This is an optimization exercise on Yosys and OpenROAD, whose aim is small area, a short achievable clock period and few clock cycles, not a production implementation.
Function was checked by simulation only, so behaviour that the tests miss may differ from the original.
The series may have gaps, and a smaller design here may also do less where the tests do not look.

==> flow/design.v <==
module ula32 (
    input  wire [31:0] A,
    input  wire [31:0] B,
    input  wire [2:0]  Seletor,
    output reg  [31:0] S,
    output wire        Overflow,
    output wire        Negativo,
    output wire        z,
    output wire        Igual,
    output wire        Maior,
    output wire        Menor
);
    wire [31:0] novo_B = (Seletor == 3'b001) ? B :
                         (Seletor == 3'b100) ? 32'd1 : ~B;
    wire        cin    = Seletor[1];
    wire [31:0] low;
    wire        c30;
    assign {c30, low[30:0]} = {1'b0, A[30:0]} + {1'b0, novo_B[30:0]} + {31'd0, cin};
    assign low[31] = A[31] ^ novo_B[31] ^ c30;
    wire        c31 = (A[31] & novo_B[31]) | (c30 & (A[31] | novo_B[31]));
    wire [31:0] soma_temp = low;
    always @(*) begin
        case (Seletor)
            3'b000:  S = A;
            3'b001:  S = soma_temp;
            3'b010:  S = soma_temp;
            3'b011:  S = A & B;
            3'b110:  S = A ^ B;
            3'b101:  S = ~A;
            3'b100:  S = soma_temp;
            default: S = 32'd0;
        endcase
    end
    assign Overflow = c31 ^ c30;
    assign Negativo = S[31];
    assign z        = (S == 32'd0);
    assign Igual    = (soma_temp == 32'd0) & ~Overflow;
    assign Maior    = ((~soma_temp[31] & ~Overflow) | (Overflow & ~A[31])) & ~Igual;
    assign Menor    = (soma_temp[31] & ~Overflow) | (Overflow & A[31]);
endmodule
module Banco_reg (
    input  wire        Clk,
    input  wire        Reset,
    input  wire        RegWrite,
    input  wire [4:0]  ReadReg1,
    input  wire [4:0]  ReadReg2,
    input  wire [4:0]  WriteReg,
    input  wire [31:0] WriteData,
    output wire [31:0] ReadData1,
    output wire [31:0] ReadData2
);
    reg [31:0] Cluster [0:31];
    integer i;
    assign ReadData1 = Cluster[ReadReg1];
    assign ReadData2 = Cluster[ReadReg2];
    always @(posedge Clk) begin
        if (Reset) begin
            for (i = 0; i < 32; i = i + 1)
                Cluster[i] <= 32'd0;
        end else if (RegWrite) begin
            Cluster[WriteReg] <= WriteData;
        end
    end
endmodule
module RegDesloc (
    input  wire        Clk,
    input  wire        Reset,
    input  wire [2:0]  Shift,
    input  wire [4:0]  N,
    input  wire [31:0] Entrada,
    output wire [31:0] Saida
);
    reg [31:0] temp;
    reg [4:0]  n_shift;
    assign Saida = temp;
    always @(posedge Clk) begin
        if (Reset) begin
            temp    <= 32'd0;
            n_shift <= 5'd0;
        end else begin
            case (Shift)
                3'b001: begin
                    temp    <= Entrada;
                    n_shift <= N;
                end
                3'b010: temp <= temp << n_shift;
                3'b011: temp <= temp >> n_shift;
                3'b100: temp <= $signed(temp) >>> n_shift;
                3'b101: temp <= (temp >> n_shift) | (temp << (6'd32 - {1'b0, n_shift}));
                3'b110: temp <= (temp << n_shift) | (temp >> (6'd32 - {1'b0, n_shift}));
                default: temp <= temp;
            endcase
        end
    end
endmodule
module MULT (
    input  wire        clk,
    input  wire        rst,
    input  wire        start,
    input  wire [31:0] A,
    input  wire [31:0] B,
    output wire [31:0] Hi,
    output wire [31:0] Lo,
    output reg         done
);
    reg [63:0] multiplicando;
    reg [31:0] multiplicador;
    reg [63:0] product;
    reg [5:0]  repetitions;
    reg        busy;
    reg        sign;
    wire [63:0] result = sign ? (~product + 64'd1) : product;
    assign Hi = result[63:32];
    assign Lo = result[31:0];
    always @(posedge clk) begin
        if (rst) begin
            multiplicando <= 64'd0;
            multiplicador <= 32'd0;
            product       <= 64'd0;
            repetitions   <= 6'd0;
            busy          <= 1'b0;
            sign          <= 1'b0;
            done          <= 1'b0;
        end else begin
            done <= 1'b0;
            if (start) begin
                multiplicando <= {32'd0, A[31] ? (~A + 32'd1) : A};
                multiplicador <= B[31] ? (~B + 32'd1) : B;
                sign          <= A[31] ^ B[31];
                product       <= 64'd0;
                repetitions   <= 6'd0;
                busy          <= 1'b1;
            end else if (busy) begin
                if (multiplicador[0])
                    product <= product + multiplicando;
                multiplicando <= multiplicando << 1;
                multiplicador <= multiplicador >> 1;
                repetitions   <= repetitions + 6'd1;
                if (repetitions == 6'd31) begin
                    busy <= 1'b0;
                    done <= 1'b1;
                end
            end
        end
    end
endmodule
module DIV (
    input  wire        clk,
    input  wire        reset,
    input  wire        start,
    input  wire [31:0] A,
    input  wire [31:0] B,
    output wire [31:0] Hi,
    output wire [31:0] Lo,
    output reg         done
);
    reg [31:0] dividend;
    reg [31:0] divisor;
    reg [31:0] quotient;
    reg [32:0] remainder;
    reg [5:0]  counter;
    reg        busy;
    reg        sign;
    reg        sign_dividend;
    wire [32:0] shifted = {remainder[31:0], dividend[31]};
    wire [32:0] diff    = shifted - {1'b0, divisor};
    assign Lo = sign          ? (~quotient + 32'd1)        : quotient;
    assign Hi = sign_dividend ? (~remainder[31:0] + 32'd1) : remainder[31:0];
    always @(posedge clk) begin
        if (reset) begin
            dividend      <= 32'd0;
            divisor       <= 32'd0;
            quotient      <= 32'd0;
            remainder     <= 33'd0;
            counter       <= 6'd0;
            busy          <= 1'b0;
            sign          <= 1'b0;
            sign_dividend <= 1'b0;
            done          <= 1'b0;
        end else begin
            done <= 1'b0;
            if (start) begin
                dividend      <= A[31] ? (~A + 32'd1) : A;
                divisor       <= B[31] ? (~B + 32'd1) : B;
                sign          <= A[31] ^ B[31];
                sign_dividend <= A[31];
                quotient      <= 32'd0;
                remainder     <= 33'd0;
                counter       <= 6'd0;
                busy          <= 1'b1;
            end else if (busy) begin
                dividend <= dividend << 1;
                if (!diff[32]) begin
                    remainder <= diff;
                    quotient  <= {quotient[30:0], 1'b1};
                end else begin
                    remainder <= shifted;
                    quotient  <= {quotient[30:0], 1'b0};
                end
                counter <= counter + 6'd1;
                if (counter == 6'd31) begin
                    busy <= 1'b0;
                    done <= 1'b1;
                end
            end
        end
    end
endmodule
module ctrl_unit (
    input  wire        clk,
    input  wire        reset,
    input  wire        OF,
    input  wire        GT,
    input  wire        EQ,
    input  wire        LT,
    input  wire        DIV_0,
    input  wire        MD_done,
    input  wire [5:0]  OPCODE,
    input  wire [5:0]  FUNCT,
    output reg         PC_write,
    output reg         MEM_write,
    output reg         MDR_write,
    output reg         IR_write,
    output reg         REG_write,
    output reg         AB_write,
    output reg         ALU_Out_write,
    output reg         EPC_write,
    output reg         HILO_write,
    output reg  [2:0]  ALU_ctrl,
    output reg  [2:0]  shift_REG_ctrl,
    output reg  [2:0]  REG_dest,
    output reg  [3:0]  MEM_to_REG,
    output reg         ALU_src_A,
    output reg  [1:0]  ALU_src_B,
    output reg  [2:0]  PC_src,
    output reg  [1:0]  IorD,
    output reg         shift_AMT,
    output reg         shift_SRC,
    output reg  [1:0]  EXC_control,
    output reg         HILO_src,
    output reg         MULT_start,
    output reg         DIV_start
);
    localparam ST_RESET  = 6'd0;
    localparam ST_F0     = 6'd1;
    localparam ST_F1     = 6'd2;
    localparam ST_F2     = 6'd3;
    localparam ST_F3     = 6'd4;
    localparam ST_F4     = 6'd5;
    localparam ST_DECODE = 6'd6;
    localparam ST_RALU0  = 6'd7;
    localparam ST_RALU1  = 6'd8;
    localparam ST_SLT    = 6'd9;
    localparam ST_SH0    = 6'd10;
    localparam ST_SH1    = 6'd11;
    localparam ST_SH2    = 6'd12;
    localparam ST_MULT   = 6'd13;
    localparam ST_DIV    = 6'd14;
    localparam ST_MDWAIT = 6'd15;
    localparam ST_MDWB   = 6'd16;
    localparam ST_MFHI   = 6'd17;
    localparam ST_MFLO   = 6'd18;
    localparam ST_JR     = 6'd19;
    localparam ST_BREAK  = 6'd20;
    localparam ST_RTE    = 6'd21;
    localparam ST_XCHG0  = 6'd22;
    localparam ST_XCHG1  = 6'd23;
    localparam ST_ADDI0  = 6'd24;
    localparam ST_ADDI1  = 6'd25;
    localparam ST_SLTI   = 6'd26;
    localparam ST_LUI    = 6'd27;
    localparam ST_BR     = 6'd28;
    localparam ST_LD0    = 6'd29;
    localparam ST_LD1    = 6'd30;
    localparam ST_LD2    = 6'd31;
    localparam ST_LD3    = 6'd32;
    localparam ST_LD4    = 6'd33;
    localparam ST_ST0    = 6'd34;
    localparam ST_ST1    = 6'd35;
    localparam ST_ST2    = 6'd36;
    localparam ST_ST3    = 6'd37;
    localparam ST_ST4    = 6'd38;
    localparam ST_J      = 6'd39;
    localparam ST_JAL    = 6'd40;
    localparam ST_EXC0   = 6'd41;
    localparam ST_EXC1   = 6'd42;
    localparam ST_EXC2   = 6'd43;
    localparam ST_EXC3   = 6'd44;
    localparam R_TYPE = 6'b000000;
    localparam ADD   = 6'b100000;
    localparam AND   = 6'b100100;
    localparam DIV   = 6'b011010;
    localparam MULT  = 6'b011000;
    localparam JR    = 6'b001000;
    localparam MFHI  = 6'b010000;
    localparam MFLO  = 6'b010010;
    localparam SLL   = 6'b000000;
    localparam SLLV  = 6'b000100;
    localparam SLT   = 6'b101010;
    localparam SRA   = 6'b000011;
    localparam SRAV  = 6'b000111;
    localparam SRL   = 6'b000010;
    localparam SUB   = 6'b100010;
    localparam BREAK = 6'b001101;
    localparam RTE   = 6'b010011;
    localparam XCHG  = 6'b000101;
    localparam ADDI  = 6'b001000;
    localparam ADDIU = 6'b001001;
    localparam BEQ   = 6'b000100;
    localparam BNE   = 6'b000101;
    localparam BLE   = 6'b000110;
    localparam BGT   = 6'b000111;
    localparam LB    = 6'b100000;
    localparam LH    = 6'b100001;
    localparam LW    = 6'b100011;
    localparam SB    = 6'b101000;
    localparam SH    = 6'b101001;
    localparam SW    = 6'b101011;
    localparam SLTI  = 6'b001010;
    localparam LUI   = 6'b001111;
    localparam J     = 6'b000010;
    localparam JAL   = 6'b000011;
    reg [5:0] STATE;
    reg [5:0] NEXT;
    reg [1:0] EXC_track;       
    reg [1:0] EXC_next;
    reg       is_div;
    always @(*) begin
        NEXT     = STATE;
        EXC_next = EXC_track;
        case (STATE)
            ST_RESET:  NEXT = ST_F0;
            ST_F0:     NEXT = ST_F1;
            ST_F1:     NEXT = ST_F2;
            ST_F2:     NEXT = ST_F3;
            ST_F3:     NEXT = ST_F4;
            ST_F4:     NEXT = ST_DECODE;
            ST_DECODE: begin
                EXC_next = 2'd0;
                NEXT     = ST_EXC0;
                case (OPCODE)
                    R_TYPE: begin
                        case (FUNCT)
                            ADD, AND, SUB:          NEXT = ST_RALU0;
                            SLT:                    NEXT = ST_SLT;
                            SLL, SLLV, SRA, SRAV, SRL: NEXT = ST_SH0;
                            MULT:                   NEXT = ST_MULT;
                            DIV:                    NEXT = ST_DIV;
                            MFHI:                   NEXT = ST_MFHI;
                            MFLO:                   NEXT = ST_MFLO;
                            JR:                     NEXT = ST_JR;
                            BREAK:                  NEXT = ST_BREAK;
                            RTE:                    NEXT = ST_RTE;
                            XCHG:                   NEXT = ST_XCHG0;
                            default:                NEXT = ST_EXC0;
                        endcase
                    end
                    ADDI, ADDIU:            NEXT = ST_ADDI0;
                    SLTI:                   NEXT = ST_SLTI;
                    LUI:                    NEXT = ST_LUI;
                    BEQ, BNE, BLE, BGT:     NEXT = ST_BR;
                    LB, LH, LW:             NEXT = ST_LD0;
                    SB, SH, SW:             NEXT = ST_ST0;
                    J:                      NEXT = ST_J;
                    JAL:                    NEXT = ST_JAL;
                    default:                NEXT = ST_EXC0;
                endcase
            end
            ST_RALU0: begin
                if (OF && FUNCT != AND) begin
                    NEXT     = ST_EXC0;
                    EXC_next = 2'd1;
                end else begin
                    NEXT = ST_RALU1;
                end
            end
            ST_ADDI0: begin
                if (OF && OPCODE == ADDI) begin
                    NEXT     = ST_EXC0;
                    EXC_next = 2'd1;
                end else begin
                    NEXT = ST_ADDI1;
                end
            end
            ST_SH0:    NEXT = ST_SH1;
            ST_SH1:    NEXT = ST_SH2;
            ST_MULT:   NEXT = ST_MDWAIT;
            ST_DIV: begin
                if (DIV_0) begin
                    NEXT     = ST_EXC0;
                    EXC_next = 2'd2;
                end else begin
                    NEXT = ST_MDWAIT;
                end
            end
            ST_MDWAIT: if (MD_done) NEXT = ST_MDWB;
            ST_XCHG0:  NEXT = ST_XCHG1;
            ST_LD0:    NEXT = ST_LD1;
            ST_LD1:    NEXT = ST_LD2;
            ST_LD2:    NEXT = ST_LD3;
            ST_LD3:    NEXT = ST_LD4;
            ST_ST0:    NEXT = (OPCODE == SW) ? ST_ST4 : ST_ST1;
            ST_ST1:    NEXT = ST_ST2;
            ST_ST2:    NEXT = ST_ST3;
            ST_ST3:    NEXT = ST_ST4;
            ST_EXC0:   NEXT = ST_EXC1;
            ST_EXC1:   NEXT = ST_EXC2;
            ST_EXC2:   NEXT = ST_EXC3;
            default:   NEXT = ST_F0;    
        endcase
    end
    always @(posedge clk) begin
        if (reset) begin
            STATE     <= ST_RESET;
            EXC_track <= 2'd0;
            is_div    <= 1'b0;
        end else begin
            STATE     <= NEXT;
            EXC_track <= EXC_next;
            if (STATE == ST_MULT) is_div <= 1'b0;
            if (STATE == ST_DIV)  is_div <= 1'b1;
        end
    end
    always @(*) begin
        PC_write       = 1'b0;
        MEM_write      = 1'b0;
        MDR_write      = 1'b0;
        IR_write       = 1'b0;
        REG_write      = 1'b0;
        AB_write       = 1'b0;
        ALU_Out_write  = 1'b0;
        EPC_write      = 1'b0;
        HILO_write     = 1'b0;
        ALU_ctrl       = 3'b000;
        shift_REG_ctrl = 3'b000;
        REG_dest       = 3'b000;
        MEM_to_REG     = 4'b0000;
        ALU_src_A      = 1'b0;
        ALU_src_B      = 2'b00;
        PC_src         = 3'b000;
        IorD           = 2'b00;
        shift_AMT      = 1'b0;
        shift_SRC      = 1'b0;
        EXC_control    = EXC_track;
        HILO_src       = is_div;
        MULT_start     = 1'b0;
        DIV_start      = 1'b0;
        case (STATE)
            ST_RESET: begin                  
                REG_write  = 1'b1;
                REG_dest   = 3'b010;
                MEM_to_REG = 4'b1001;
            end
            ST_F3: begin                     
                IR_write  = 1'b1;
                PC_write  = 1'b1;
                ALU_ctrl  = 3'b001;
                ALU_src_B = 2'b01;
            end
            ST_F4: begin                     
                AB_write      = 1'b1;
                ALU_Out_write = 1'b1;
                ALU_ctrl      = 3'b001;
                ALU_src_B     = 2'b11;
            end
            ST_RALU0: begin                  
                ALU_Out_write = 1'b1;
                ALU_src_A     = 1'b1;
                ALU_ctrl      = (FUNCT == AND) ? 3'b011 :
                                (FUNCT == SUB) ? 3'b010 : 3'b001;
            end
            ST_RALU1: begin                  
                REG_write  = 1'b1;
                REG_dest   = 3'b001;
            end
            ST_SLT: begin                    
                ALU_src_A  = 1'b1;
                ALU_ctrl   = 3'b111;
                REG_write  = 1'b1;
                REG_dest   = 3'b001;
                MEM_to_REG = 4'b0100;
            end
            ST_SH0: begin                    
                shift_REG_ctrl = 3'b001;
                shift_AMT      = (FUNCT == SLLV || FUNCT == SRAV) ? 1'b0 : 1'b1;
                shift_SRC      = (FUNCT == SLLV || FUNCT == SRAV) ? 1'b0 : 1'b1;
            end
            ST_SH1: begin
                shift_REG_ctrl = (FUNCT == SRL)                  ? 3'b011 :
                                 (FUNCT == SRA || FUNCT == SRAV) ? 3'b100 : 3'b010;
            end
            ST_SH2: begin                    
                REG_write  = 1'b1;
                REG_dest   = 3'b001;
                MEM_to_REG = 4'b0110;
            end
            ST_MULT: MULT_start = 1'b1;
            ST_DIV:  DIV_start  = !DIV_0;
            ST_MDWB: HILO_write = 1'b1;
            ST_MFHI: begin
                REG_write  = 1'b1;
                REG_dest   = 3'b001;
                MEM_to_REG = 4'b0010;
            end
            ST_MFLO: begin
                REG_write  = 1'b1;
                REG_dest   = 3'b001;
                MEM_to_REG = 4'b0011;
            end
            ST_JR: begin                     
                PC_write  = 1'b1;
                ALU_src_A = 1'b1;
                ALU_ctrl  = 3'b000;
            end
            ST_BREAK: begin                  
                PC_write  = 1'b1;
                ALU_ctrl  = 3'b010;
                ALU_src_B = 2'b01;
            end
            ST_RTE: begin                    
                PC_write = 1'b1;
                PC_src   = 3'b011;
            end
            ST_XCHG0: begin                  
                REG_write  = 1'b1;
                REG_dest   = 3'b100;
                MEM_to_REG = 4'b0111;
            end
            ST_XCHG1: begin                  
                REG_write  = 1'b1;
                REG_dest   = 3'b000;
                MEM_to_REG = 4'b1000;
            end
            ST_ADDI0: begin                  
                ALU_Out_write = 1'b1;
                ALU_src_A     = 1'b1;
                ALU_src_B     = 2'b10;
                ALU_ctrl      = 3'b001;
            end
            ST_ADDI1: begin                  
                REG_write = 1'b1;
            end
            ST_SLTI: begin                   
                ALU_src_A  = 1'b1;
                ALU_src_B  = 2'b10;
                ALU_ctrl   = 3'b111;
                REG_write  = 1'b1;
                MEM_to_REG = 4'b0100;
            end
            ST_LUI: begin                    
                REG_write  = 1'b1;
                MEM_to_REG = 4'b0101;
            end
            ST_BR: begin                     
                ALU_src_A = 1'b1;
                ALU_ctrl  = 3'b111;
                PC_src    = 3'b001;
                case (OPCODE)
                    BEQ:     PC_write = EQ;
                    BNE:     PC_write = !EQ;
                    BLE:     PC_write = LT || EQ;
                    default: PC_write = GT;
                endcase
            end
            ST_LD0, ST_ST0: begin            
                ALU_Out_write = 1'b1;
                ALU_src_A     = 1'b1;
                ALU_src_B     = 2'b10;
                ALU_ctrl      = 3'b001;
            end
            ST_LD1, ST_LD2, ST_ST1, ST_ST2: IorD = 2'b01;
            ST_LD3, ST_ST3: begin            
                IorD      = 2'b01;
                MDR_write = 1'b1;
            end
            ST_LD4: begin                    
                REG_write  = 1'b1;
                MEM_to_REG = 4'b0001;
            end
            ST_ST4: begin                    
                IorD      = 2'b01;
                MEM_write = 1'b1;
            end
            ST_J: begin
                PC_write = 1'b1;
                PC_src   = 3'b010;
            end
            ST_JAL: begin                    
                PC_write   = 1'b1;
                PC_src     = 3'b010;
                REG_write  = 1'b1;
                REG_dest   = 3'b011;
                MEM_to_REG = 4'b1010;
            end
            ST_EXC0: begin                   
                EPC_write = 1'b1;
                ALU_ctrl  = 3'b000;
            end
            ST_EXC1, ST_EXC2: IorD = 2'b10;
            ST_EXC3: begin                   
                IorD     = 2'b10;
                PC_write = 1'b1;
                PC_src   = 3'b100;
            end
            default: ;
        endcase
    end
endmodule
module cpu (
    input  wire        clk,
    input  wire        reset,
    input  wire [31:0] mem_rdata,
    output wire [31:0] mem_addr,
    output wire [31:0] mem_wdata,
    output wire [3:0]  mem_wstrb
);
    wire        OF, GT, EQ, LT, ZR, NG;
    wire        DIV_0;
    wire        MD_done;
    wire        PC_write, MEM_write, MDR_write, IR_write, REG_write;
    wire        AB_write, ALU_Out_write, EPC_write, HILO_write;
    wire [2:0]  ALU_ctrl;
    wire [2:0]  shift_REG_ctrl;
    wire [2:0]  REG_dest;
    wire [3:0]  MEM_to_REG;
    wire        ALU_src_A;
    wire [1:0]  ALU_src_B;
    wire [2:0]  PC_src;
    wire [1:0]  IorD;
    wire        shift_AMT;
    wire        shift_SRC;
    wire [1:0]  EXC_control;
    wire        HILO_src;
    wire        MULT_start, DIV_start;
    reg  [31:0] PC_out, A_out, B_out, ALU_Out_out, EPC_out, MDR_out, HI_out, LO_out;
    reg  [5:0]  OPCODE;
    reg  [4:0]  RS, RT;
    reg  [15:0] OFFSET;
    wire [31:0] ALU_result;
    wire [31:0] REG_to_A, REG_to_B;
    wire [31:0] shift_REG_out;
    wire [31:0] MULT_HI_out, MULT_LO_out, DIV_HI_out, DIV_LO_out;
    wire [31:0] SE_16to32_out = {{16{OFFSET[15]}}, OFFSET};
    wire [31:0] SL_2_out      = {SE_16to32_out[29:0], 2'b00};
    wire [31:0] SL_16_out     = {OFFSET, 16'd0};
    wire [31:0] jump_addr     = {PC_out[31:28], RS, RT, OFFSET, 2'b00};
    wire [31:0] ALU_A_in = ALU_src_A ? A_out : PC_out;
    reg  [31:0] ALU_B_in;
    always @(*) begin
        case (ALU_src_B)
            2'b00:   ALU_B_in = B_out;
            2'b01:   ALU_B_in = 32'd4;
            2'b10:   ALU_B_in = SE_16to32_out;
            default: ALU_B_in = SL_2_out;
        endcase
    end
    wire [31:0] EXC_out = (EXC_control == 2'b00) ? 32'd253 :
                          (EXC_control == 2'b01) ? 32'd254 : 32'd255;
    assign mem_addr = (IorD == 2'b00) ? PC_out :
                      (IorD == 2'b01) ? ALU_Out_out : EXC_out;
    reg [31:0] LS_out;
    always @(*) begin
        case (OPCODE)
            6'b100001: LS_out = {16'd0, MDR_out[15:0]};         
            6'b100000: LS_out = {24'd0, MDR_out[7:0]};          
            6'b101011: LS_out = B_out;                          
            6'b101001: LS_out = {MDR_out[31:16], B_out[15:0]};  
            6'b101000: LS_out = {MDR_out[31:8], B_out[7:0]};    
            default:   LS_out = MDR_out;                        
        endcase
    end
    assign mem_wdata = LS_out;
    assign mem_wstrb = {4{MEM_write}};
    reg [4:0] REG_dest_out;
    always @(*) begin
        case (REG_dest)
            3'b000:  REG_dest_out = RT;
            3'b001:  REG_dest_out = OFFSET[15:11];    
            3'b010:  REG_dest_out = 5'd29;
            3'b011:  REG_dest_out = 5'd31;
            default: REG_dest_out = RS;
        endcase
    end
    reg [31:0] REG_write_data;
    always @(*) begin
        case (MEM_to_REG)
            4'd0:    REG_write_data = ALU_Out_out;
            4'd1:    REG_write_data = LS_out;
            4'd2:    REG_write_data = HI_out;
            4'd3:    REG_write_data = LO_out;
            4'd4:    REG_write_data = {31'd0, LT};
            4'd5:    REG_write_data = SL_16_out;
            4'd6:    REG_write_data = shift_REG_out;
            4'd7:    REG_write_data = B_out;
            4'd8:    REG_write_data = A_out;
            4'd9:    REG_write_data = 32'd227;
            default: REG_write_data = PC_out;
        endcase
    end
    reg [31:0] PC_src_out;
    always @(*) begin
        case (PC_src)
            3'b000:  PC_src_out = ALU_result;
            3'b001:  PC_src_out = ALU_Out_out;
            3'b010:  PC_src_out = jump_addr;
            3'b011:  PC_src_out = EPC_out;
            default: PC_src_out = {24'd0, mem_rdata[7:0]};
        endcase
    end
    wire [4:0]  shift_AMT_out = shift_AMT ? OFFSET[10:6] : B_out[4:0];
    wire [31:0] shift_SRC_out = shift_SRC ? B_out : A_out;
    assign DIV_0 = (B_out == 32'd0);
    always @(posedge clk) begin
        if (reset) begin
            PC_out      <= 32'd0;
            A_out       <= 32'd0;
            B_out       <= 32'd0;
            ALU_Out_out <= 32'd0;
            EPC_out     <= 32'd0;
            MDR_out     <= 32'd0;
            HI_out      <= 32'd0;
            LO_out      <= 32'd0;
            OPCODE      <= 6'd0;
            RS          <= 5'd0;
            RT          <= 5'd0;
            OFFSET      <= 16'd0;
        end else begin
            if (PC_write)      PC_out      <= PC_src_out;
            if (AB_write)      A_out       <= REG_to_A;
            if (AB_write)      B_out       <= REG_to_B;
            if (ALU_Out_write) ALU_Out_out <= ALU_result;
            if (EPC_write)     EPC_out     <= ALU_result;
            if (MDR_write)     MDR_out     <= mem_rdata;
            if (HILO_write) begin
                HI_out <= HILO_src ? DIV_HI_out : MULT_HI_out;
                LO_out <= HILO_src ? DIV_LO_out : MULT_LO_out;
            end
            if (IR_write) begin
                OPCODE <= mem_rdata[31:26];
                RS     <= mem_rdata[25:21];
                RT     <= mem_rdata[20:16];
                OFFSET <= mem_rdata[15:0];
            end
        end
    end
    Banco_reg REG_ (
        .Clk(clk), .Reset(reset), .RegWrite(REG_write),
        .ReadReg1(RS), .ReadReg2(RT), .WriteReg(REG_dest_out),
        .WriteData(REG_write_data), .ReadData1(REG_to_A), .ReadData2(REG_to_B)
    );
    ula32 ALU_ (
        .A(ALU_A_in), .B(ALU_B_in), .Seletor(ALU_ctrl), .S(ALU_result),
        .Overflow(OF), .Negativo(NG), .z(ZR), .Igual(EQ), .Maior(GT), .Menor(LT)
    );
    RegDesloc shift_REG_ (
        .Clk(clk), .Reset(reset), .Shift(shift_REG_ctrl), .N(shift_AMT_out),
        .Entrada(shift_SRC_out), .Saida(shift_REG_out)
    );
    wire MULT_done, DIV_done;
    assign MD_done = MULT_done | DIV_done;
    MULT MULT_ (
        .clk(clk), .rst(reset), .start(MULT_start), .A(A_out), .B(B_out),
        .Hi(MULT_HI_out), .Lo(MULT_LO_out), .done(MULT_done)
    );
    DIV DIV_ (
        .clk(clk), .reset(reset), .start(DIV_start), .A(A_out), .B(B_out),
        .Hi(DIV_HI_out), .Lo(DIV_LO_out), .done(DIV_done)
    );
    ctrl_unit CTRL_ (
        .clk(clk), .reset(reset),
        .OF(OF), .GT(GT), .EQ(EQ), .LT(LT), .DIV_0(DIV_0), .MD_done(MD_done),
        .OPCODE(OPCODE), .FUNCT(OFFSET[5:0]),
        .PC_write(PC_write), .MEM_write(MEM_write), .MDR_write(MDR_write),
        .IR_write(IR_write), .REG_write(REG_write), .AB_write(AB_write),
        .ALU_Out_write(ALU_Out_write), .EPC_write(EPC_write), .HILO_write(HILO_write),
        .ALU_ctrl(ALU_ctrl), .shift_REG_ctrl(shift_REG_ctrl),
        .REG_dest(REG_dest), .MEM_to_REG(MEM_to_REG),
        .ALU_src_A(ALU_src_A), .ALU_src_B(ALU_src_B), .PC_src(PC_src), .IorD(IorD),
        .shift_AMT(shift_AMT), .shift_SRC(shift_SRC), .EXC_control(EXC_control),
        .HILO_src(HILO_src), .MULT_start(MULT_start), .DIV_start(DIV_start)
    );
endmodule
==> flow/run.sh <==
#!/bin/bash
# synth_recipe.tcl (not shown) runs the flow's synth.tcl, then flattens the netlist and writes it again
# the make line also repeats each setting of config.mk as NAME=value (left out here)
make -C /OpenROAD-flow-scripts/flow DESIGN_CONFIG=/design/flow/config.mk WORK_HOME=/design/flow/orfs CLKGATE_MAP_FILE= SYNTH_SCRIPT=/design/flow/synth_recipe.tcl finish
==> flow/config.mk <==
export PLATFORM = sky130hd
export DESIGN_NAME = cpu
export DESIGN_NICKNAME = cpu
export VERILOG_FILES = /design/flow/design.v
export SDC_FILE = /design/flow/constraint.sdc
export NUM_CORES = 4
export LEC_CHECK = 0
export CAP_MARGIN = 20
export CORE_MARGIN = 2
export CORE_UTILIZATION = 40
export SLEW_MARGIN = 20
==> flow/constraint.sdc <==
create_clock -name core_clock -period 9.0 [get_ports {clk}]
set_input_delay 1.8000 -clock core_clock [delete_from_list [all_inputs] [get_ports {clk}]]
set_output_delay 1.8000 -clock core_clock [all_outputs]
set_load 0.01 [all_outputs]
Run 1, clock nets:
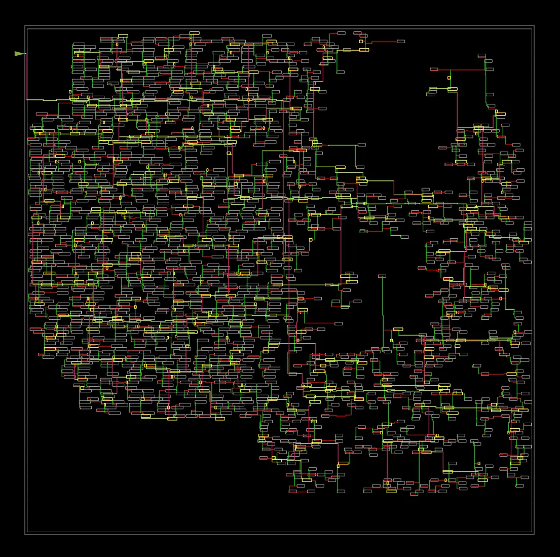
number of clock buffers inserted by TritonCTS: 182
clock insertion delay at the later pin of the skew report: 0.87 ns
Post-Route Skew: 0.0596 ns
clock buffers: 246

Run 1, where the registers sit:
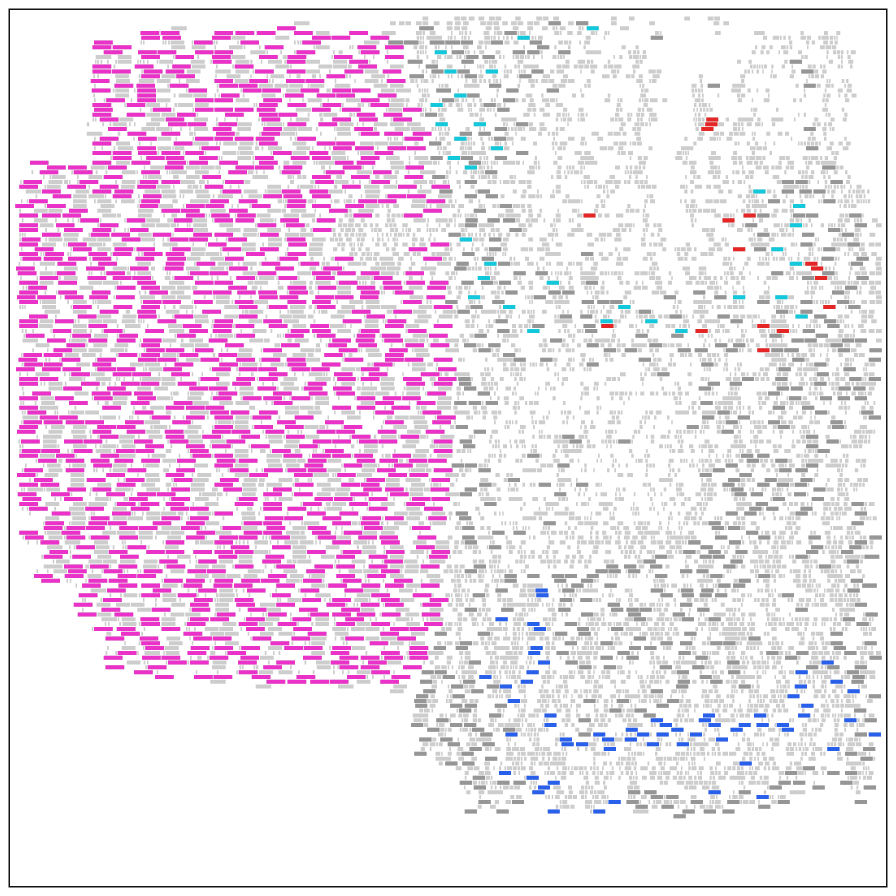
[magenta] `REG_.Cluster` | flops: 1,024
[blue] `MULT_.product` | flops: 64
[cyan] `EPC_out` | flops: 32
[red] `OFFSET` | flops: 16
not colored: 535
register area: 43,800 µm²
share of the final layout cell area in sequential cells: 0.408

==> metrics.log, run 1 <==
INFO  metric run_status = finished clean
INFO  metric area_fraction_in_compound_gates_after_synthesis = 0.127
INFO  metric placement_rows = 180
INFO  metric max_fanout_on_critical_path = 16
INFO  metric detail_route.drc_violations = 0
INFO  metric critPathMostFrequentCell = nor2_1
INFO  metric detailedRoute.firstIterationViolations = between 10,000 and 15,000
INFO  metric dominant_combinational_cell_family_by_area_after_synthesis = multiplexers
INFO  metric hold_path.startpoint = MDR_out[22]
INFO  metric route.met3.wl = ~46 mm
INFO  metric final.min_clock_period = ~8.2 ns
INFO  metric top_usage_layer = met2
INFO  metric filler_cell_count = roughly 22,000
INFO  metric cts-htree-levels = 4
INFO  metric synth.ff_latch_count = 1,671
INFO  metric grt_use_met1 = 0.409
INFO  metric layout_worst_path_cycle_share = 0.906
INFO  metric end_kind = flip-flop
INFO  metric fp.dieW = just under 500 µm
INFO  metric min_delay_path_depth = 2
INFO  metric layout_cell_share_with_drive_strength_beyond_1 = 0.162
INFO  metric post_synth_mux_area_share = 0.195
INFO  metric cts_num_sinks = 1,671
INFO  metric boundaryPins = 102
INFO  metric r2r_cells = 26
INFO  metric first_pass_iters = 9
INFO  metric number_of_cells_upsized_or_downsized_after_cts = 0
INFO  metric syn-mean-instance-area = around 11 µm²
INFO  metric ys_async_sr_fraction = 0
INFO  metric global_route.usage.met2 = 0.486
INFO  metric maxCapViolations = 0
INFO  metric beginning_of_the_worst_register_to_register_path = CTRL_.STATE[3]
INFO  metric final_net_count = around 9,000
INFO  metric max_freq = roughly 0.12 GHz
INFO  metric postCtsHoldBufs = 0
INFO  metric worstPathArrival = around 8.9 ns
INFO  metric coreArea = 241,000 µm²
INFO  metric timing_max_transition_violations_final = 0
INFO  metric worst_setup_path_startpoint = CTRL_.STATE[3]
INFO  metric layout-area-overhead-vs-synth = 11.0%
INFO  metric worstMarginPinSlew = roughly 1.3 ns
INFO  metric detail-route-antenna-nets = 0
INFO  metric timing.setup.tns = 0 ns
INFO  metric place.gp.congestion = roughly 1.0
INFO  metric ctsRootBufferMaster = clkbuf_16
INFO  metric yosys_warnings = 7
INFO  metric grt_first_pass_wirelength = around 560 mm
INFO  metric grt-ovfl-total = 0
INFO  metric design_area = 107,000 µm²
INFO  metric grt_max_degree = between 150 and 200
INFO  metric detailed_place.area = between 100,000 and 150,000 µm²
INFO  metric post_synth_inst_count = 9,190
INFO  metric postLayoutCoreUtil = 0.446
INFO  metric r2r-end = PC_out[20]
INFO  metric largest_register_ff_count = ~1,000
INFO  metric floorplan.initialDensity = 0.402
INFO  metric grt_antenna_before_repair = 14
INFO  metric synth-simple-area-share = 0.136
INFO  metric mappedNetlistArea = between 90,000 and 100,000 µm²
INFO  metric slew_headroom = 0.114
INFO  metric crit_path_max_incr_delay = 0.67 ns
INFO  metric cts_tree = built
INFO  metric grt_setup_unrepaired = no
INFO  metric final-hold-violation-count = 0
INFO  metric dr.max_layer_used = met5
INFO  metric largest_registers = REG_.Cluster: 1024 flops, MULT_.multiplicando: 64 flops, MULT_.product: 64 flops
INFO  metric worst-r2r-setup-slack = 0.84 ns
INFO  metric synth_xor_xnor_area_share = 0.0299
INFO  metric crit_path_end = PC_out[20]
INFO  metric holdPathEnd = MDR_out[22]
INFO  metric port_buffers = between 100 and 150
INFO  metric path_clk_slew = 0.06 ns
INFO  metric hold_path_class = reg2reg
INFO  metric yosys_most_used_dff = edfxtp_1
INFO  metric setup.worst_path.class = reg2reg
INFO  metric count_of_endpoints_failing_setup_in_the_final_report = 0
INFO  metric post_dr_vias_cell = 6.46
INFO  metric die-area = ~250,000 µm²
INFO  metric startpoint_type = flip-flop
INFO  metric route.met2.wl = about 180 mm
INFO  metric wl_met1 = 148 mm
INFO  metric register_containing_the_most_flip_flops_in_the_final_layout = REG_.Cluster
INFO  metric synthAdderAreaFrac = 0.0225
INFO  metric cts.path.max_buffers = 3
INFO  metric die_y = around 500 µm
Testbench counts for the RTL of run 1, summed over its fixed seeds: cycles 304,597.
Run 1, signal wires on met3:
Cells faint in the background.
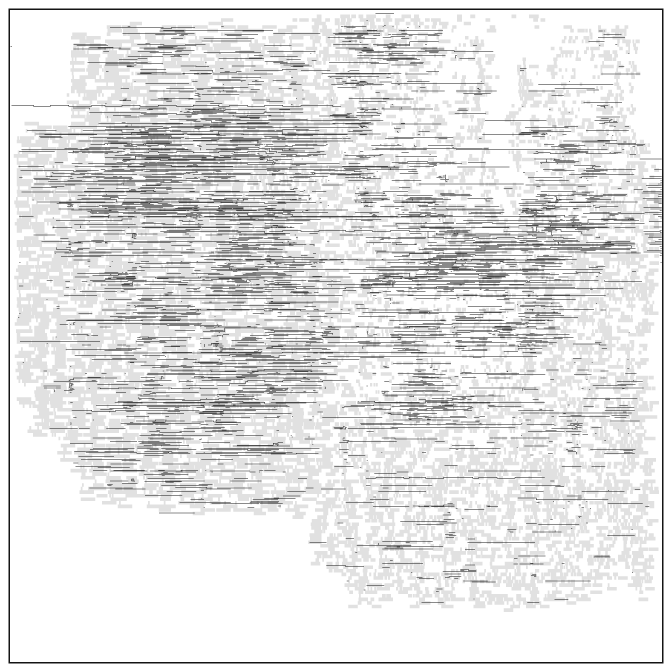
share of all routed wire: 11%
nets with wire on the layer: 1,070
wire length on this layer: 45.7 mm
main direction: horizontal
total number of vias: 79,230
global-route met3 utilization: 0.0834

Run 1, wiring by layer:
Only two layers are drawn.
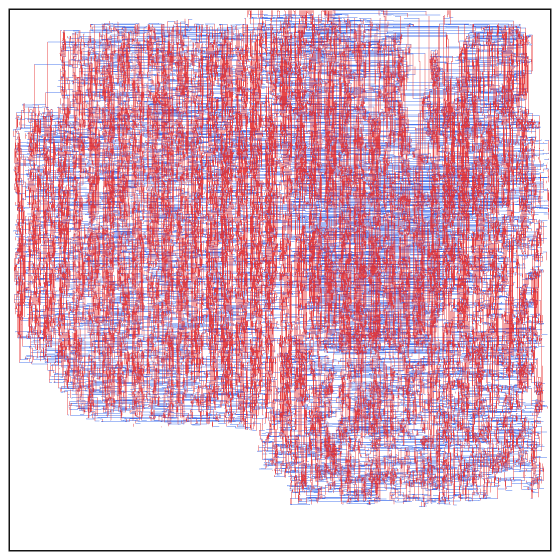
[red] M2 | wire length: 179 mm
[blue] M1 | wire length: 148 mm
Wirelength per Cell: 32.5 µm
overall fraction of global-route tracks in use: 0.317
overall routed net length: 398 mm

==> run 1: cell usage after synthesis, drive strengths merged, types with 159 or more instances <==
master / number / area [µm²]
a211oi: 314 / 2360
a21oi: 486 / 2430
buf: 159 / 678
clkbuf: 700 / 2640
dfxtp: 647 / 13000
edfxtp: 1024 / 30700
ha: 164 / 2050
mux2i: 352 / 3540
mux4: 653 / 14700
nand2: 753 / 2830
nor2: 1766 / 6640
o21ai: 387 / 1950
xnor2: 225 / 1970
==> run 1: layout by cell type (no fill, tap or decap), drive strengths merged, types with 20 or more instances in the layout <==
cell           instances
a222oi                57
and2                  29
inv                  108
o31ai                 67
nor3                 101
xnor2                225
a211oi               314
and3                  32
mux2                  51
nor4                  23
o21ai                387
a21oi                486
nor2b                 51
a22o                  31
a31oi                 29
nand2b                67
o41ai                 28
mux4                 653
nand2                753
nand4                 27
o21a                  20
nor2                1766
xor2                 105
or2                   29
a21o                  80
mux2i                352
clkbuf               246
ha                   164
clkinv                74
edfxtp              1024
o22ai                 29
a22oi                 85
o211ai                76
a221oi                44
buf                  292
or4                   33
dfxtp                647
or3                   47
clkdlybuf4s50        100
nand3                118
==> run 1: final cells by class <==
cell class	count	area, µm²	share of cell area
multi-input combinational	6554	49800	0.464
sequential	1671	43800	0.408
clock buffer	246	5040	0.0470
tap	3185	3990	0.0371
timing repair buffer	392	3280	0.0305
clock inverter	93	1010	0.00941
inverter	106	398	0.00371
antenna	11	27.5	0.000256
==> run 1: critical path: cells and delay by family, from the launching register on <==
kind,cells,cell delay (ns)
flip-flops,1,0.61
AO/OA/AOI/OAI,9,2.50
multiplexers,2,1.04
AND/OR/NAND/NOR,11,2.21
adder cells (fa/ha/maj),2,1.07
buffers and inverters,2,0.58
==> run 1: metrics by stage <==
| stage | worst slack, ns | cells | hold slack [ns] |
|---|---|---|---|
| final | 0.844 | 12258 | 0.457 |
| after global routing | 0.115 | 12253 | 0.471 |
| after CTS | 0.535 | 12247 | 0.456 |
| after detailed placement | 0.554 | 11908 | 0.448 |
| after global placement | 0.720 | 11908 | 0.443 |
| after floorplan | 2.30 | 9190 | 0.431 |
## Run 2: files that changed since run 1, shown whole
==> flow/design.v <==
module addpfx #(
    parameter W = 32
) (
    input  wire [W-1:0] a,
    input  wire [W-1:0] b,
    input  wire         cin,
    output wire [W-1:0] s,
    output wire         cout
);
    localparam L = 6;    
    wire [W-1:0] g [0:L];
    wire [W-1:0] p [0:L];
    wire [W-1:0] x = a ^ b;
    assign g[0] = (a & b) | {{(W-1){1'b0}}, x[0] & cin};
    assign p[0] = x;
    genvar l, i;
    generate
        for (l = 0; l < L; l = l + 1) begin : lv
            for (i = 0; i < W; i = i + 1) begin : bt
                if (i >= (1 << l)) begin : cmb
                    assign g[l+1][i] = g[l][i] | (p[l][i] & g[l][i - (1 << l)]);
                    assign p[l+1][i] = p[l][i] & p[l][i - (1 << l)];
                end else begin : pas
                    assign g[l+1][i] = g[l][i];
                    assign p[l+1][i] = p[l][i];
                end
            end
        end
    endgenerate
    wire [W:0] c = {g[L], cin};
    assign s    = x ^ c[W-1:0];
    assign cout = c[W];
endmodule
module ula32 (
    input  wire [31:0] A,
    input  wire [31:0] B,
    input  wire        Cin,
    output wire [31:0] S,
    output wire        Overflow,
    output wire        Menor
);
    wire co;
    addpfx #(32) ADD_ (.a(A), .b(B), .cin(Cin), .s(S), .cout(co));
    assign Overflow = (A[31] == B[31]) & (S[31] != A[31]);
    assign Menor    = S[31] ^ Overflow;
endmodule
module Banco_reg (
    input  wire        Clk,
    input  wire        Reset,
    input  wire        RegWrite,
    input  wire [4:0]  ReadReg1,
    input  wire [4:0]  ReadReg2,
    input  wire [4:0]  WriteReg,
    input  wire [31:0] WriteData,
    output wire [31:0] ReadData1,
    output wire [31:0] ReadData2
);
    wire [31:0] Cluster [0:31];
    wire [31:0] wd_zero = Reset ? 32'd0   : WriteData;
    wire [31:0] wd_sp   = Reset ? 32'd227 : WriteData;
    genvar i;
    generate
        for (i = 0; i < 32; i = i + 1) begin : r
            reg [31:0] q;
            always @(posedge Clk)
                if (Reset | (RegWrite & (WriteReg == i)))
                    q <= (i == 29) ? wd_sp : wd_zero;
            assign Cluster[i] = q;
        end
    endgenerate
    assign ReadData1 = Cluster[ReadReg1];
    assign ReadData2 = Cluster[ReadReg2];
endmodule
module RegDesloc (
    input  wire [31:0] Entrada,
    input  wire [4:0]  N,
    input  wire        Left,
    input  wire        Arith,
    output wire [31:0] Saida
);
    function [31:0] rev(input [31:0] x);
        integer k;
        for (k = 0; k < 32; k = k + 1) rev[k] = x[31 - k];
    endfunction
    wire [31:0] x = Left ? rev(Entrada) : Entrada;
    wire [32:0] y = $signed({Arith & x[31], x}) >>> N;
    assign Saida = Left ? rev(y[31:0]) : y[31:0];
endmodule
module MULT #(
    parameter DB = 2
) (
    input  wire        clk,
    input  wire        rst,
    input  wire        start_mul,
    input  wire        start_div,
    input  wire [31:0] A,
    input  wire [31:0] B,
    output reg  [31:0] Hi,
    output reg  [31:0] Lo,
    output reg         busy
);
    localparam DCYC = 32 / DB;
    reg [31:0] m;
    reg        is_div, fix, bm1, sq, sr;
    reg [4:0]  cnt;
    function [35:0] brow(input [2:0] dg, input [31:0] mm, input integer sh);
        reg [33:0] v;
        reg [35:0] w;
        begin
            case (dg)
                3'b001, 3'b010, 3'b101, 3'b110: v = {{2{mm[31]}}, mm};
                3'b011, 3'b100:                 v = {mm[31], mm, 1'b0};
                default:                        v = 34'd0;
            endcase
            w = {{2{v[33]}}, v} << sh;
            brow = (dg[2] & ~(dg[1] & dg[0])) ? ~w : w;
        end
    endfunction
    wire [2:0]  d0 = {Lo[1], Lo[0], bm1};
    wire [2:0]  d1 = {Lo[3], Lo[2], Lo[1]};
    wire        n0 = d0[2] & ~(d0[1] & d0[0]);
    wire        n1 = d1[2] & ~(d1[1] & d1[0]);
    wire [35:0] x  = {{4{Hi[31]}}, Hi};
    wire [35:0] y  = brow(d0, m, 0);
    wire [35:0] z  = brow(d1, m, 2);
    wire [35:0] cs = x ^ y ^ z;
    wire [35:0] cc = {(x[34:0] & y[34:0]) | (x[34:0] & z[34:0]) | (y[34:0] & z[34:0]), n0};
    wire [35:0] msum;
    wire        mco;
    addpfx #(36) MADD_ (.a(cs), .b(cc), .cin(n1), .s(msum), .cout(mco));
    wire [31:0] dh [0:DB];
    wire [31:0] dl [0:DB];
    assign dh[0] = Hi;
    assign dl[0] = Lo;
    genvar k;
    generate
        for (k = 0; k < DB; k = k + 1) begin : dstep
            wire [33:0] t;
            wire        tco;
            addpfx #(34) SUB_ (.a({1'b0, dh[k], dl[k][31]}), .b(~{2'b00, m}),
                               .cin(1'b1), .s(t), .cout(tco));
            assign dh[k+1] = t[33] ? {dh[k][30:0], dl[k][31]} : t[31:0];
            assign dl[k+1] = {dl[k][30:0], ~t[33]};
        end
    endgenerate
    always @(posedge clk) begin
        if (rst) begin
            Hi   <= 32'd0;
            Lo   <= 32'd0;
            busy <= 1'b0;
        end else if (start_mul) begin
            m      <= A;
            Lo     <= B;
            Hi     <= 32'd0;
            bm1    <= 1'b0;
            is_div <= 1'b0;
            cnt    <= 5'd0;
            busy   <= 1'b1;
        end else if (start_div) begin
            m      <= B[31] ? -B : B;
            Lo     <= A[31] ? -A : A;
            Hi     <= 32'd0;
            sq     <= A[31] ^ B[31];
            sr     <= A[31];
            is_div <= 1'b1;
            fix    <= 1'b0;
            cnt    <= 5'd0;
            busy   <= 1'b1;
        end else if (busy) begin
            cnt <= cnt + 5'd1;
            if (!is_div) begin
                Hi  <= msum[35:4];
                Lo  <= {msum[3:0], Lo[31:4]};
                bm1 <= Lo[3];
                if (cnt == 5'd7) busy <= 1'b0;
            end else if (!fix) begin
                Hi <= dh[DB];
                Lo <= dl[DB];
                if (cnt == DCYC - 1) fix <= 1'b1;
            end else begin
                if (sr) Hi <= -Hi;
                if (sq) Lo <= -Lo;
                busy <= 1'b0;
            end
        end
    end
endmodule
module cpu (
    input  wire        clk,
    input  wire        reset,
    input  wire [31:0] mem_rdata,
    output reg  [31:0] mem_addr,
    output wire [31:0] mem_wdata,
    output reg  [3:0]  mem_wstrb
);
    reg  [31:0] fpc;         
    reg         dv;          
    reg         hv;          
    reg  [31:0] irh;
    reg  [31:0] hpc4;        
    reg         xph;         
    reg         e_we;        
    reg  [4:0]  e_wa;
    reg  [31:0] e_res;       
    reg  [31:0] e_aux;       
    reg         e_ld, e_st, e_redir, e_exc;
    reg  [1:0]  e_lty;       
    reg  [3:0]  e_strb;
    reg  [1:0]  e_cause;
    reg  [31:0] e_pc4;       
    reg         exc_v;       
    reg  [31:0] epc;
    reg         wv;          
    reg  [4:0]  wrd;
    reg  [1:0]  wty;
    wire [31:0] hi, lo;
    wire        md_busy;
    wire [11:0] sdist = e_res[11:0] - e_pc4[11:0];
    wire        ovl   = e_st & ((sdist < 12'd4) | (sdist > 12'd4092));
    wire        squash = e_redir | e_exc | ovl;
    wire [31:0] ldata = (wty == 2'd0) ? mem_rdata :
                        (wty == 2'd1) ? {16'd0, mem_rdata[15:0]} :
                                        {24'd0, mem_rdata[7:0]};
    wire        rf_we = wv | e_we;
    wire [4:0]  rf_wa = wv ? wrd : e_wa;
    wire [31:0] rf_wd = wv ? ldata : e_res;
    wire [31:0] di   = hv ? irh : mem_rdata;
    wire [31:0] dpc4 = hv ? hpc4 : fpc;
    wire        dval = hv | dv;
    wire [5:0]  op  = di[31:26];
    wire [5:0]  fn  = di[5:0];
    wire [4:0]  rs  = di[25:21];
    wire [4:0]  rt  = di[20:16];
    wire [4:0]  rd  = di[15:11];
    wire [4:0]  sha = di[10:6];
    wire [15:0] imm = di[15:0];
    wire [31:0] imm_se = {{16{imm[15]}}, imm};
    wire rtype  = (op == 6'h00);
    wire i_add  = rtype & (fn == 6'h20);
    wire i_sub  = rtype & (fn == 6'h22);
    wire i_and  = rtype & (fn == 6'h24);
    wire i_slt  = rtype & (fn == 6'h2a);
    wire i_sll  = rtype & (fn == 6'h00);
    wire i_srl  = rtype & (fn == 6'h02);
    wire i_sra  = rtype & (fn == 6'h03);
    wire i_sllv = rtype & (fn == 6'h04);
    wire i_srav = rtype & (fn == 6'h07);
    wire i_mult = rtype & (fn == 6'h18);
    wire i_div  = rtype & (fn == 6'h1a);
    wire i_mfhi = rtype & (fn == 6'h10);
    wire i_mflo = rtype & (fn == 6'h12);
    wire i_jr   = rtype & (fn == 6'h08);
    wire i_xchg = rtype & (fn == 6'h05);
    wire i_brk  = rtype & (fn == 6'h0d);
    wire i_rte  = rtype & (fn == 6'h13);
    wire i_addi = (op == 6'h08);
    wire i_addiu= (op == 6'h09);
    wire i_slti = (op == 6'h0a);
    wire i_lui  = (op == 6'h0f);
    wire i_beq  = (op == 6'h04);
    wire i_bne  = (op == 6'h05);
    wire i_ble  = (op == 6'h06);
    wire i_bgt  = (op == 6'h07);
    wire i_lw   = (op == 6'h23);
    wire i_lh   = (op == 6'h21);
    wire i_lb   = (op == 6'h20);
    wire i_sw   = (op == 6'h2b);
    wire i_sh   = (op == 6'h29);
    wire i_sb   = (op == 6'h28);
    wire i_j    = (op == 6'h02);
    wire i_jal  = (op == 6'h03);
    wire i_shift  = i_sll | i_srl | i_sra | i_sllv | i_srav;
    wire i_branch = i_beq | i_bne | i_ble | i_bgt;
    wire i_load   = i_lw | i_lh | i_lb;
    wire i_store  = i_sw | i_sh | i_sb;
    wire i_md     = i_mult | i_div | i_mfhi | i_mflo;
    wire i_known  = i_add | i_sub | i_and | i_slt | i_shift | i_mult | i_div |
                    i_mfhi | i_mflo | i_jr | i_xchg | i_brk | i_rte |
                    i_addi | i_addiu | i_slti | i_lui | i_branch | i_load |
                    i_store | i_j | i_jal;
    wire [31:0] rf_a, rf_b;
    Banco_reg REG_ (
        .Clk(clk), .Reset(reset), .RegWrite(rf_we),
        .ReadReg1(rs), .ReadReg2(rt), .WriteReg(rf_wa),
        .WriteData(rf_wd), .ReadData1(rf_a), .ReadData2(rf_b)
    );
    wire [31:0] va = (rf_we && rf_wa == rs) ? rf_wd : rf_a;
    wire [31:0] vb = (rf_we && rf_wa == rt) ? rf_wd : rf_b;
    wire        use_imm = ~rtype & ~i_branch;
    wire        subm    = i_sub | i_slt | i_slti | i_ble | i_bgt;
    wire [31:0] sum;
    wire        ovf, lt;
    ula32 ALU_ (.A(va), .B((use_imm ? imm_se : vb) ^ {32{subm}}), .Cin(subm),
                .S(sum), .Overflow(ovf), .Menor(lt));
    wire eq = (va == vb);
    wire [31:0] shout;
    RegDesloc SHIFT_ (.Entrada((i_sllv | i_srav) ? va : vb),
                      .N((i_sllv | i_srav) ? vb[4:0] : sha),
                      .Left(i_sll | i_sllv), .Arith(i_sra | i_srav),
                      .Saida(shout));
    wire exc_ov = (i_add | i_sub | i_addi) & ovf;
    wire exc_dz = i_div & (vb == 32'd0);
    wire exc_d  = ~i_known | exc_ov | exc_dz;
    wire [1:0] cause = ~i_known ? 2'd0 : i_div ? 2'd2 : 2'd1;
    wire taken = (i_beq & eq) | (i_bne & ~eq) | (i_ble & (lt | eq)) |
                 (i_bgt & ~(lt | eq));
    wire redir_d = ~exc_d & (taken | i_j | i_jal | i_jr | i_rte | i_brk);
    wire [31:0] btgt = dpc4 + {imm_se[29:0], 2'b00};
    reg  [31:0] aux_d;
    always @(*) begin
        if (i_branch)    aux_d = btgt;
        else if (i_jr)   aux_d = va;
        else if (i_rte)  aux_d = epc;
        else if (i_brk)  aux_d = dpc4 - 32'd4;
        else if (i_xchg) aux_d = va;
        else if (i_store) aux_d = vb;
        else             aux_d = {dpc4[31:28], di[25:0], 2'b00};
    end
    reg  [31:0] res_d;
    reg  [4:0]  wa_d;
    reg         wr_d;
    always @(*) begin
        res_d = sum;
        wa_d  = rtype ? rd : rt;
        wr_d  = i_add | i_sub | i_and | i_slt | i_shift | i_mfhi | i_mflo |
                i_xchg | i_addi | i_addiu | i_slti | i_lui | i_jal;
        if (i_and)              res_d = va & vb;
        if (i_slt | i_slti)     res_d = {31'd0, lt};
        if (i_lui)              res_d = {imm, 16'd0};
        if (i_shift)            res_d = shout;
        if (i_mfhi)             res_d = hi;
        if (i_mflo)             res_d = lo;
        if (i_jal)  begin       res_d = dpc4; wa_d = 5'd31; end
        if (i_xchg) begin       res_d = xph ? e_aux : vb; wa_d = xph ? rt : rs; end
    end
    wire wait_d = e_ld | (i_md & md_busy);
    wire emit   = dval & ~squash & ~wait_d;
    wire hold   = dval & ~squash & (wait_d | (i_xchg & ~xph));
    wire refetch = dv & hv & hold;
    MULT MD_ (
        .clk(clk), .rst(reset),
        .start_mul(emit & i_mult), .start_div(emit & i_div & ~exc_dz),
        .A(va), .B(vb), .Hi(hi), .Lo(lo), .busy(md_busy)
    );
    reg         fetch;
    reg  [31:0] faddr;
    always @(*) begin
        fetch     = 1'b1;
        faddr     = refetch ? hpc4 : fpc;
        mem_wstrb = 4'd0;
        if (exc_v)        faddr = {24'd0, mem_rdata[7:0]};
        else if (e_exc)   fetch = 1'b0;
        else if (e_redir) faddr = e_aux;
        else if (e_ld | e_st) begin
            fetch     = 1'b0;
            mem_wstrb = e_st ? e_strb : 4'd0;
        end
        if (fetch)      mem_addr = faddr;
        else if (e_exc) mem_addr = {24'd0, 8'd253 + {6'd0, e_cause}};
        else            mem_addr = e_res;
    end
    assign mem_wdata = e_aux;
    always @(posedge clk) begin
        if (reset) begin
            fpc     <= 32'd0;
            dv      <= 1'b0;
            hv      <= 1'b0;
            xph     <= 1'b0;
            e_we    <= 1'b0;
            e_ld    <= 1'b0;
            e_st    <= 1'b0;
            e_redir <= 1'b0;
            e_exc   <= 1'b0;
            exc_v   <= 1'b0;
            epc     <= 32'd0;
            wv      <= 1'b0;
        end else begin
            dv <= fetch;
            if (fetch)          fpc <= faddr + 32'd4;
            else if (ovl)       fpc <= e_pc4;
            else if (refetch)   fpc <= hpc4;
            if (squash) begin
                hv <= 1'b0;
            end else if (hv & hold) begin
                hv <= 1'b1;
            end else if (dv & (hv | hold)) begin
                hv   <= 1'b1;
                irh  <= mem_rdata;
                hpc4 <= fpc;
            end else begin
                hv <= 1'b0;
            end
            if (emit & i_xchg) xph <= ~xph;
            e_we    <= emit & wr_d & ~exc_d;
            e_ld    <= emit & i_load;
            e_st    <= emit & i_store;
            e_redir <= emit & redir_d;
            e_exc   <= emit & exc_d;
            if (emit) begin
                e_wa    <= wa_d;
                e_res   <= res_d;
                e_aux   <= aux_d;
                e_lty   <= i_lw ? 2'd0 : i_lh ? 2'd1 : 2'd2;
                e_strb  <= i_sw ? 4'b1111 : i_sh ? 4'b0011 : 4'b0001;
                e_cause <= cause;
                e_pc4   <= dpc4;
            end
            wv  <= e_ld;
            wrd <= e_wa;
            wty <= e_lty;
            exc_v <= e_exc;
            if (e_exc) epc <= e_pc4;
        end
    end
endmodule
==> flow/config.mk <==
export PLATFORM = sky130hd
export DESIGN_NAME = cpu
export DESIGN_NICKNAME = cpu
export VERILOG_FILES = /design/flow/design.v
export SDC_FILE = /design/flow/constraint.sdc
export NUM_CORES = 4
export LEC_CHECK = 0
export CAP_MARGIN = 20
export CORE_MARGIN = 2
export CORE_UTILIZATION = 40
export SETUP_SLACK_MARGIN = 4.5
export SLEW_MARGIN = 20
==> run 2 against run 1 <==
Effect of this change:
- the run now fails in global routing
- synthesized cell count decreased by 1.3%
- area after synthesis decreased by 7.5%
==> metrics.log, run 2 <==
INFO  metric run_status = aborted with a tool error
INFO  metric halt_stage = global routing
INFO  metric first_error_message = [ERROR GRT-0232] Routing congestion too high. Check the congestion heatmap in the GUI.
INFO  metric place.gp.congestion = 1.21 (+18%)
INFO  metric dpl.cell_count = 12,593 (+5.8%)
INFO  metric die_y = 477 µm (-3.8%)
INFO  metric boundaryPins = 102 (unchanged)
INFO  metric grt_max_degree = 85
INFO  metric yosysSeqAreaShare = 0.448
INFO  metric dp.final_hpwl = between 400 and 500 mm
INFO  metric area_fraction_in_compound_gates_after_synthesis = 0.253 (+0.126)
INFO  metric synth_xor_xnor_area_share = 0.0361 (+0.00622)
INFO  metric syn-mean-instance-area = 9.87 µm² (-6.2%)
INFO  metric dominant_combinational_cell_family_by_area_after_synthesis = compound AO/OA/AOI/OAI gates
INFO  metric port_buffers = 101 (unchanged)
INFO  metric synth.top_cells.by_area = edfxtp_1, o21ai_0, a22oi_1
INFO  metric cts_num_sinks = 1,383 (-17%)
INFO  metric cts.path.max_buffers = 3 (unchanged)
INFO  metric yosys-top-cells-count = edfxtp_1, nand2_1, o21ai_0, nor2_1, clkbuf_1
INFO  metric synth.ff_latch_count = 1,383 (-17%)
INFO  metric place_worst_setup_slack = -0.194 ns (-0.748 ns)
INFO  metric grt-ovfl-total = 1
INFO  metric fp.dieW = 477 µm (-3.8%)
INFO  metric placement_rows = 173 (-3.9%)
INFO  metric synth_nets = 9,354
INFO  metric ys_async_sr_fraction = 0 (unchanged)
INFO  metric area_share_of_the_leading_cell_type_in_the_synthesized_netlist = 0.417 (+0.0994)
INFO  metric synth_top_cell_by_area = edfxtp_1
INFO  metric synthDistinctLibCells = 120
INFO  metric gr-usage-all-layers = 0.641
INFO  metric count_leader_synth = edfxtp_1
INFO  metric synthAdderAreaFrac = 0.0387 (+0.0163)
INFO  metric ctsRootBufferMaster = clkbuf_16
INFO  metric cts_made_buffers = 167 (-8.2%)
INFO  metric mappedNetlistArea = 89,500 µm² (-7.5%)
INFO  metric cts-htree-levels = 4 (unchanged)
INFO  metric synth-simple-area-share = 0.135 (-0.000828)
INFO  metric floorplan.initialDensity = 0.403 (+0.000532)
INFO  metric synth-edff-count = ~1,200
INFO  metric post_synth_mux_area_share = 0.0447 (-0.150)
INFO  metric yosys_most_used_dff = edfxtp_1
INFO  metric post_synth_inst_count = 9,069 (-1.3%)
INFO  metric yosys_warnings = 7 (unchanged)
Testbench counts for the RTL of run 2, summed over its fixed seeds: cycles 49,653.
-- run 2: cell count changes after synthesis, moves of 130 or more --
cell,previous run,this run
dfxtp_1,647,139
nor2_1,1765,684
mux4_2,653,8
a22oi_1,85,424
o221ai_1,9,140
edfxtp_1,1024,1244
a211oi_1,314,109
clkbuf_1,694,537
o22ai_1,29,159
o21ai_0,347,693
-- run 2: worst min-delay path by stage --
stage                         from  endpoint  slack (ns)  depth (start not counted)
after floorplan           e_lty[0]    wty[0]        0.40                          0
after global placement    e_lty[1]    wty[1]        0.41                          0
after detailed placement  e_lty[1]    wty[1]        0.41                          0
after CTS                 e_lty[1]    wty[1]        0.43                          0
-- run 2: per-stage QoR --
stage / area, µm² / hold WS, ns / utilization
2_1_floorplan: 91200 / 0.400 / -
3_3_place_gp: 103000 / 0.410 / 0.465
3_5_place_dp: 104000 / 0.408 / 0.466
4_1_cts: 121000 / 0.425 / 0.545
-- run 2: cells by family after synthesis --
kind of cell / count (synthesis)
mux: 377
fa+ha+maj: 253
simple gates: 2464
compound gates: 3256
xor+xnor: 369
buf+inv: 967
flops: 1383
-- run 2: repair_timing --
action / 4_1_cts
resized for setup: 1593
hold buffers: 0
setup endpoints to repair: 460
pin swaps: 485
buffers inserted: 608
cloned: 44
hold endpoints to repair: 0
-- run 2: layer usage --
layer  GRT usage  GRT overflow
met1       0.652             0
met2       0.843             1
met3       0.409             0
met4       0.677             0
met5       0.118             0
==> run 3: a larger rewrite; changed files in full <==
removed: flow/run.sh
==> flow/design.v <==
module ula32 (
    input  wire [31:0] A,
    input  wire [31:0] B,
    input  wire        Cin,
    output wire [31:0] S,
    output wire        Overflow,
    output wire        Menor
);
    assign S = A + B + {31'd0, Cin};
    assign Overflow = (A[31] == B[31]) & (S[31] != A[31]);
    assign Menor    = S[31] ^ Overflow;
endmodule
module Banco_reg (
    input  wire        Clk,
    input  wire        Reset,
    input  wire        RegWrite,
    input  wire [4:0]  ReadReg1,
    input  wire [4:0]  ReadReg2,
    input  wire [4:0]  WriteReg,
    input  wire [31:0] WriteData,
    output wire [31:0] ReadData1,
    output wire [31:0] ReadData2
);
    wire [31:0] Cluster [0:31];
    wire [31:0] wd_zero = Reset ? 32'd0   : WriteData;
    wire [31:0] wd_sp   = Reset ? 32'd227 : WriteData;
    genvar i;
    generate
        for (i = 0; i < 32; i = i + 1) begin : r
            reg [31:0] q;
            always @(posedge Clk)
                if (Reset | (RegWrite & (WriteReg == i)))
                    q <= (i == 29) ? wd_sp : wd_zero;
            assign Cluster[i] = q;
        end
    endgenerate
    assign ReadData1 = Cluster[ReadReg1];
    assign ReadData2 = Cluster[ReadReg2];
endmodule
module RegDesloc (
    input  wire [31:0] Entrada,
    input  wire [4:0]  N,
    input  wire        Left,
    input  wire        Arith,
    output wire [31:0] Saida
);
    function [31:0] rev(input [31:0] x);
        integer k;
        for (k = 0; k < 32; k = k + 1) rev[k] = x[31 - k];
    endfunction
    wire [31:0] x = Left ? rev(Entrada) : Entrada;
    wire [32:0] y = $signed({Arith & x[31], x}) >>> N;
    assign Saida = Left ? rev(y[31:0]) : y[31:0];
endmodule
module MULT (
    input  wire        clk,
    input  wire        rst,
    input  wire        start_mul,
    input  wire        start_div,
    input  wire [31:0] A,
    input  wire [31:0] B,
    output wire [31:0] Hi,
    output wire [31:0] Lo,
    output reg         busy
);
    reg [31:0] hr, lr;       
    reg        nh, nl;       
    reg        fix;          
    reg [31:0] m;            
    reg        is_div, bm1, dci;
    reg [4:0]  cnt;
    reg        first;        
    reg [1:0]  sk;           
    assign Hi = hr;
    assign Lo = lr;
    function [35:0] brow(input [2:0] dg, input [31:0] mm, input integer sh);
        reg [33:0] v;
        reg [35:0] w;
        begin
            case (dg)
                3'b001, 3'b010, 3'b101, 3'b110: v = {{2{mm[31]}}, mm};
                3'b011, 3'b100:                 v = {mm[31], mm, 1'b0};
                default:                        v = 34'd0;
            endcase
            w = {{2{v[33]}}, v} << sh;
            brow = (dg[2] & ~(dg[1] & dg[0])) ? ~w : w;
        end
    endfunction
    wire [2:0]  d0 = {lr[1], lr[0], bm1};
    wire [2:0]  d1 = {lr[3], lr[2], lr[1]};
    wire        n0 = d0[2] & ~(d0[1] & d0[0]);
    wire        n1 = d1[2] & ~(d1[1] & d1[0]);
    wire [35:0] x  = {{4{hr[31]}}, hr};
    wire [35:0] y  = brow(d0, m, 0);
    wire [35:0] z  = brow(d1, m, 2);
    wire [35:0] cs = x ^ y ^ z;
    wire [35:0] cc = {(x[34:0] & y[34:0]) | (x[34:0] & z[34:0]) | (y[34:0] & z[34:0]), n0};
    wire        mneg = start_div | fix;
    wire [35:0] msum = (mneg ? {4'd0, ~(start_div ? A : lr)} : cs) +
                       (mneg ? 36'd0 : cc) + {35'd0, mneg | n1};
    reg [31:0] h0, l0;
    always @(*) begin
        h0 = hr;
        l0 = lr;
        if (first)
            case (sk)
                2'd1: begin h0 = {24'd0, lr[31:24]}; l0 = {lr[23:0], 8'd0};  end
                2'd2: begin h0 = {16'd0, lr[31:16]}; l0 = {lr[15:0], 16'd0}; end
                2'd3: begin h0 = {8'd0,  lr[31:8]};  l0 = {lr[7:0], 24'd0};  end
                default: ;
            endcase
    end
    wire big8  = B[31] ? ~&B[31:8]  : |B[31:8];
    wire big16 = B[31] ? ~&B[31:16] : |B[31:16];
    wire big24 = B[31] ? ~&B[31:24] : |B[31:24];
    wire fit8  = A[31] ? &A[31:7]  : ~|A[31:8];
    wire fit16 = A[31] ? &A[31:15] : ~|A[31:16];
    wire fit24 = A[31] ? &A[31:23] : ~|A[31:24];
    wire [1:0] skb = big24 ? 2'd3 : big16 ? 2'd2 : big8 ? 2'd1 : 2'd0;
    wire [1:0] ska = fit8 ? 2'd3 : fit16 ? 2'd2 : fit24 ? 2'd1 : 2'd0;
    wire [2:0] skt = {1'b0, ska} + {1'b0, skb};
    wire [33:0] t = (fix ? {1'b0, ~hr, 1'b1} : {1'b0, h0, l0[31]}) +
                    (fix ? 34'd0 : {2'b11, m}) + {33'd0, fix | dci};
    wire [31:0] dh1 = t[33] ? {h0[30:0], l0[31]} : t[31:0];
    wire [31:0] dl1 = {l0[30:0], ~t[33]};
    always @(posedge clk) begin
        if (rst) begin
            hr   <= 32'd0;
            lr   <= 32'd0;
            nh   <= 1'b0;
            nl   <= 1'b0;
            fix  <= 1'b0;
            first <= 1'b0;
            busy <= 1'b0;
        end else if (start_mul) begin
            m      <= A;
            lr     <= B;
            hr     <= 32'd0;
            nh     <= 1'b0;
            nl     <= 1'b0;
            bm1    <= 1'b0;
            is_div <= 1'b0;
            first  <= 1'b0;
            cnt    <= 5'd0;
            busy   <= 1'b1;
        end else if (start_div) begin
            m      <= B[31] ? B : ~B;
            dci    <= ~B[31];
            lr     <= A[31] ? msum[31:0] : A;
            hr     <= 32'd0;
            nh     <= A[31];
            nl     <= A[31] ^ B[31];
            is_div <= 1'b1;
            first  <= 1'b1;
            sk     <= skt[2] ? 2'd3 : skt[1:0];
            cnt    <= 5'd0;
            busy   <= 1'b1;
        end else if (busy) begin
            if (first) cnt <= {sk, 3'd0} + 5'd1;
            else       cnt <= cnt + 5'd1;
            if (!is_div) begin
                hr  <= msum[35:4];
                lr  <= {msum[3:0], lr[31:4]};
                bm1 <= lr[3];
                if (cnt == 5'd7) busy <= 1'b0;
            end else if (fix) begin
                if (nh) hr <= t[32:1];
                if (nl) lr <= msum[31:0];
                nh   <= 1'b0;
                nl   <= 1'b0;
                fix  <= 1'b0;
                busy <= 1'b0;
            end else begin
                hr <= dh1;
                lr <= dl1;
                first <= 1'b0;
                if ((first ? {sk, 3'd0} : cnt) == 5'd31) begin
                    if (nh | nl) fix  <= 1'b1;
                    else         busy <= 1'b0;
                end
            end
        end
    end
endmodule
module cpu (
    input  wire        clk,
    input  wire        reset,
    input  wire [31:0] mem_rdata,
    output reg  [31:0] mem_addr,
    output wire [31:0] mem_wdata,
    output reg  [3:0]  mem_wstrb
);
    localparam N_DEC = 40;
    localparam D_ADD = 0,  D_SUB = 1,  D_AND = 2,  D_SLT = 3,  D_SLL = 4,
               D_SRL = 5,  D_SRA = 6,  D_SLLV = 7, D_SRAV = 8, D_MULT = 9,
               D_DIV = 10, D_MFHI = 11, D_MFLO = 12, D_JR = 13, D_XCHG = 14,
               D_BRK = 15, D_RTE = 16, D_ADDI = 17, D_ADDIU = 18, D_SLTI = 19,
               D_LUI = 20, D_BEQ = 21, D_BNE = 22, D_BLE = 23, D_BGT = 24,
               D_LW = 25, D_LH = 26, D_LB = 27, D_SW = 28, D_SH = 29,
               D_SB = 30, D_J = 31, D_JAL = 32,
               D_UD = 33,      
               D_IMM = 34,     
               D_SUBM = 35,    
               D_SUM = 36,     
               D_WR = 37,      
               D_JMP = 38,     
               D_MD = 39;      
    function [N_DEC-1:0] decode(input [31:0] w);
        reg [5:0] o, f;
        reg       r;
        reg [N_DEC-1:0] d;
        begin
            o = w[31:26];
            f = w[5:0];
            r = (o == 6'h00);
            d = {N_DEC{1'b0}};
            d[D_ADD]   = r & (f == 6'h20);
            d[D_SUB]   = r & (f == 6'h22);
            d[D_AND]   = r & (f == 6'h24);
            d[D_SLT]   = r & (f == 6'h2a);
            d[D_SLL]   = r & (f == 6'h00);
            d[D_SRL]   = r & (f == 6'h02);
            d[D_SRA]   = r & (f == 6'h03);
            d[D_SLLV]  = r & (f == 6'h04);
            d[D_SRAV]  = r & (f == 6'h07);
            d[D_MULT]  = r & (f == 6'h18);
            d[D_DIV]   = r & (f == 6'h1a);
            d[D_MFHI]  = r & (f == 6'h10);
            d[D_MFLO]  = r & (f == 6'h12);
            d[D_JR]    = r & (f == 6'h08);
            d[D_XCHG]  = r & (f == 6'h05);
            d[D_BRK]   = r & (f == 6'h0d);
            d[D_RTE]   = r & (f == 6'h13);
            d[D_ADDI]  = (o == 6'h08);
            d[D_ADDIU] = (o == 6'h09);
            d[D_SLTI]  = (o == 6'h0a);
            d[D_LUI]   = (o == 6'h0f);
            d[D_BEQ]   = (o == 6'h04);
            d[D_BNE]   = (o == 6'h05);
            d[D_BLE]   = (o == 6'h06);
            d[D_BGT]   = (o == 6'h07);
            d[D_LW]    = (o == 6'h23);
            d[D_LH]    = (o == 6'h21);
            d[D_LB]    = (o == 6'h20);
            d[D_SW]    = (o == 6'h2b);
            d[D_SH]    = (o == 6'h29);
            d[D_SB]    = (o == 6'h28);
            d[D_J]     = (o == 6'h02);
            d[D_JAL]   = (o == 6'h03);
            d[D_UD]    = ~|d[D_JAL:D_ADD];
            d[D_IMM]   = d[D_ADDI] | d[D_ADDIU] | d[D_SLTI] | d[D_LW] | d[D_LH] |
                         d[D_LB] | d[D_SW] | d[D_SH] | d[D_SB];
            d[D_SUBM]  = d[D_SUB] | d[D_SLT] | d[D_SLTI] | d[D_BLE] | d[D_BGT];
            d[D_SUM]   = d[D_ADD] | d[D_SUB] | d[D_ADDI] | d[D_ADDIU] |
                         d[D_LW] | d[D_LH] | d[D_LB] | d[D_SW] | d[D_SH] | d[D_SB];
            d[D_WR]    = d[D_ADD] | d[D_SUB] | d[D_AND] | d[D_SLT] | d[D_SLL] |
                         d[D_SRL] | d[D_SRA] | d[D_SLLV] | d[D_SRAV] | d[D_MFHI] |
                         d[D_MFLO] | d[D_XCHG] | d[D_ADDI] | d[D_ADDIU] |
                         d[D_SLTI] | d[D_LUI] | d[D_JAL];
            d[D_JMP]   = d[D_J] | d[D_JAL] | d[D_JR] | d[D_RTE] | d[D_BRK];
            d[D_MD]    = d[D_MULT] | d[D_DIV] | d[D_MFHI] | d[D_MFLO];
            decode = d;
        end
    endfunction
    reg  [31:0] fpc;         
    reg         dv;          
    reg         hv;          
    reg  [31:0] irh;
    reg  [31:0] hpc4;        
    reg         x_v;         
    reg  [N_DEC-1:0] x_dc;   
    reg  [25:0] x_ir;        
    reg  [31:0] x_pc4;       
    reg  [31:0] x_a, x_b;    
    reg         xph;         
    reg         x_dep;       
    reg         e_we;        
    reg  [4:0]  e_wa;
    reg  [31:0] e_res;       
    reg  [31:0] e_aux;       
    reg         e_ld, e_st, e_redir, e_exc;
    reg  [1:0]  e_lty;       
    reg  [3:0]  e_strb;
    reg  [1:0]  e_cause;
    reg  [31:0] e_pc4;       
    reg         exc_v;       
    reg  [31:0] epc;
    reg         wv;          
    reg  [4:0]  wrd;
    reg  [1:0]  wty;
    wire [31:0] hi, lo;
    wire        md_busy;
    wire [11:0] sdist = e_res[11:0] - e_pc4[11:0];
    wire        ovl   = e_st & ((sdist < 12'd4) | (sdist > 12'd4092));
    wire        squash = e_redir | e_exc | ovl;
    wire [31:0] ldata = (wty == 2'd0) ? mem_rdata :
                        (wty == 2'd1) ? {16'd0, mem_rdata[15:0]} :
                                        {24'd0, mem_rdata[7:0]};
    wire        rf_we = wv | e_we;
    wire [4:0]  rf_wa = wv ? wrd : e_wa;
    wire [31:0] rf_wd = wv ? ldata : e_res;
    wire i_add  = x_dc[D_ADD],  i_sub  = x_dc[D_SUB],  i_and  = x_dc[D_AND];
    wire i_slt  = x_dc[D_SLT],  i_sll  = x_dc[D_SLL],  i_srl  = x_dc[D_SRL];
    wire i_sra  = x_dc[D_SRA],  i_sllv = x_dc[D_SLLV], i_srav = x_dc[D_SRAV];
    wire i_mult = x_dc[D_MULT], i_div  = x_dc[D_DIV],  i_mfhi = x_dc[D_MFHI];
    wire i_mflo = x_dc[D_MFLO], i_xchg = x_dc[D_XCHG], i_addi = x_dc[D_ADDI];
    wire i_slti = x_dc[D_SLTI], i_lui  = x_dc[D_LUI];
    wire i_beq  = x_dc[D_BEQ],  i_bne  = x_dc[D_BNE],  i_ble  = x_dc[D_BLE];
    wire i_bgt  = x_dc[D_BGT],  i_lw   = x_dc[D_LW],   i_lh   = x_dc[D_LH];
    wire i_sw   = x_dc[D_SW],   i_sh   = x_dc[D_SH],   i_jal  = x_dc[D_JAL];
    wire i_shift  = i_sll | i_srl | i_sra | i_sllv | i_srav;
    wire i_branch = i_beq | i_bne | i_ble | i_bgt;
    wire i_load   = x_dc[D_LW] | x_dc[D_LH] | x_dc[D_LB];
    wire i_store  = x_dc[D_SW] | x_dc[D_SH] | x_dc[D_SB];
    wire [4:0]  x_rs = x_ir[25:21];
    wire [4:0]  x_rt = x_ir[20:16];
    wire [4:0]  x_rd = x_ir[15:11];
    wire [15:0] x_imm = x_ir[15:0];
    wire [31:0] sum;
    wire        ovf, lt;
    ula32 ALU_ (.A(x_a),
                .B((x_dc[D_IMM] ? {{16{x_imm[15]}}, x_imm} : x_b) ^ {32{x_dc[D_SUBM]}}),
                .Cin(x_dc[D_SUBM]), .S(sum), .Overflow(ovf), .Menor(lt));
    wire eq = (x_a == x_b);
    wire [31:0] shout;
    RegDesloc SHIFT_ (.Entrada((i_sllv | i_srav) ? x_a : x_b),
                      .N((i_sllv | i_srav) ? x_b[4:0] : x_ir[10:6]),
                      .Left(i_sll | i_sllv), .Arith(i_sra | i_srav),
                      .Saida(shout));
    wire exc_dz = i_div & (x_b == 32'd0);
    wire exc_x  = x_dc[D_UD] | ((i_add | i_sub | i_addi) & ovf) | exc_dz;
    wire [1:0] cause = x_dc[D_UD] ? 2'd0 : i_div ? 2'd2 : 2'd1;
    wire taken = (i_beq & eq) | (i_bne & ~eq) | (i_ble & (lt | eq)) |
                 (i_bgt & ~(lt | eq));
    wire [31:0] res_x = (sum   & {32{x_dc[D_SUM]}}) |
                        (shout & {32{i_shift}}) |
                        ((x_a & x_b) & {32{i_and}}) |
                        ({31'd0, lt & (i_slt | i_slti)}) |
                        ({x_imm, 16'd0} & {32{i_lui}}) |
                        (hi    & {32{i_mfhi}}) |
                        (lo    & {32{i_mflo}}) |
                        (x_pc4 & {32{i_jal}}) |
                        (e_aux & {32{i_xchg & xph}}) |
                        (x_b   & {32{i_xchg & ~xph}});
    wire [4:0] wa_x = i_jal ? 5'd31 : i_xchg ? (xph ? x_rt : x_rs) :
                      (x_dc[D_IMM] | i_lui) ? x_rt : x_rd;
    wire [31:0] x_jt  = (x_dc[D_J] | i_jal) ? {x_pc4[31:28], x_ir[25:0], 2'b00} :
                        x_dc[D_JR] ? x_a : epc;
    wire [31:0] x_bt  = x_pc4 + {{14{x_imm[15]}}, x_imm, 2'b00};
    wire [31:0] aux_x = i_store ? x_b : i_xchg ? x_a : i_branch ? x_bt :
                        x_dc[D_BRK] ? x_pc4 - 32'd4 : x_jt;
    wire x_wait = e_ld | x_dep | (x_dc[D_MD] & md_busy);
    wire x_emit = x_v & ~squash & ~x_wait;
    wire x_fin  = ~x_wait & ~(i_xchg & ~xph);
    wire x_we   = x_emit & x_dc[D_WR] & ~exc_x;
    wire x_jmp  = x_v & x_dc[D_JMP] & ~x_dc[D_BRK] & ~x_wait &
                  ~(e_ld | e_st | e_redir | e_exc | exc_v);
    MULT MD_ (
        .clk(clk), .rst(reset),
        .start_mul(x_emit & i_mult), .start_div(x_emit & i_div & ~exc_dz),
        .A(x_a), .B(x_b), .Hi(hi), .Lo(lo), .busy(md_busy)
    );
    wire [31:0] di   = hv ? irh : mem_rdata;
    wire [31:0] dpc4 = hv ? hpc4 : fpc;
    wire        dval = hv | dv;
    wire [N_DEC-1:0] ddc = decode(di);
    wire [4:0]  rs  = di[25:21];
    wire [4:0]  rt  = di[20:16];
    wire [31:0] rf_a, rf_b;
    Banco_reg REG_ (
        .Clk(clk), .Reset(reset), .RegWrite(rf_we),
        .ReadReg1(rs), .ReadReg2(rt), .WriteReg(rf_wa),
        .WriteData(rf_wd), .ReadData1(rf_a), .ReadData2(rf_b)
    );
    wire        x_wr = x_v & x_dc[D_WR];
    wire [31:0] va = (x_wr && wa_x == rs) ? res_x :
                     (rf_we && rf_wa == rs) ? rf_wd : rf_a;
    wire [31:0] vb = (x_wr && wa_x == rt) ? res_x :
                     (rf_we && rf_wa == rt) ? rf_wd : rf_b;
    wire kill_d = squash | x_jmp;
    wire x_free = ~x_v | x_fin;
    wire d_go   = dval & ~kill_d & x_free;
    wire refetch = dv & hv & ~x_free;
    reg         fetch;
    reg  [31:0] faddr;
    always @(*) begin
        fetch     = 1'b1;
        faddr     = refetch ? hpc4 : fpc;
        mem_wstrb = 4'd0;
        if (exc_v)        faddr = {24'd0, mem_rdata[7:0]};
        else if (e_exc)   fetch = 1'b0;
        else if (e_redir) faddr = e_aux;
        else if (e_ld | e_st) begin
            fetch     = 1'b0;
            mem_wstrb = e_st ? e_strb : 4'd0;
        end
        else if (x_jmp)   faddr = x_jt;
        if (fetch)      mem_addr = faddr;
        else if (e_exc) mem_addr = {24'd0, 8'd253 + {6'd0, e_cause}};
        else            mem_addr = e_res;
    end
    assign mem_wdata = e_aux;
    always @(posedge clk) begin
        if (reset) begin
            fpc     <= 32'd0;
            dv      <= 1'b0;
            hv      <= 1'b0;
            x_v     <= 1'b0;
            xph     <= 1'b0;
            e_we    <= 1'b0;
            e_ld    <= 1'b0;
            e_st    <= 1'b0;
            e_redir <= 1'b0;
            e_exc   <= 1'b0;
            exc_v   <= 1'b0;
            epc     <= 32'd0;
            wv      <= 1'b0;
            x_dep   <= 1'b0;
        end else begin
            dv <= fetch;
            if (fetch)          fpc <= faddr + 32'd4;
            else if (ovl)       fpc <= e_pc4;
            else if (refetch)   fpc <= hpc4;
            if (kill_d) begin
                hv <= 1'b0;
            end else if (hv & ~d_go) begin
                hv <= 1'b1;
            end else if (dv & (hv | ~d_go)) begin
                hv   <= 1'b1;
                irh  <= mem_rdata;
                hpc4 <= fpc;
            end else begin
                hv <= 1'b0;
            end
            if (d_go)
                x_v <= 1'b1;
            else if (squash | (x_emit & x_fin))
                x_v <= 1'b0;
            if (x_emit & i_xchg) xph <= ~xph;
            e_we    <= x_we;
            e_ld    <= x_emit & i_load;
            e_st    <= x_emit & i_store;
            e_redir <= x_emit & ~exc_x & (taken | (x_dc[D_JMP] & ~x_jmp));
            e_exc   <= x_emit & exc_x;
            wv    <= e_ld;
            x_dep <= e_ld & (x_v ? ((e_wa == x_rs) | (e_wa == x_rt)) :
                                   (d_go & ((e_wa == rs) | (e_wa == rt))));
            exc_v <= e_exc;
            if (e_exc) epc <= e_pc4;
        end
        if (d_go) begin
            x_dc  <= ddc;
            x_ir  <= di[25:0];
            x_pc4 <= dpc4;
            x_a   <= va;
            x_b   <= vb;
        end else begin
            if (wv && wrd == x_rs) x_a <= ldata;
            if (wv && wrd == x_rt) x_b <= ldata;
        end
        e_wa    <= wa_x;
        e_res   <= res_x;
        e_aux   <= aux_x;
        e_lty   <= i_lw ? 2'd0 : i_lh ? 2'd1 : 2'd2;
        e_strb  <= i_sw ? 4'b1111 : i_sh ? 4'b0011 : 4'b0001;
        e_cause <= cause;
        e_pc4   <= x_pc4;
        wrd     <= e_wa;
        wty     <= e_lty;
    end
endmodule
==> flow/flow/run.sh <==
#!/bin/bash
# Standard layout (standard.sh), with two synthesis settings changed:
#  - ADDER_MAP_FILE empty: adders are left to ABC instead of being cut into
#    full/half adder cells;
#  - SYNTH_KEEP_MODULES=ula32: ABC maps the ALU adder on its own (delay
#    optimal); synth_recipe.tcl flattens it afterwards. ula32 holds no
#    registers, so the registers are the standard synthesis's.
# make's output goes to flow.log; each ORFS step logs under orfs/logs/.
set -o pipefail
bash standard.sh ADDER_MAP_FILE= SYNTH_KEEP_MODULES=ula32 finish > flow.log 2>&1
status=$?
tail -20 flow.log
exit $status
==> flow/standard.sh <==
#!/bin/bash
# synth_recipe.tcl (not shown) runs the flow's synth.tcl, then flattens the netlist and writes it again
# the make line also repeats each setting of config.mk as NAME=value (left out here)
make -C /OpenROAD-flow-scripts/flow DESIGN_CONFIG=/design/flow/config.mk WORK_HOME=/design/flow/orfs CLKGATE_MAP_FILE= SYNTH_SCRIPT=/design/flow/synth_recipe.tcl "${@:-finish}"
==> flow/config.mk <==
export PLATFORM = sky130hd
export DESIGN_NAME = cpu
export DESIGN_NICKNAME = cpu
export VERILOG_FILES = /design/flow/design.v
export SDC_FILE = /design/flow/constraint.sdc
export NUM_CORES = 4
export LEC_CHECK = 0
export CAP_MARGIN = 20
export CORE_MARGIN = 2
export CORE_UTILIZATION = 40
export SETUP_SLACK_MARGIN = 4.0
export SLEW_MARGIN = 20
Run 3, track usage over the die:
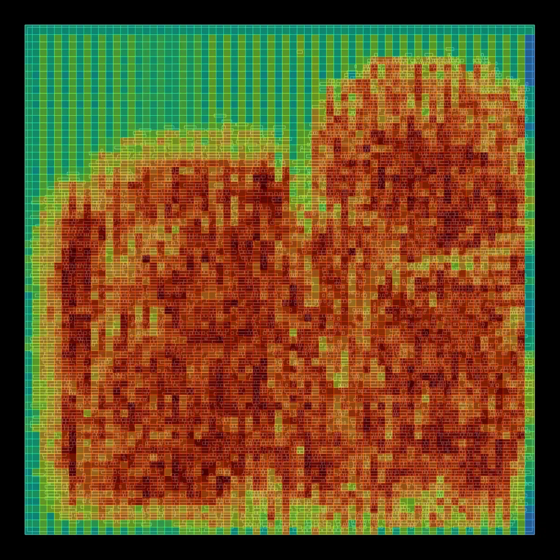
met2 Resource Use GR: 0.593
GRT met1 Usage: 0.484
overall fraction of global-route tracks in use: 0.417
Wirelength per Cell: 41.1 µm
Final Util: 0.485

Run 3, clock nets:
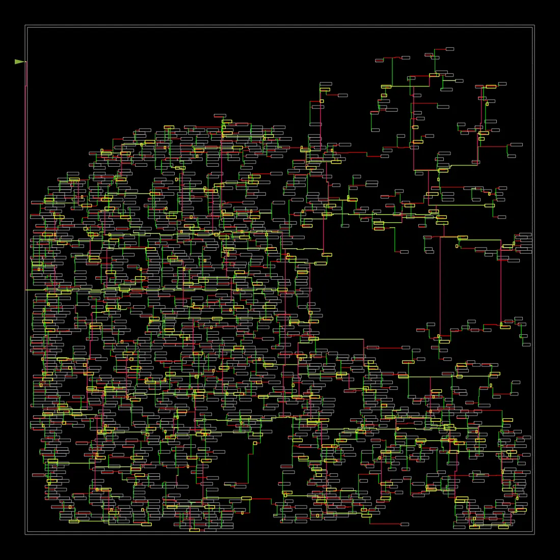
seq_cells: 1,549
Post-Route Skew: 0.0867 ns
clock buffers: 227

Run 3, where the registers sit:
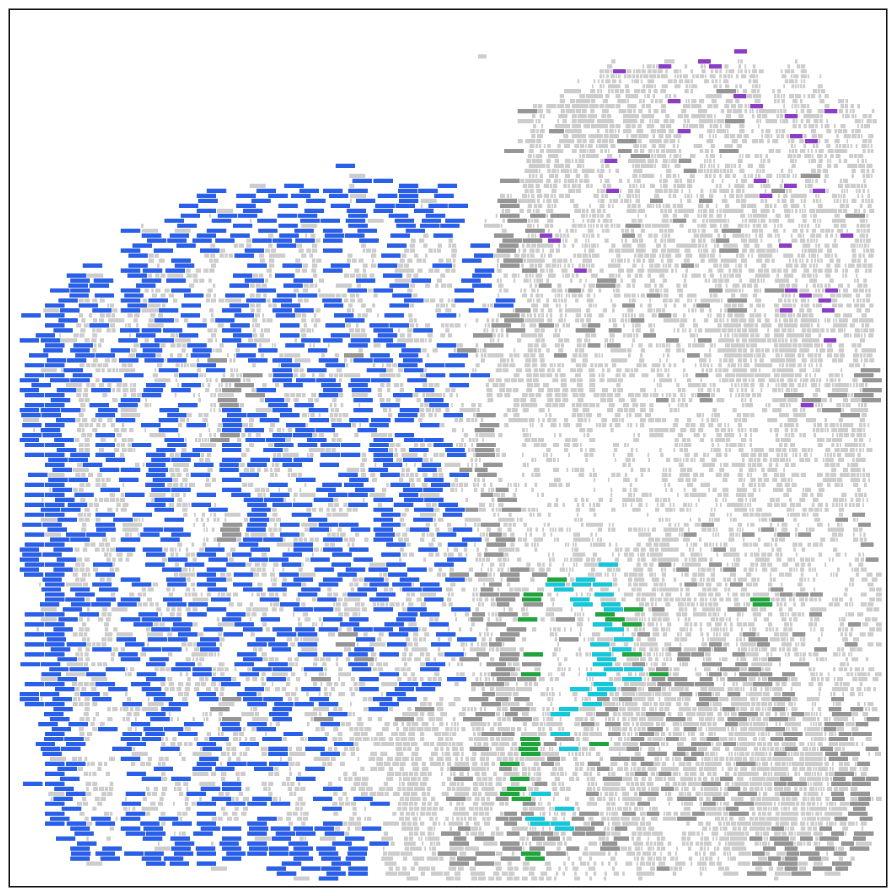
[cyan] `x_dc` | flops: 38
[purple] `MD_.hr` | flops: 32 | where: top right
[green] `x_ir` | flops: 26 | where: bottom middle
[blue] `REG_.r.q` | flops: 1,024
not colored: 429
register area: 44,000 µm²
share of the final layout cell area in sequential cells: 0.404

Run 3, cell classes on the final placement:
Fill, decap, tap and diode cells in gray.
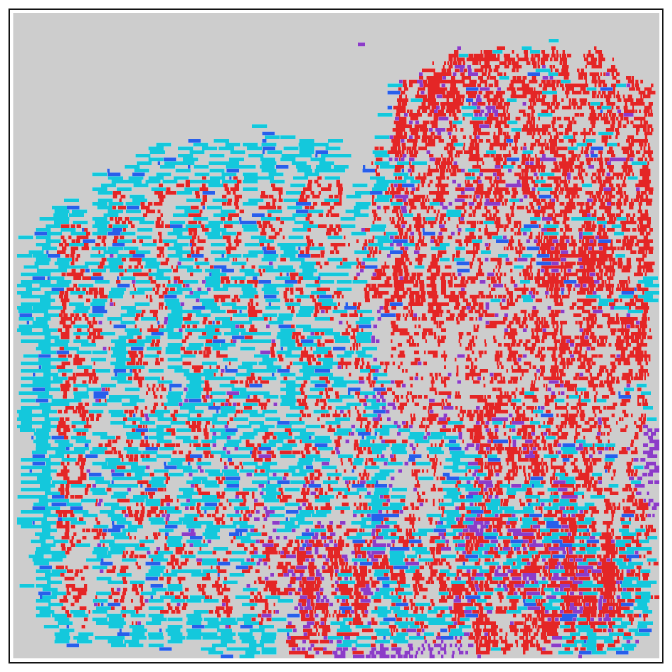
[blue] clock drivers and dummy loads | cells: 312
[red] remaining logic cells | cells: 6,507
[purple] remaining buffers and delay cells | cells: 858
[cyan] registers | cells: 1,549
area of the core: 224,000 µm²
final cell area excluding filler cells: 109,000 µm²

==> run 3 against run 2 <==
Effect of this change:
- now clean on timing, DRC and antenna
- area after synthesis grew 0.45%
- synthesized cell count shrank 2.3%
==> metrics.log, run 3 <==
INFO  metric run_status = finished clean
INFO  metric grt-ovfl-total = 0
INFO  metric detail_route.drc_violations = 0
INFO  metric dp.final_hpwl = 299 mm (-39%)
INFO  metric floorplan.initialDensity = 0.401 (-0.00167)
INFO  metric port_buffers = 101 (unchanged)
INFO  metric cts.path.max_buffers = 3 (unchanged)
INFO  metric layout.cells.most_common = edfxtp_1
INFO  metric synth.ff_latch_count = 1,549 (+12%)
INFO  metric dpl.cell_count = 11,502 (-8.7%)
INFO  metric grt_first_pass_wirelength = approximately 670 mm
INFO  metric synth.top_cells.by_area = edfxtp_1, dfxtp_1, mux2i_1
INFO  metric placement_rows = 174 (+0.58%)
INFO  metric synthDistinctLibCells = 117 (-2.5%)
INFO  metric synth_top_cell_by_area = edfxtp_1
INFO  metric post_synth_inst_count = 8,859 (-2.3%)
INFO  metric yosys_warnings = 4 (-3)
INFO  metric synthAdderAreaFrac = 0.00775 (-0.0310)
INFO  metric detailedRoute.firstIterationViolations = roughly 17,000
INFO  metric fp.dieW = 478 µm (+0.22%)
INFO  metric place_worst_setup_slack = 2.45 ns (+2.64 ns)
INFO  metric yosys-top-cells-count = edfxtp_1, nor2_1, nand2_1, clkbuf_1, o21ai_0
INFO  metric cts_num_sinks = 1,549 (+12%)
INFO  metric synth_nets = 8,893 (-4.9%)
INFO  metric yosys_most_used_dff = edfxtp_1
INFO  metric area_share_of_the_leading_cell_type_in_the_synthesized_netlist = 0.431 (+0.0135)
INFO  metric ctsRootBufferMaster = clkbuf_16
INFO  metric first_global_vias = between 80,000 and 90,000
INFO  metric yosysSeqAreaShare = 0.488 (+0.0400)
INFO  metric boundaryPins = 102 (unchanged)
INFO  metric synth_xor_xnor_area_share = 0.0576 (+0.0215)
INFO  metric area_fraction_in_compound_gates_after_synthesis = 0.229 (-0.0236)
INFO  metric crit_required = slightly below 10 ns
INFO  metric cts_made_buffers = 172 (+3.0%)
INFO  metric grt_max_degree = 86
INFO  metric register_containing_the_most_flip_flops_in_the_final_layout = REG_.r.q
INFO  metric ys_async_sr_fraction = 0 (unchanged)
INFO  metric vias = 89,975
INFO  metric post_synth_mux_area_share = 0.0523 (+0.00757)
INFO  metric dominant_combinational_cell_family_by_area_after_synthesis = compound AO/OA/AOI/OAI gates
INFO  metric die-area = around 230,000 µm²
INFO  metric largest_registers = REG_.r.q: 1024 flops, x_dc: 38 flops
INFO  metric synth-simple-area-share = 0.124 (-0.0113)
INFO  metric max_fanout_on_critical_path = 8
INFO  metric synth-edff-count = 1,290 (+3.7%)
INFO  metric detailed_place.area = 95,200 µm² (-8.1%)
INFO  metric die_y = 478 µm (+0.22%)
INFO  metric worstMarginPinSlew = 1.38 ns
INFO  metric place.gp.congestion = 1.01 (-17%)
INFO  metric cts-htree-levels = 4 (unchanged)
INFO  metric count_leader_synth = edfxtp_1
INFO  metric mappedNetlistArea = 89,900 µm² (+0.45%)
INFO  metric postCtsHoldBufs = 0 (unchanged)
INFO  metric syn-mean-instance-area = 10.2 µm² (+2.8%)
INFO  metric layout_cell_share_with_drive_strength_beyond_1 = 0.203
Testbench counts for the RTL of run 3, summed over its fixed seeds: cycles 49,948.
[run 3: cell types whose count changed after synthesis, moves of 68 or more]
cell      delta
nor2_1      +74
a221oi_1   +278
a22o_1     +170
mux2i_1     +80
a32oi_1     -68
o22ai_1    -117
o21ai_0    -182
ha_1       -210
xnor2_1    +116
o221ai_1   -120
dfxtp_1    +120
clkbuf_1   +109
inv_1      -103
[run 3: area by class of cell]
type,instances,share of cell area
Antenna cell,30,0.000690
Clock buffer,227,0.0429
Timing Repair Buffer,858,0.0728
Multi-Input combinational cell,6379,0.432
Clock inverter,85,0.00816
Tap cell,2992,0.0344
Sequential cell,1549,0.404
Inverter,128,0.00477
[run 3: cell families after synthesis]
group,count (synthesis)
compound gates,2884
xor+xnor,563
fa+ha+maj,69
buf+inv,940
flops,1549
mux,456
simple gates,2398
[run 3: metal layers]
metal	share of wire	track usage	routed length (µm)	vias to the layer above
met3	0.16	0.177	79700	3003
met2	0.40	0.593	203000	8910
met4	0.11	0.345	54600	20
li1	-	-	-	34745
met1	0.33	0.484	166000	43297
met5	0.00066	0.00987	333	-
[run 3: per-module statistics from Yosys, one instance, submodules excluded]
module	cells	times used	flops+latches	area (µm²)
cpu	8549	1	1549	87900
ula32	310	1	0	2010
[run 3: timing repair]
action	in CTS	in global routing
setup endpoints to repair	416	345
resized for setup	710	398
gates cloned	20	8
pin swaps	146	174
buffers inserted	210	165
[run 3: path summary, 6_finish.rpt]
kind | start | to
worst max-delay path | e_pc4[7] | MD_.hr[30]
worst min-delay path | e_lty[0] | wty[0]
worst max register to register | e_pc4[7] | MD_.hr[30]
worst min register to register | e_lty[0] | wty[0]
[run 3: critical path: stages (launching register included)]
cell and delay (ns):
dfxtp_1 0.54, nor2b_2 0.13, maj3_1 0.37, a211oi_1 0.20, a211o_1 0.19, mux2i_1 0.21, nor4b_4 0.27, or4_4 0.31
mux2i_4 0.27, buf_12 0.25, or4_4 0.48, a22oi_2 0.25, o2111ai_2 0.18, nand3_2 0.15, a31oi_4 0.10, maj3_2 0.36
maj3_2 0.36, or3_1 0.35, a311o_1 0.34, a21oi_2 0.11

[what the ideal ports hide]
No port has a modelled driver above. Below, the same layouts with a new extraction and two added sets of constraints.
Step 1, drivers: a clkbuf_16 drives clk and a buf_2 each remaining input, both assumed.
Step 2 also shifts input and output timing later by t, the mid clock arrival at the registers, as if the neighbouring blocks saw the same clock.
Slacks: no drivers / after step 1 / after step 2; pairs: no drivers / after step 1.
run	t, ns	setup slack, ns	worst setup path after step 2	slew at the worst register clock pin (ns)	worst data-port slew with drivers (ns)
run 1	0.939	0.844 / 0.844 / 0.844	register to register	0.07 / 0.07	0.05
run 3	0.928	3.481 / 3.481 / 3.014	input to register	0.07 / 0.07	0.04
After both steps setup and hold are still met in every run listed. The setup slack of run 3, which loses most, moves by 0.000 ns with the drivers and by -0.467 ns with both steps.
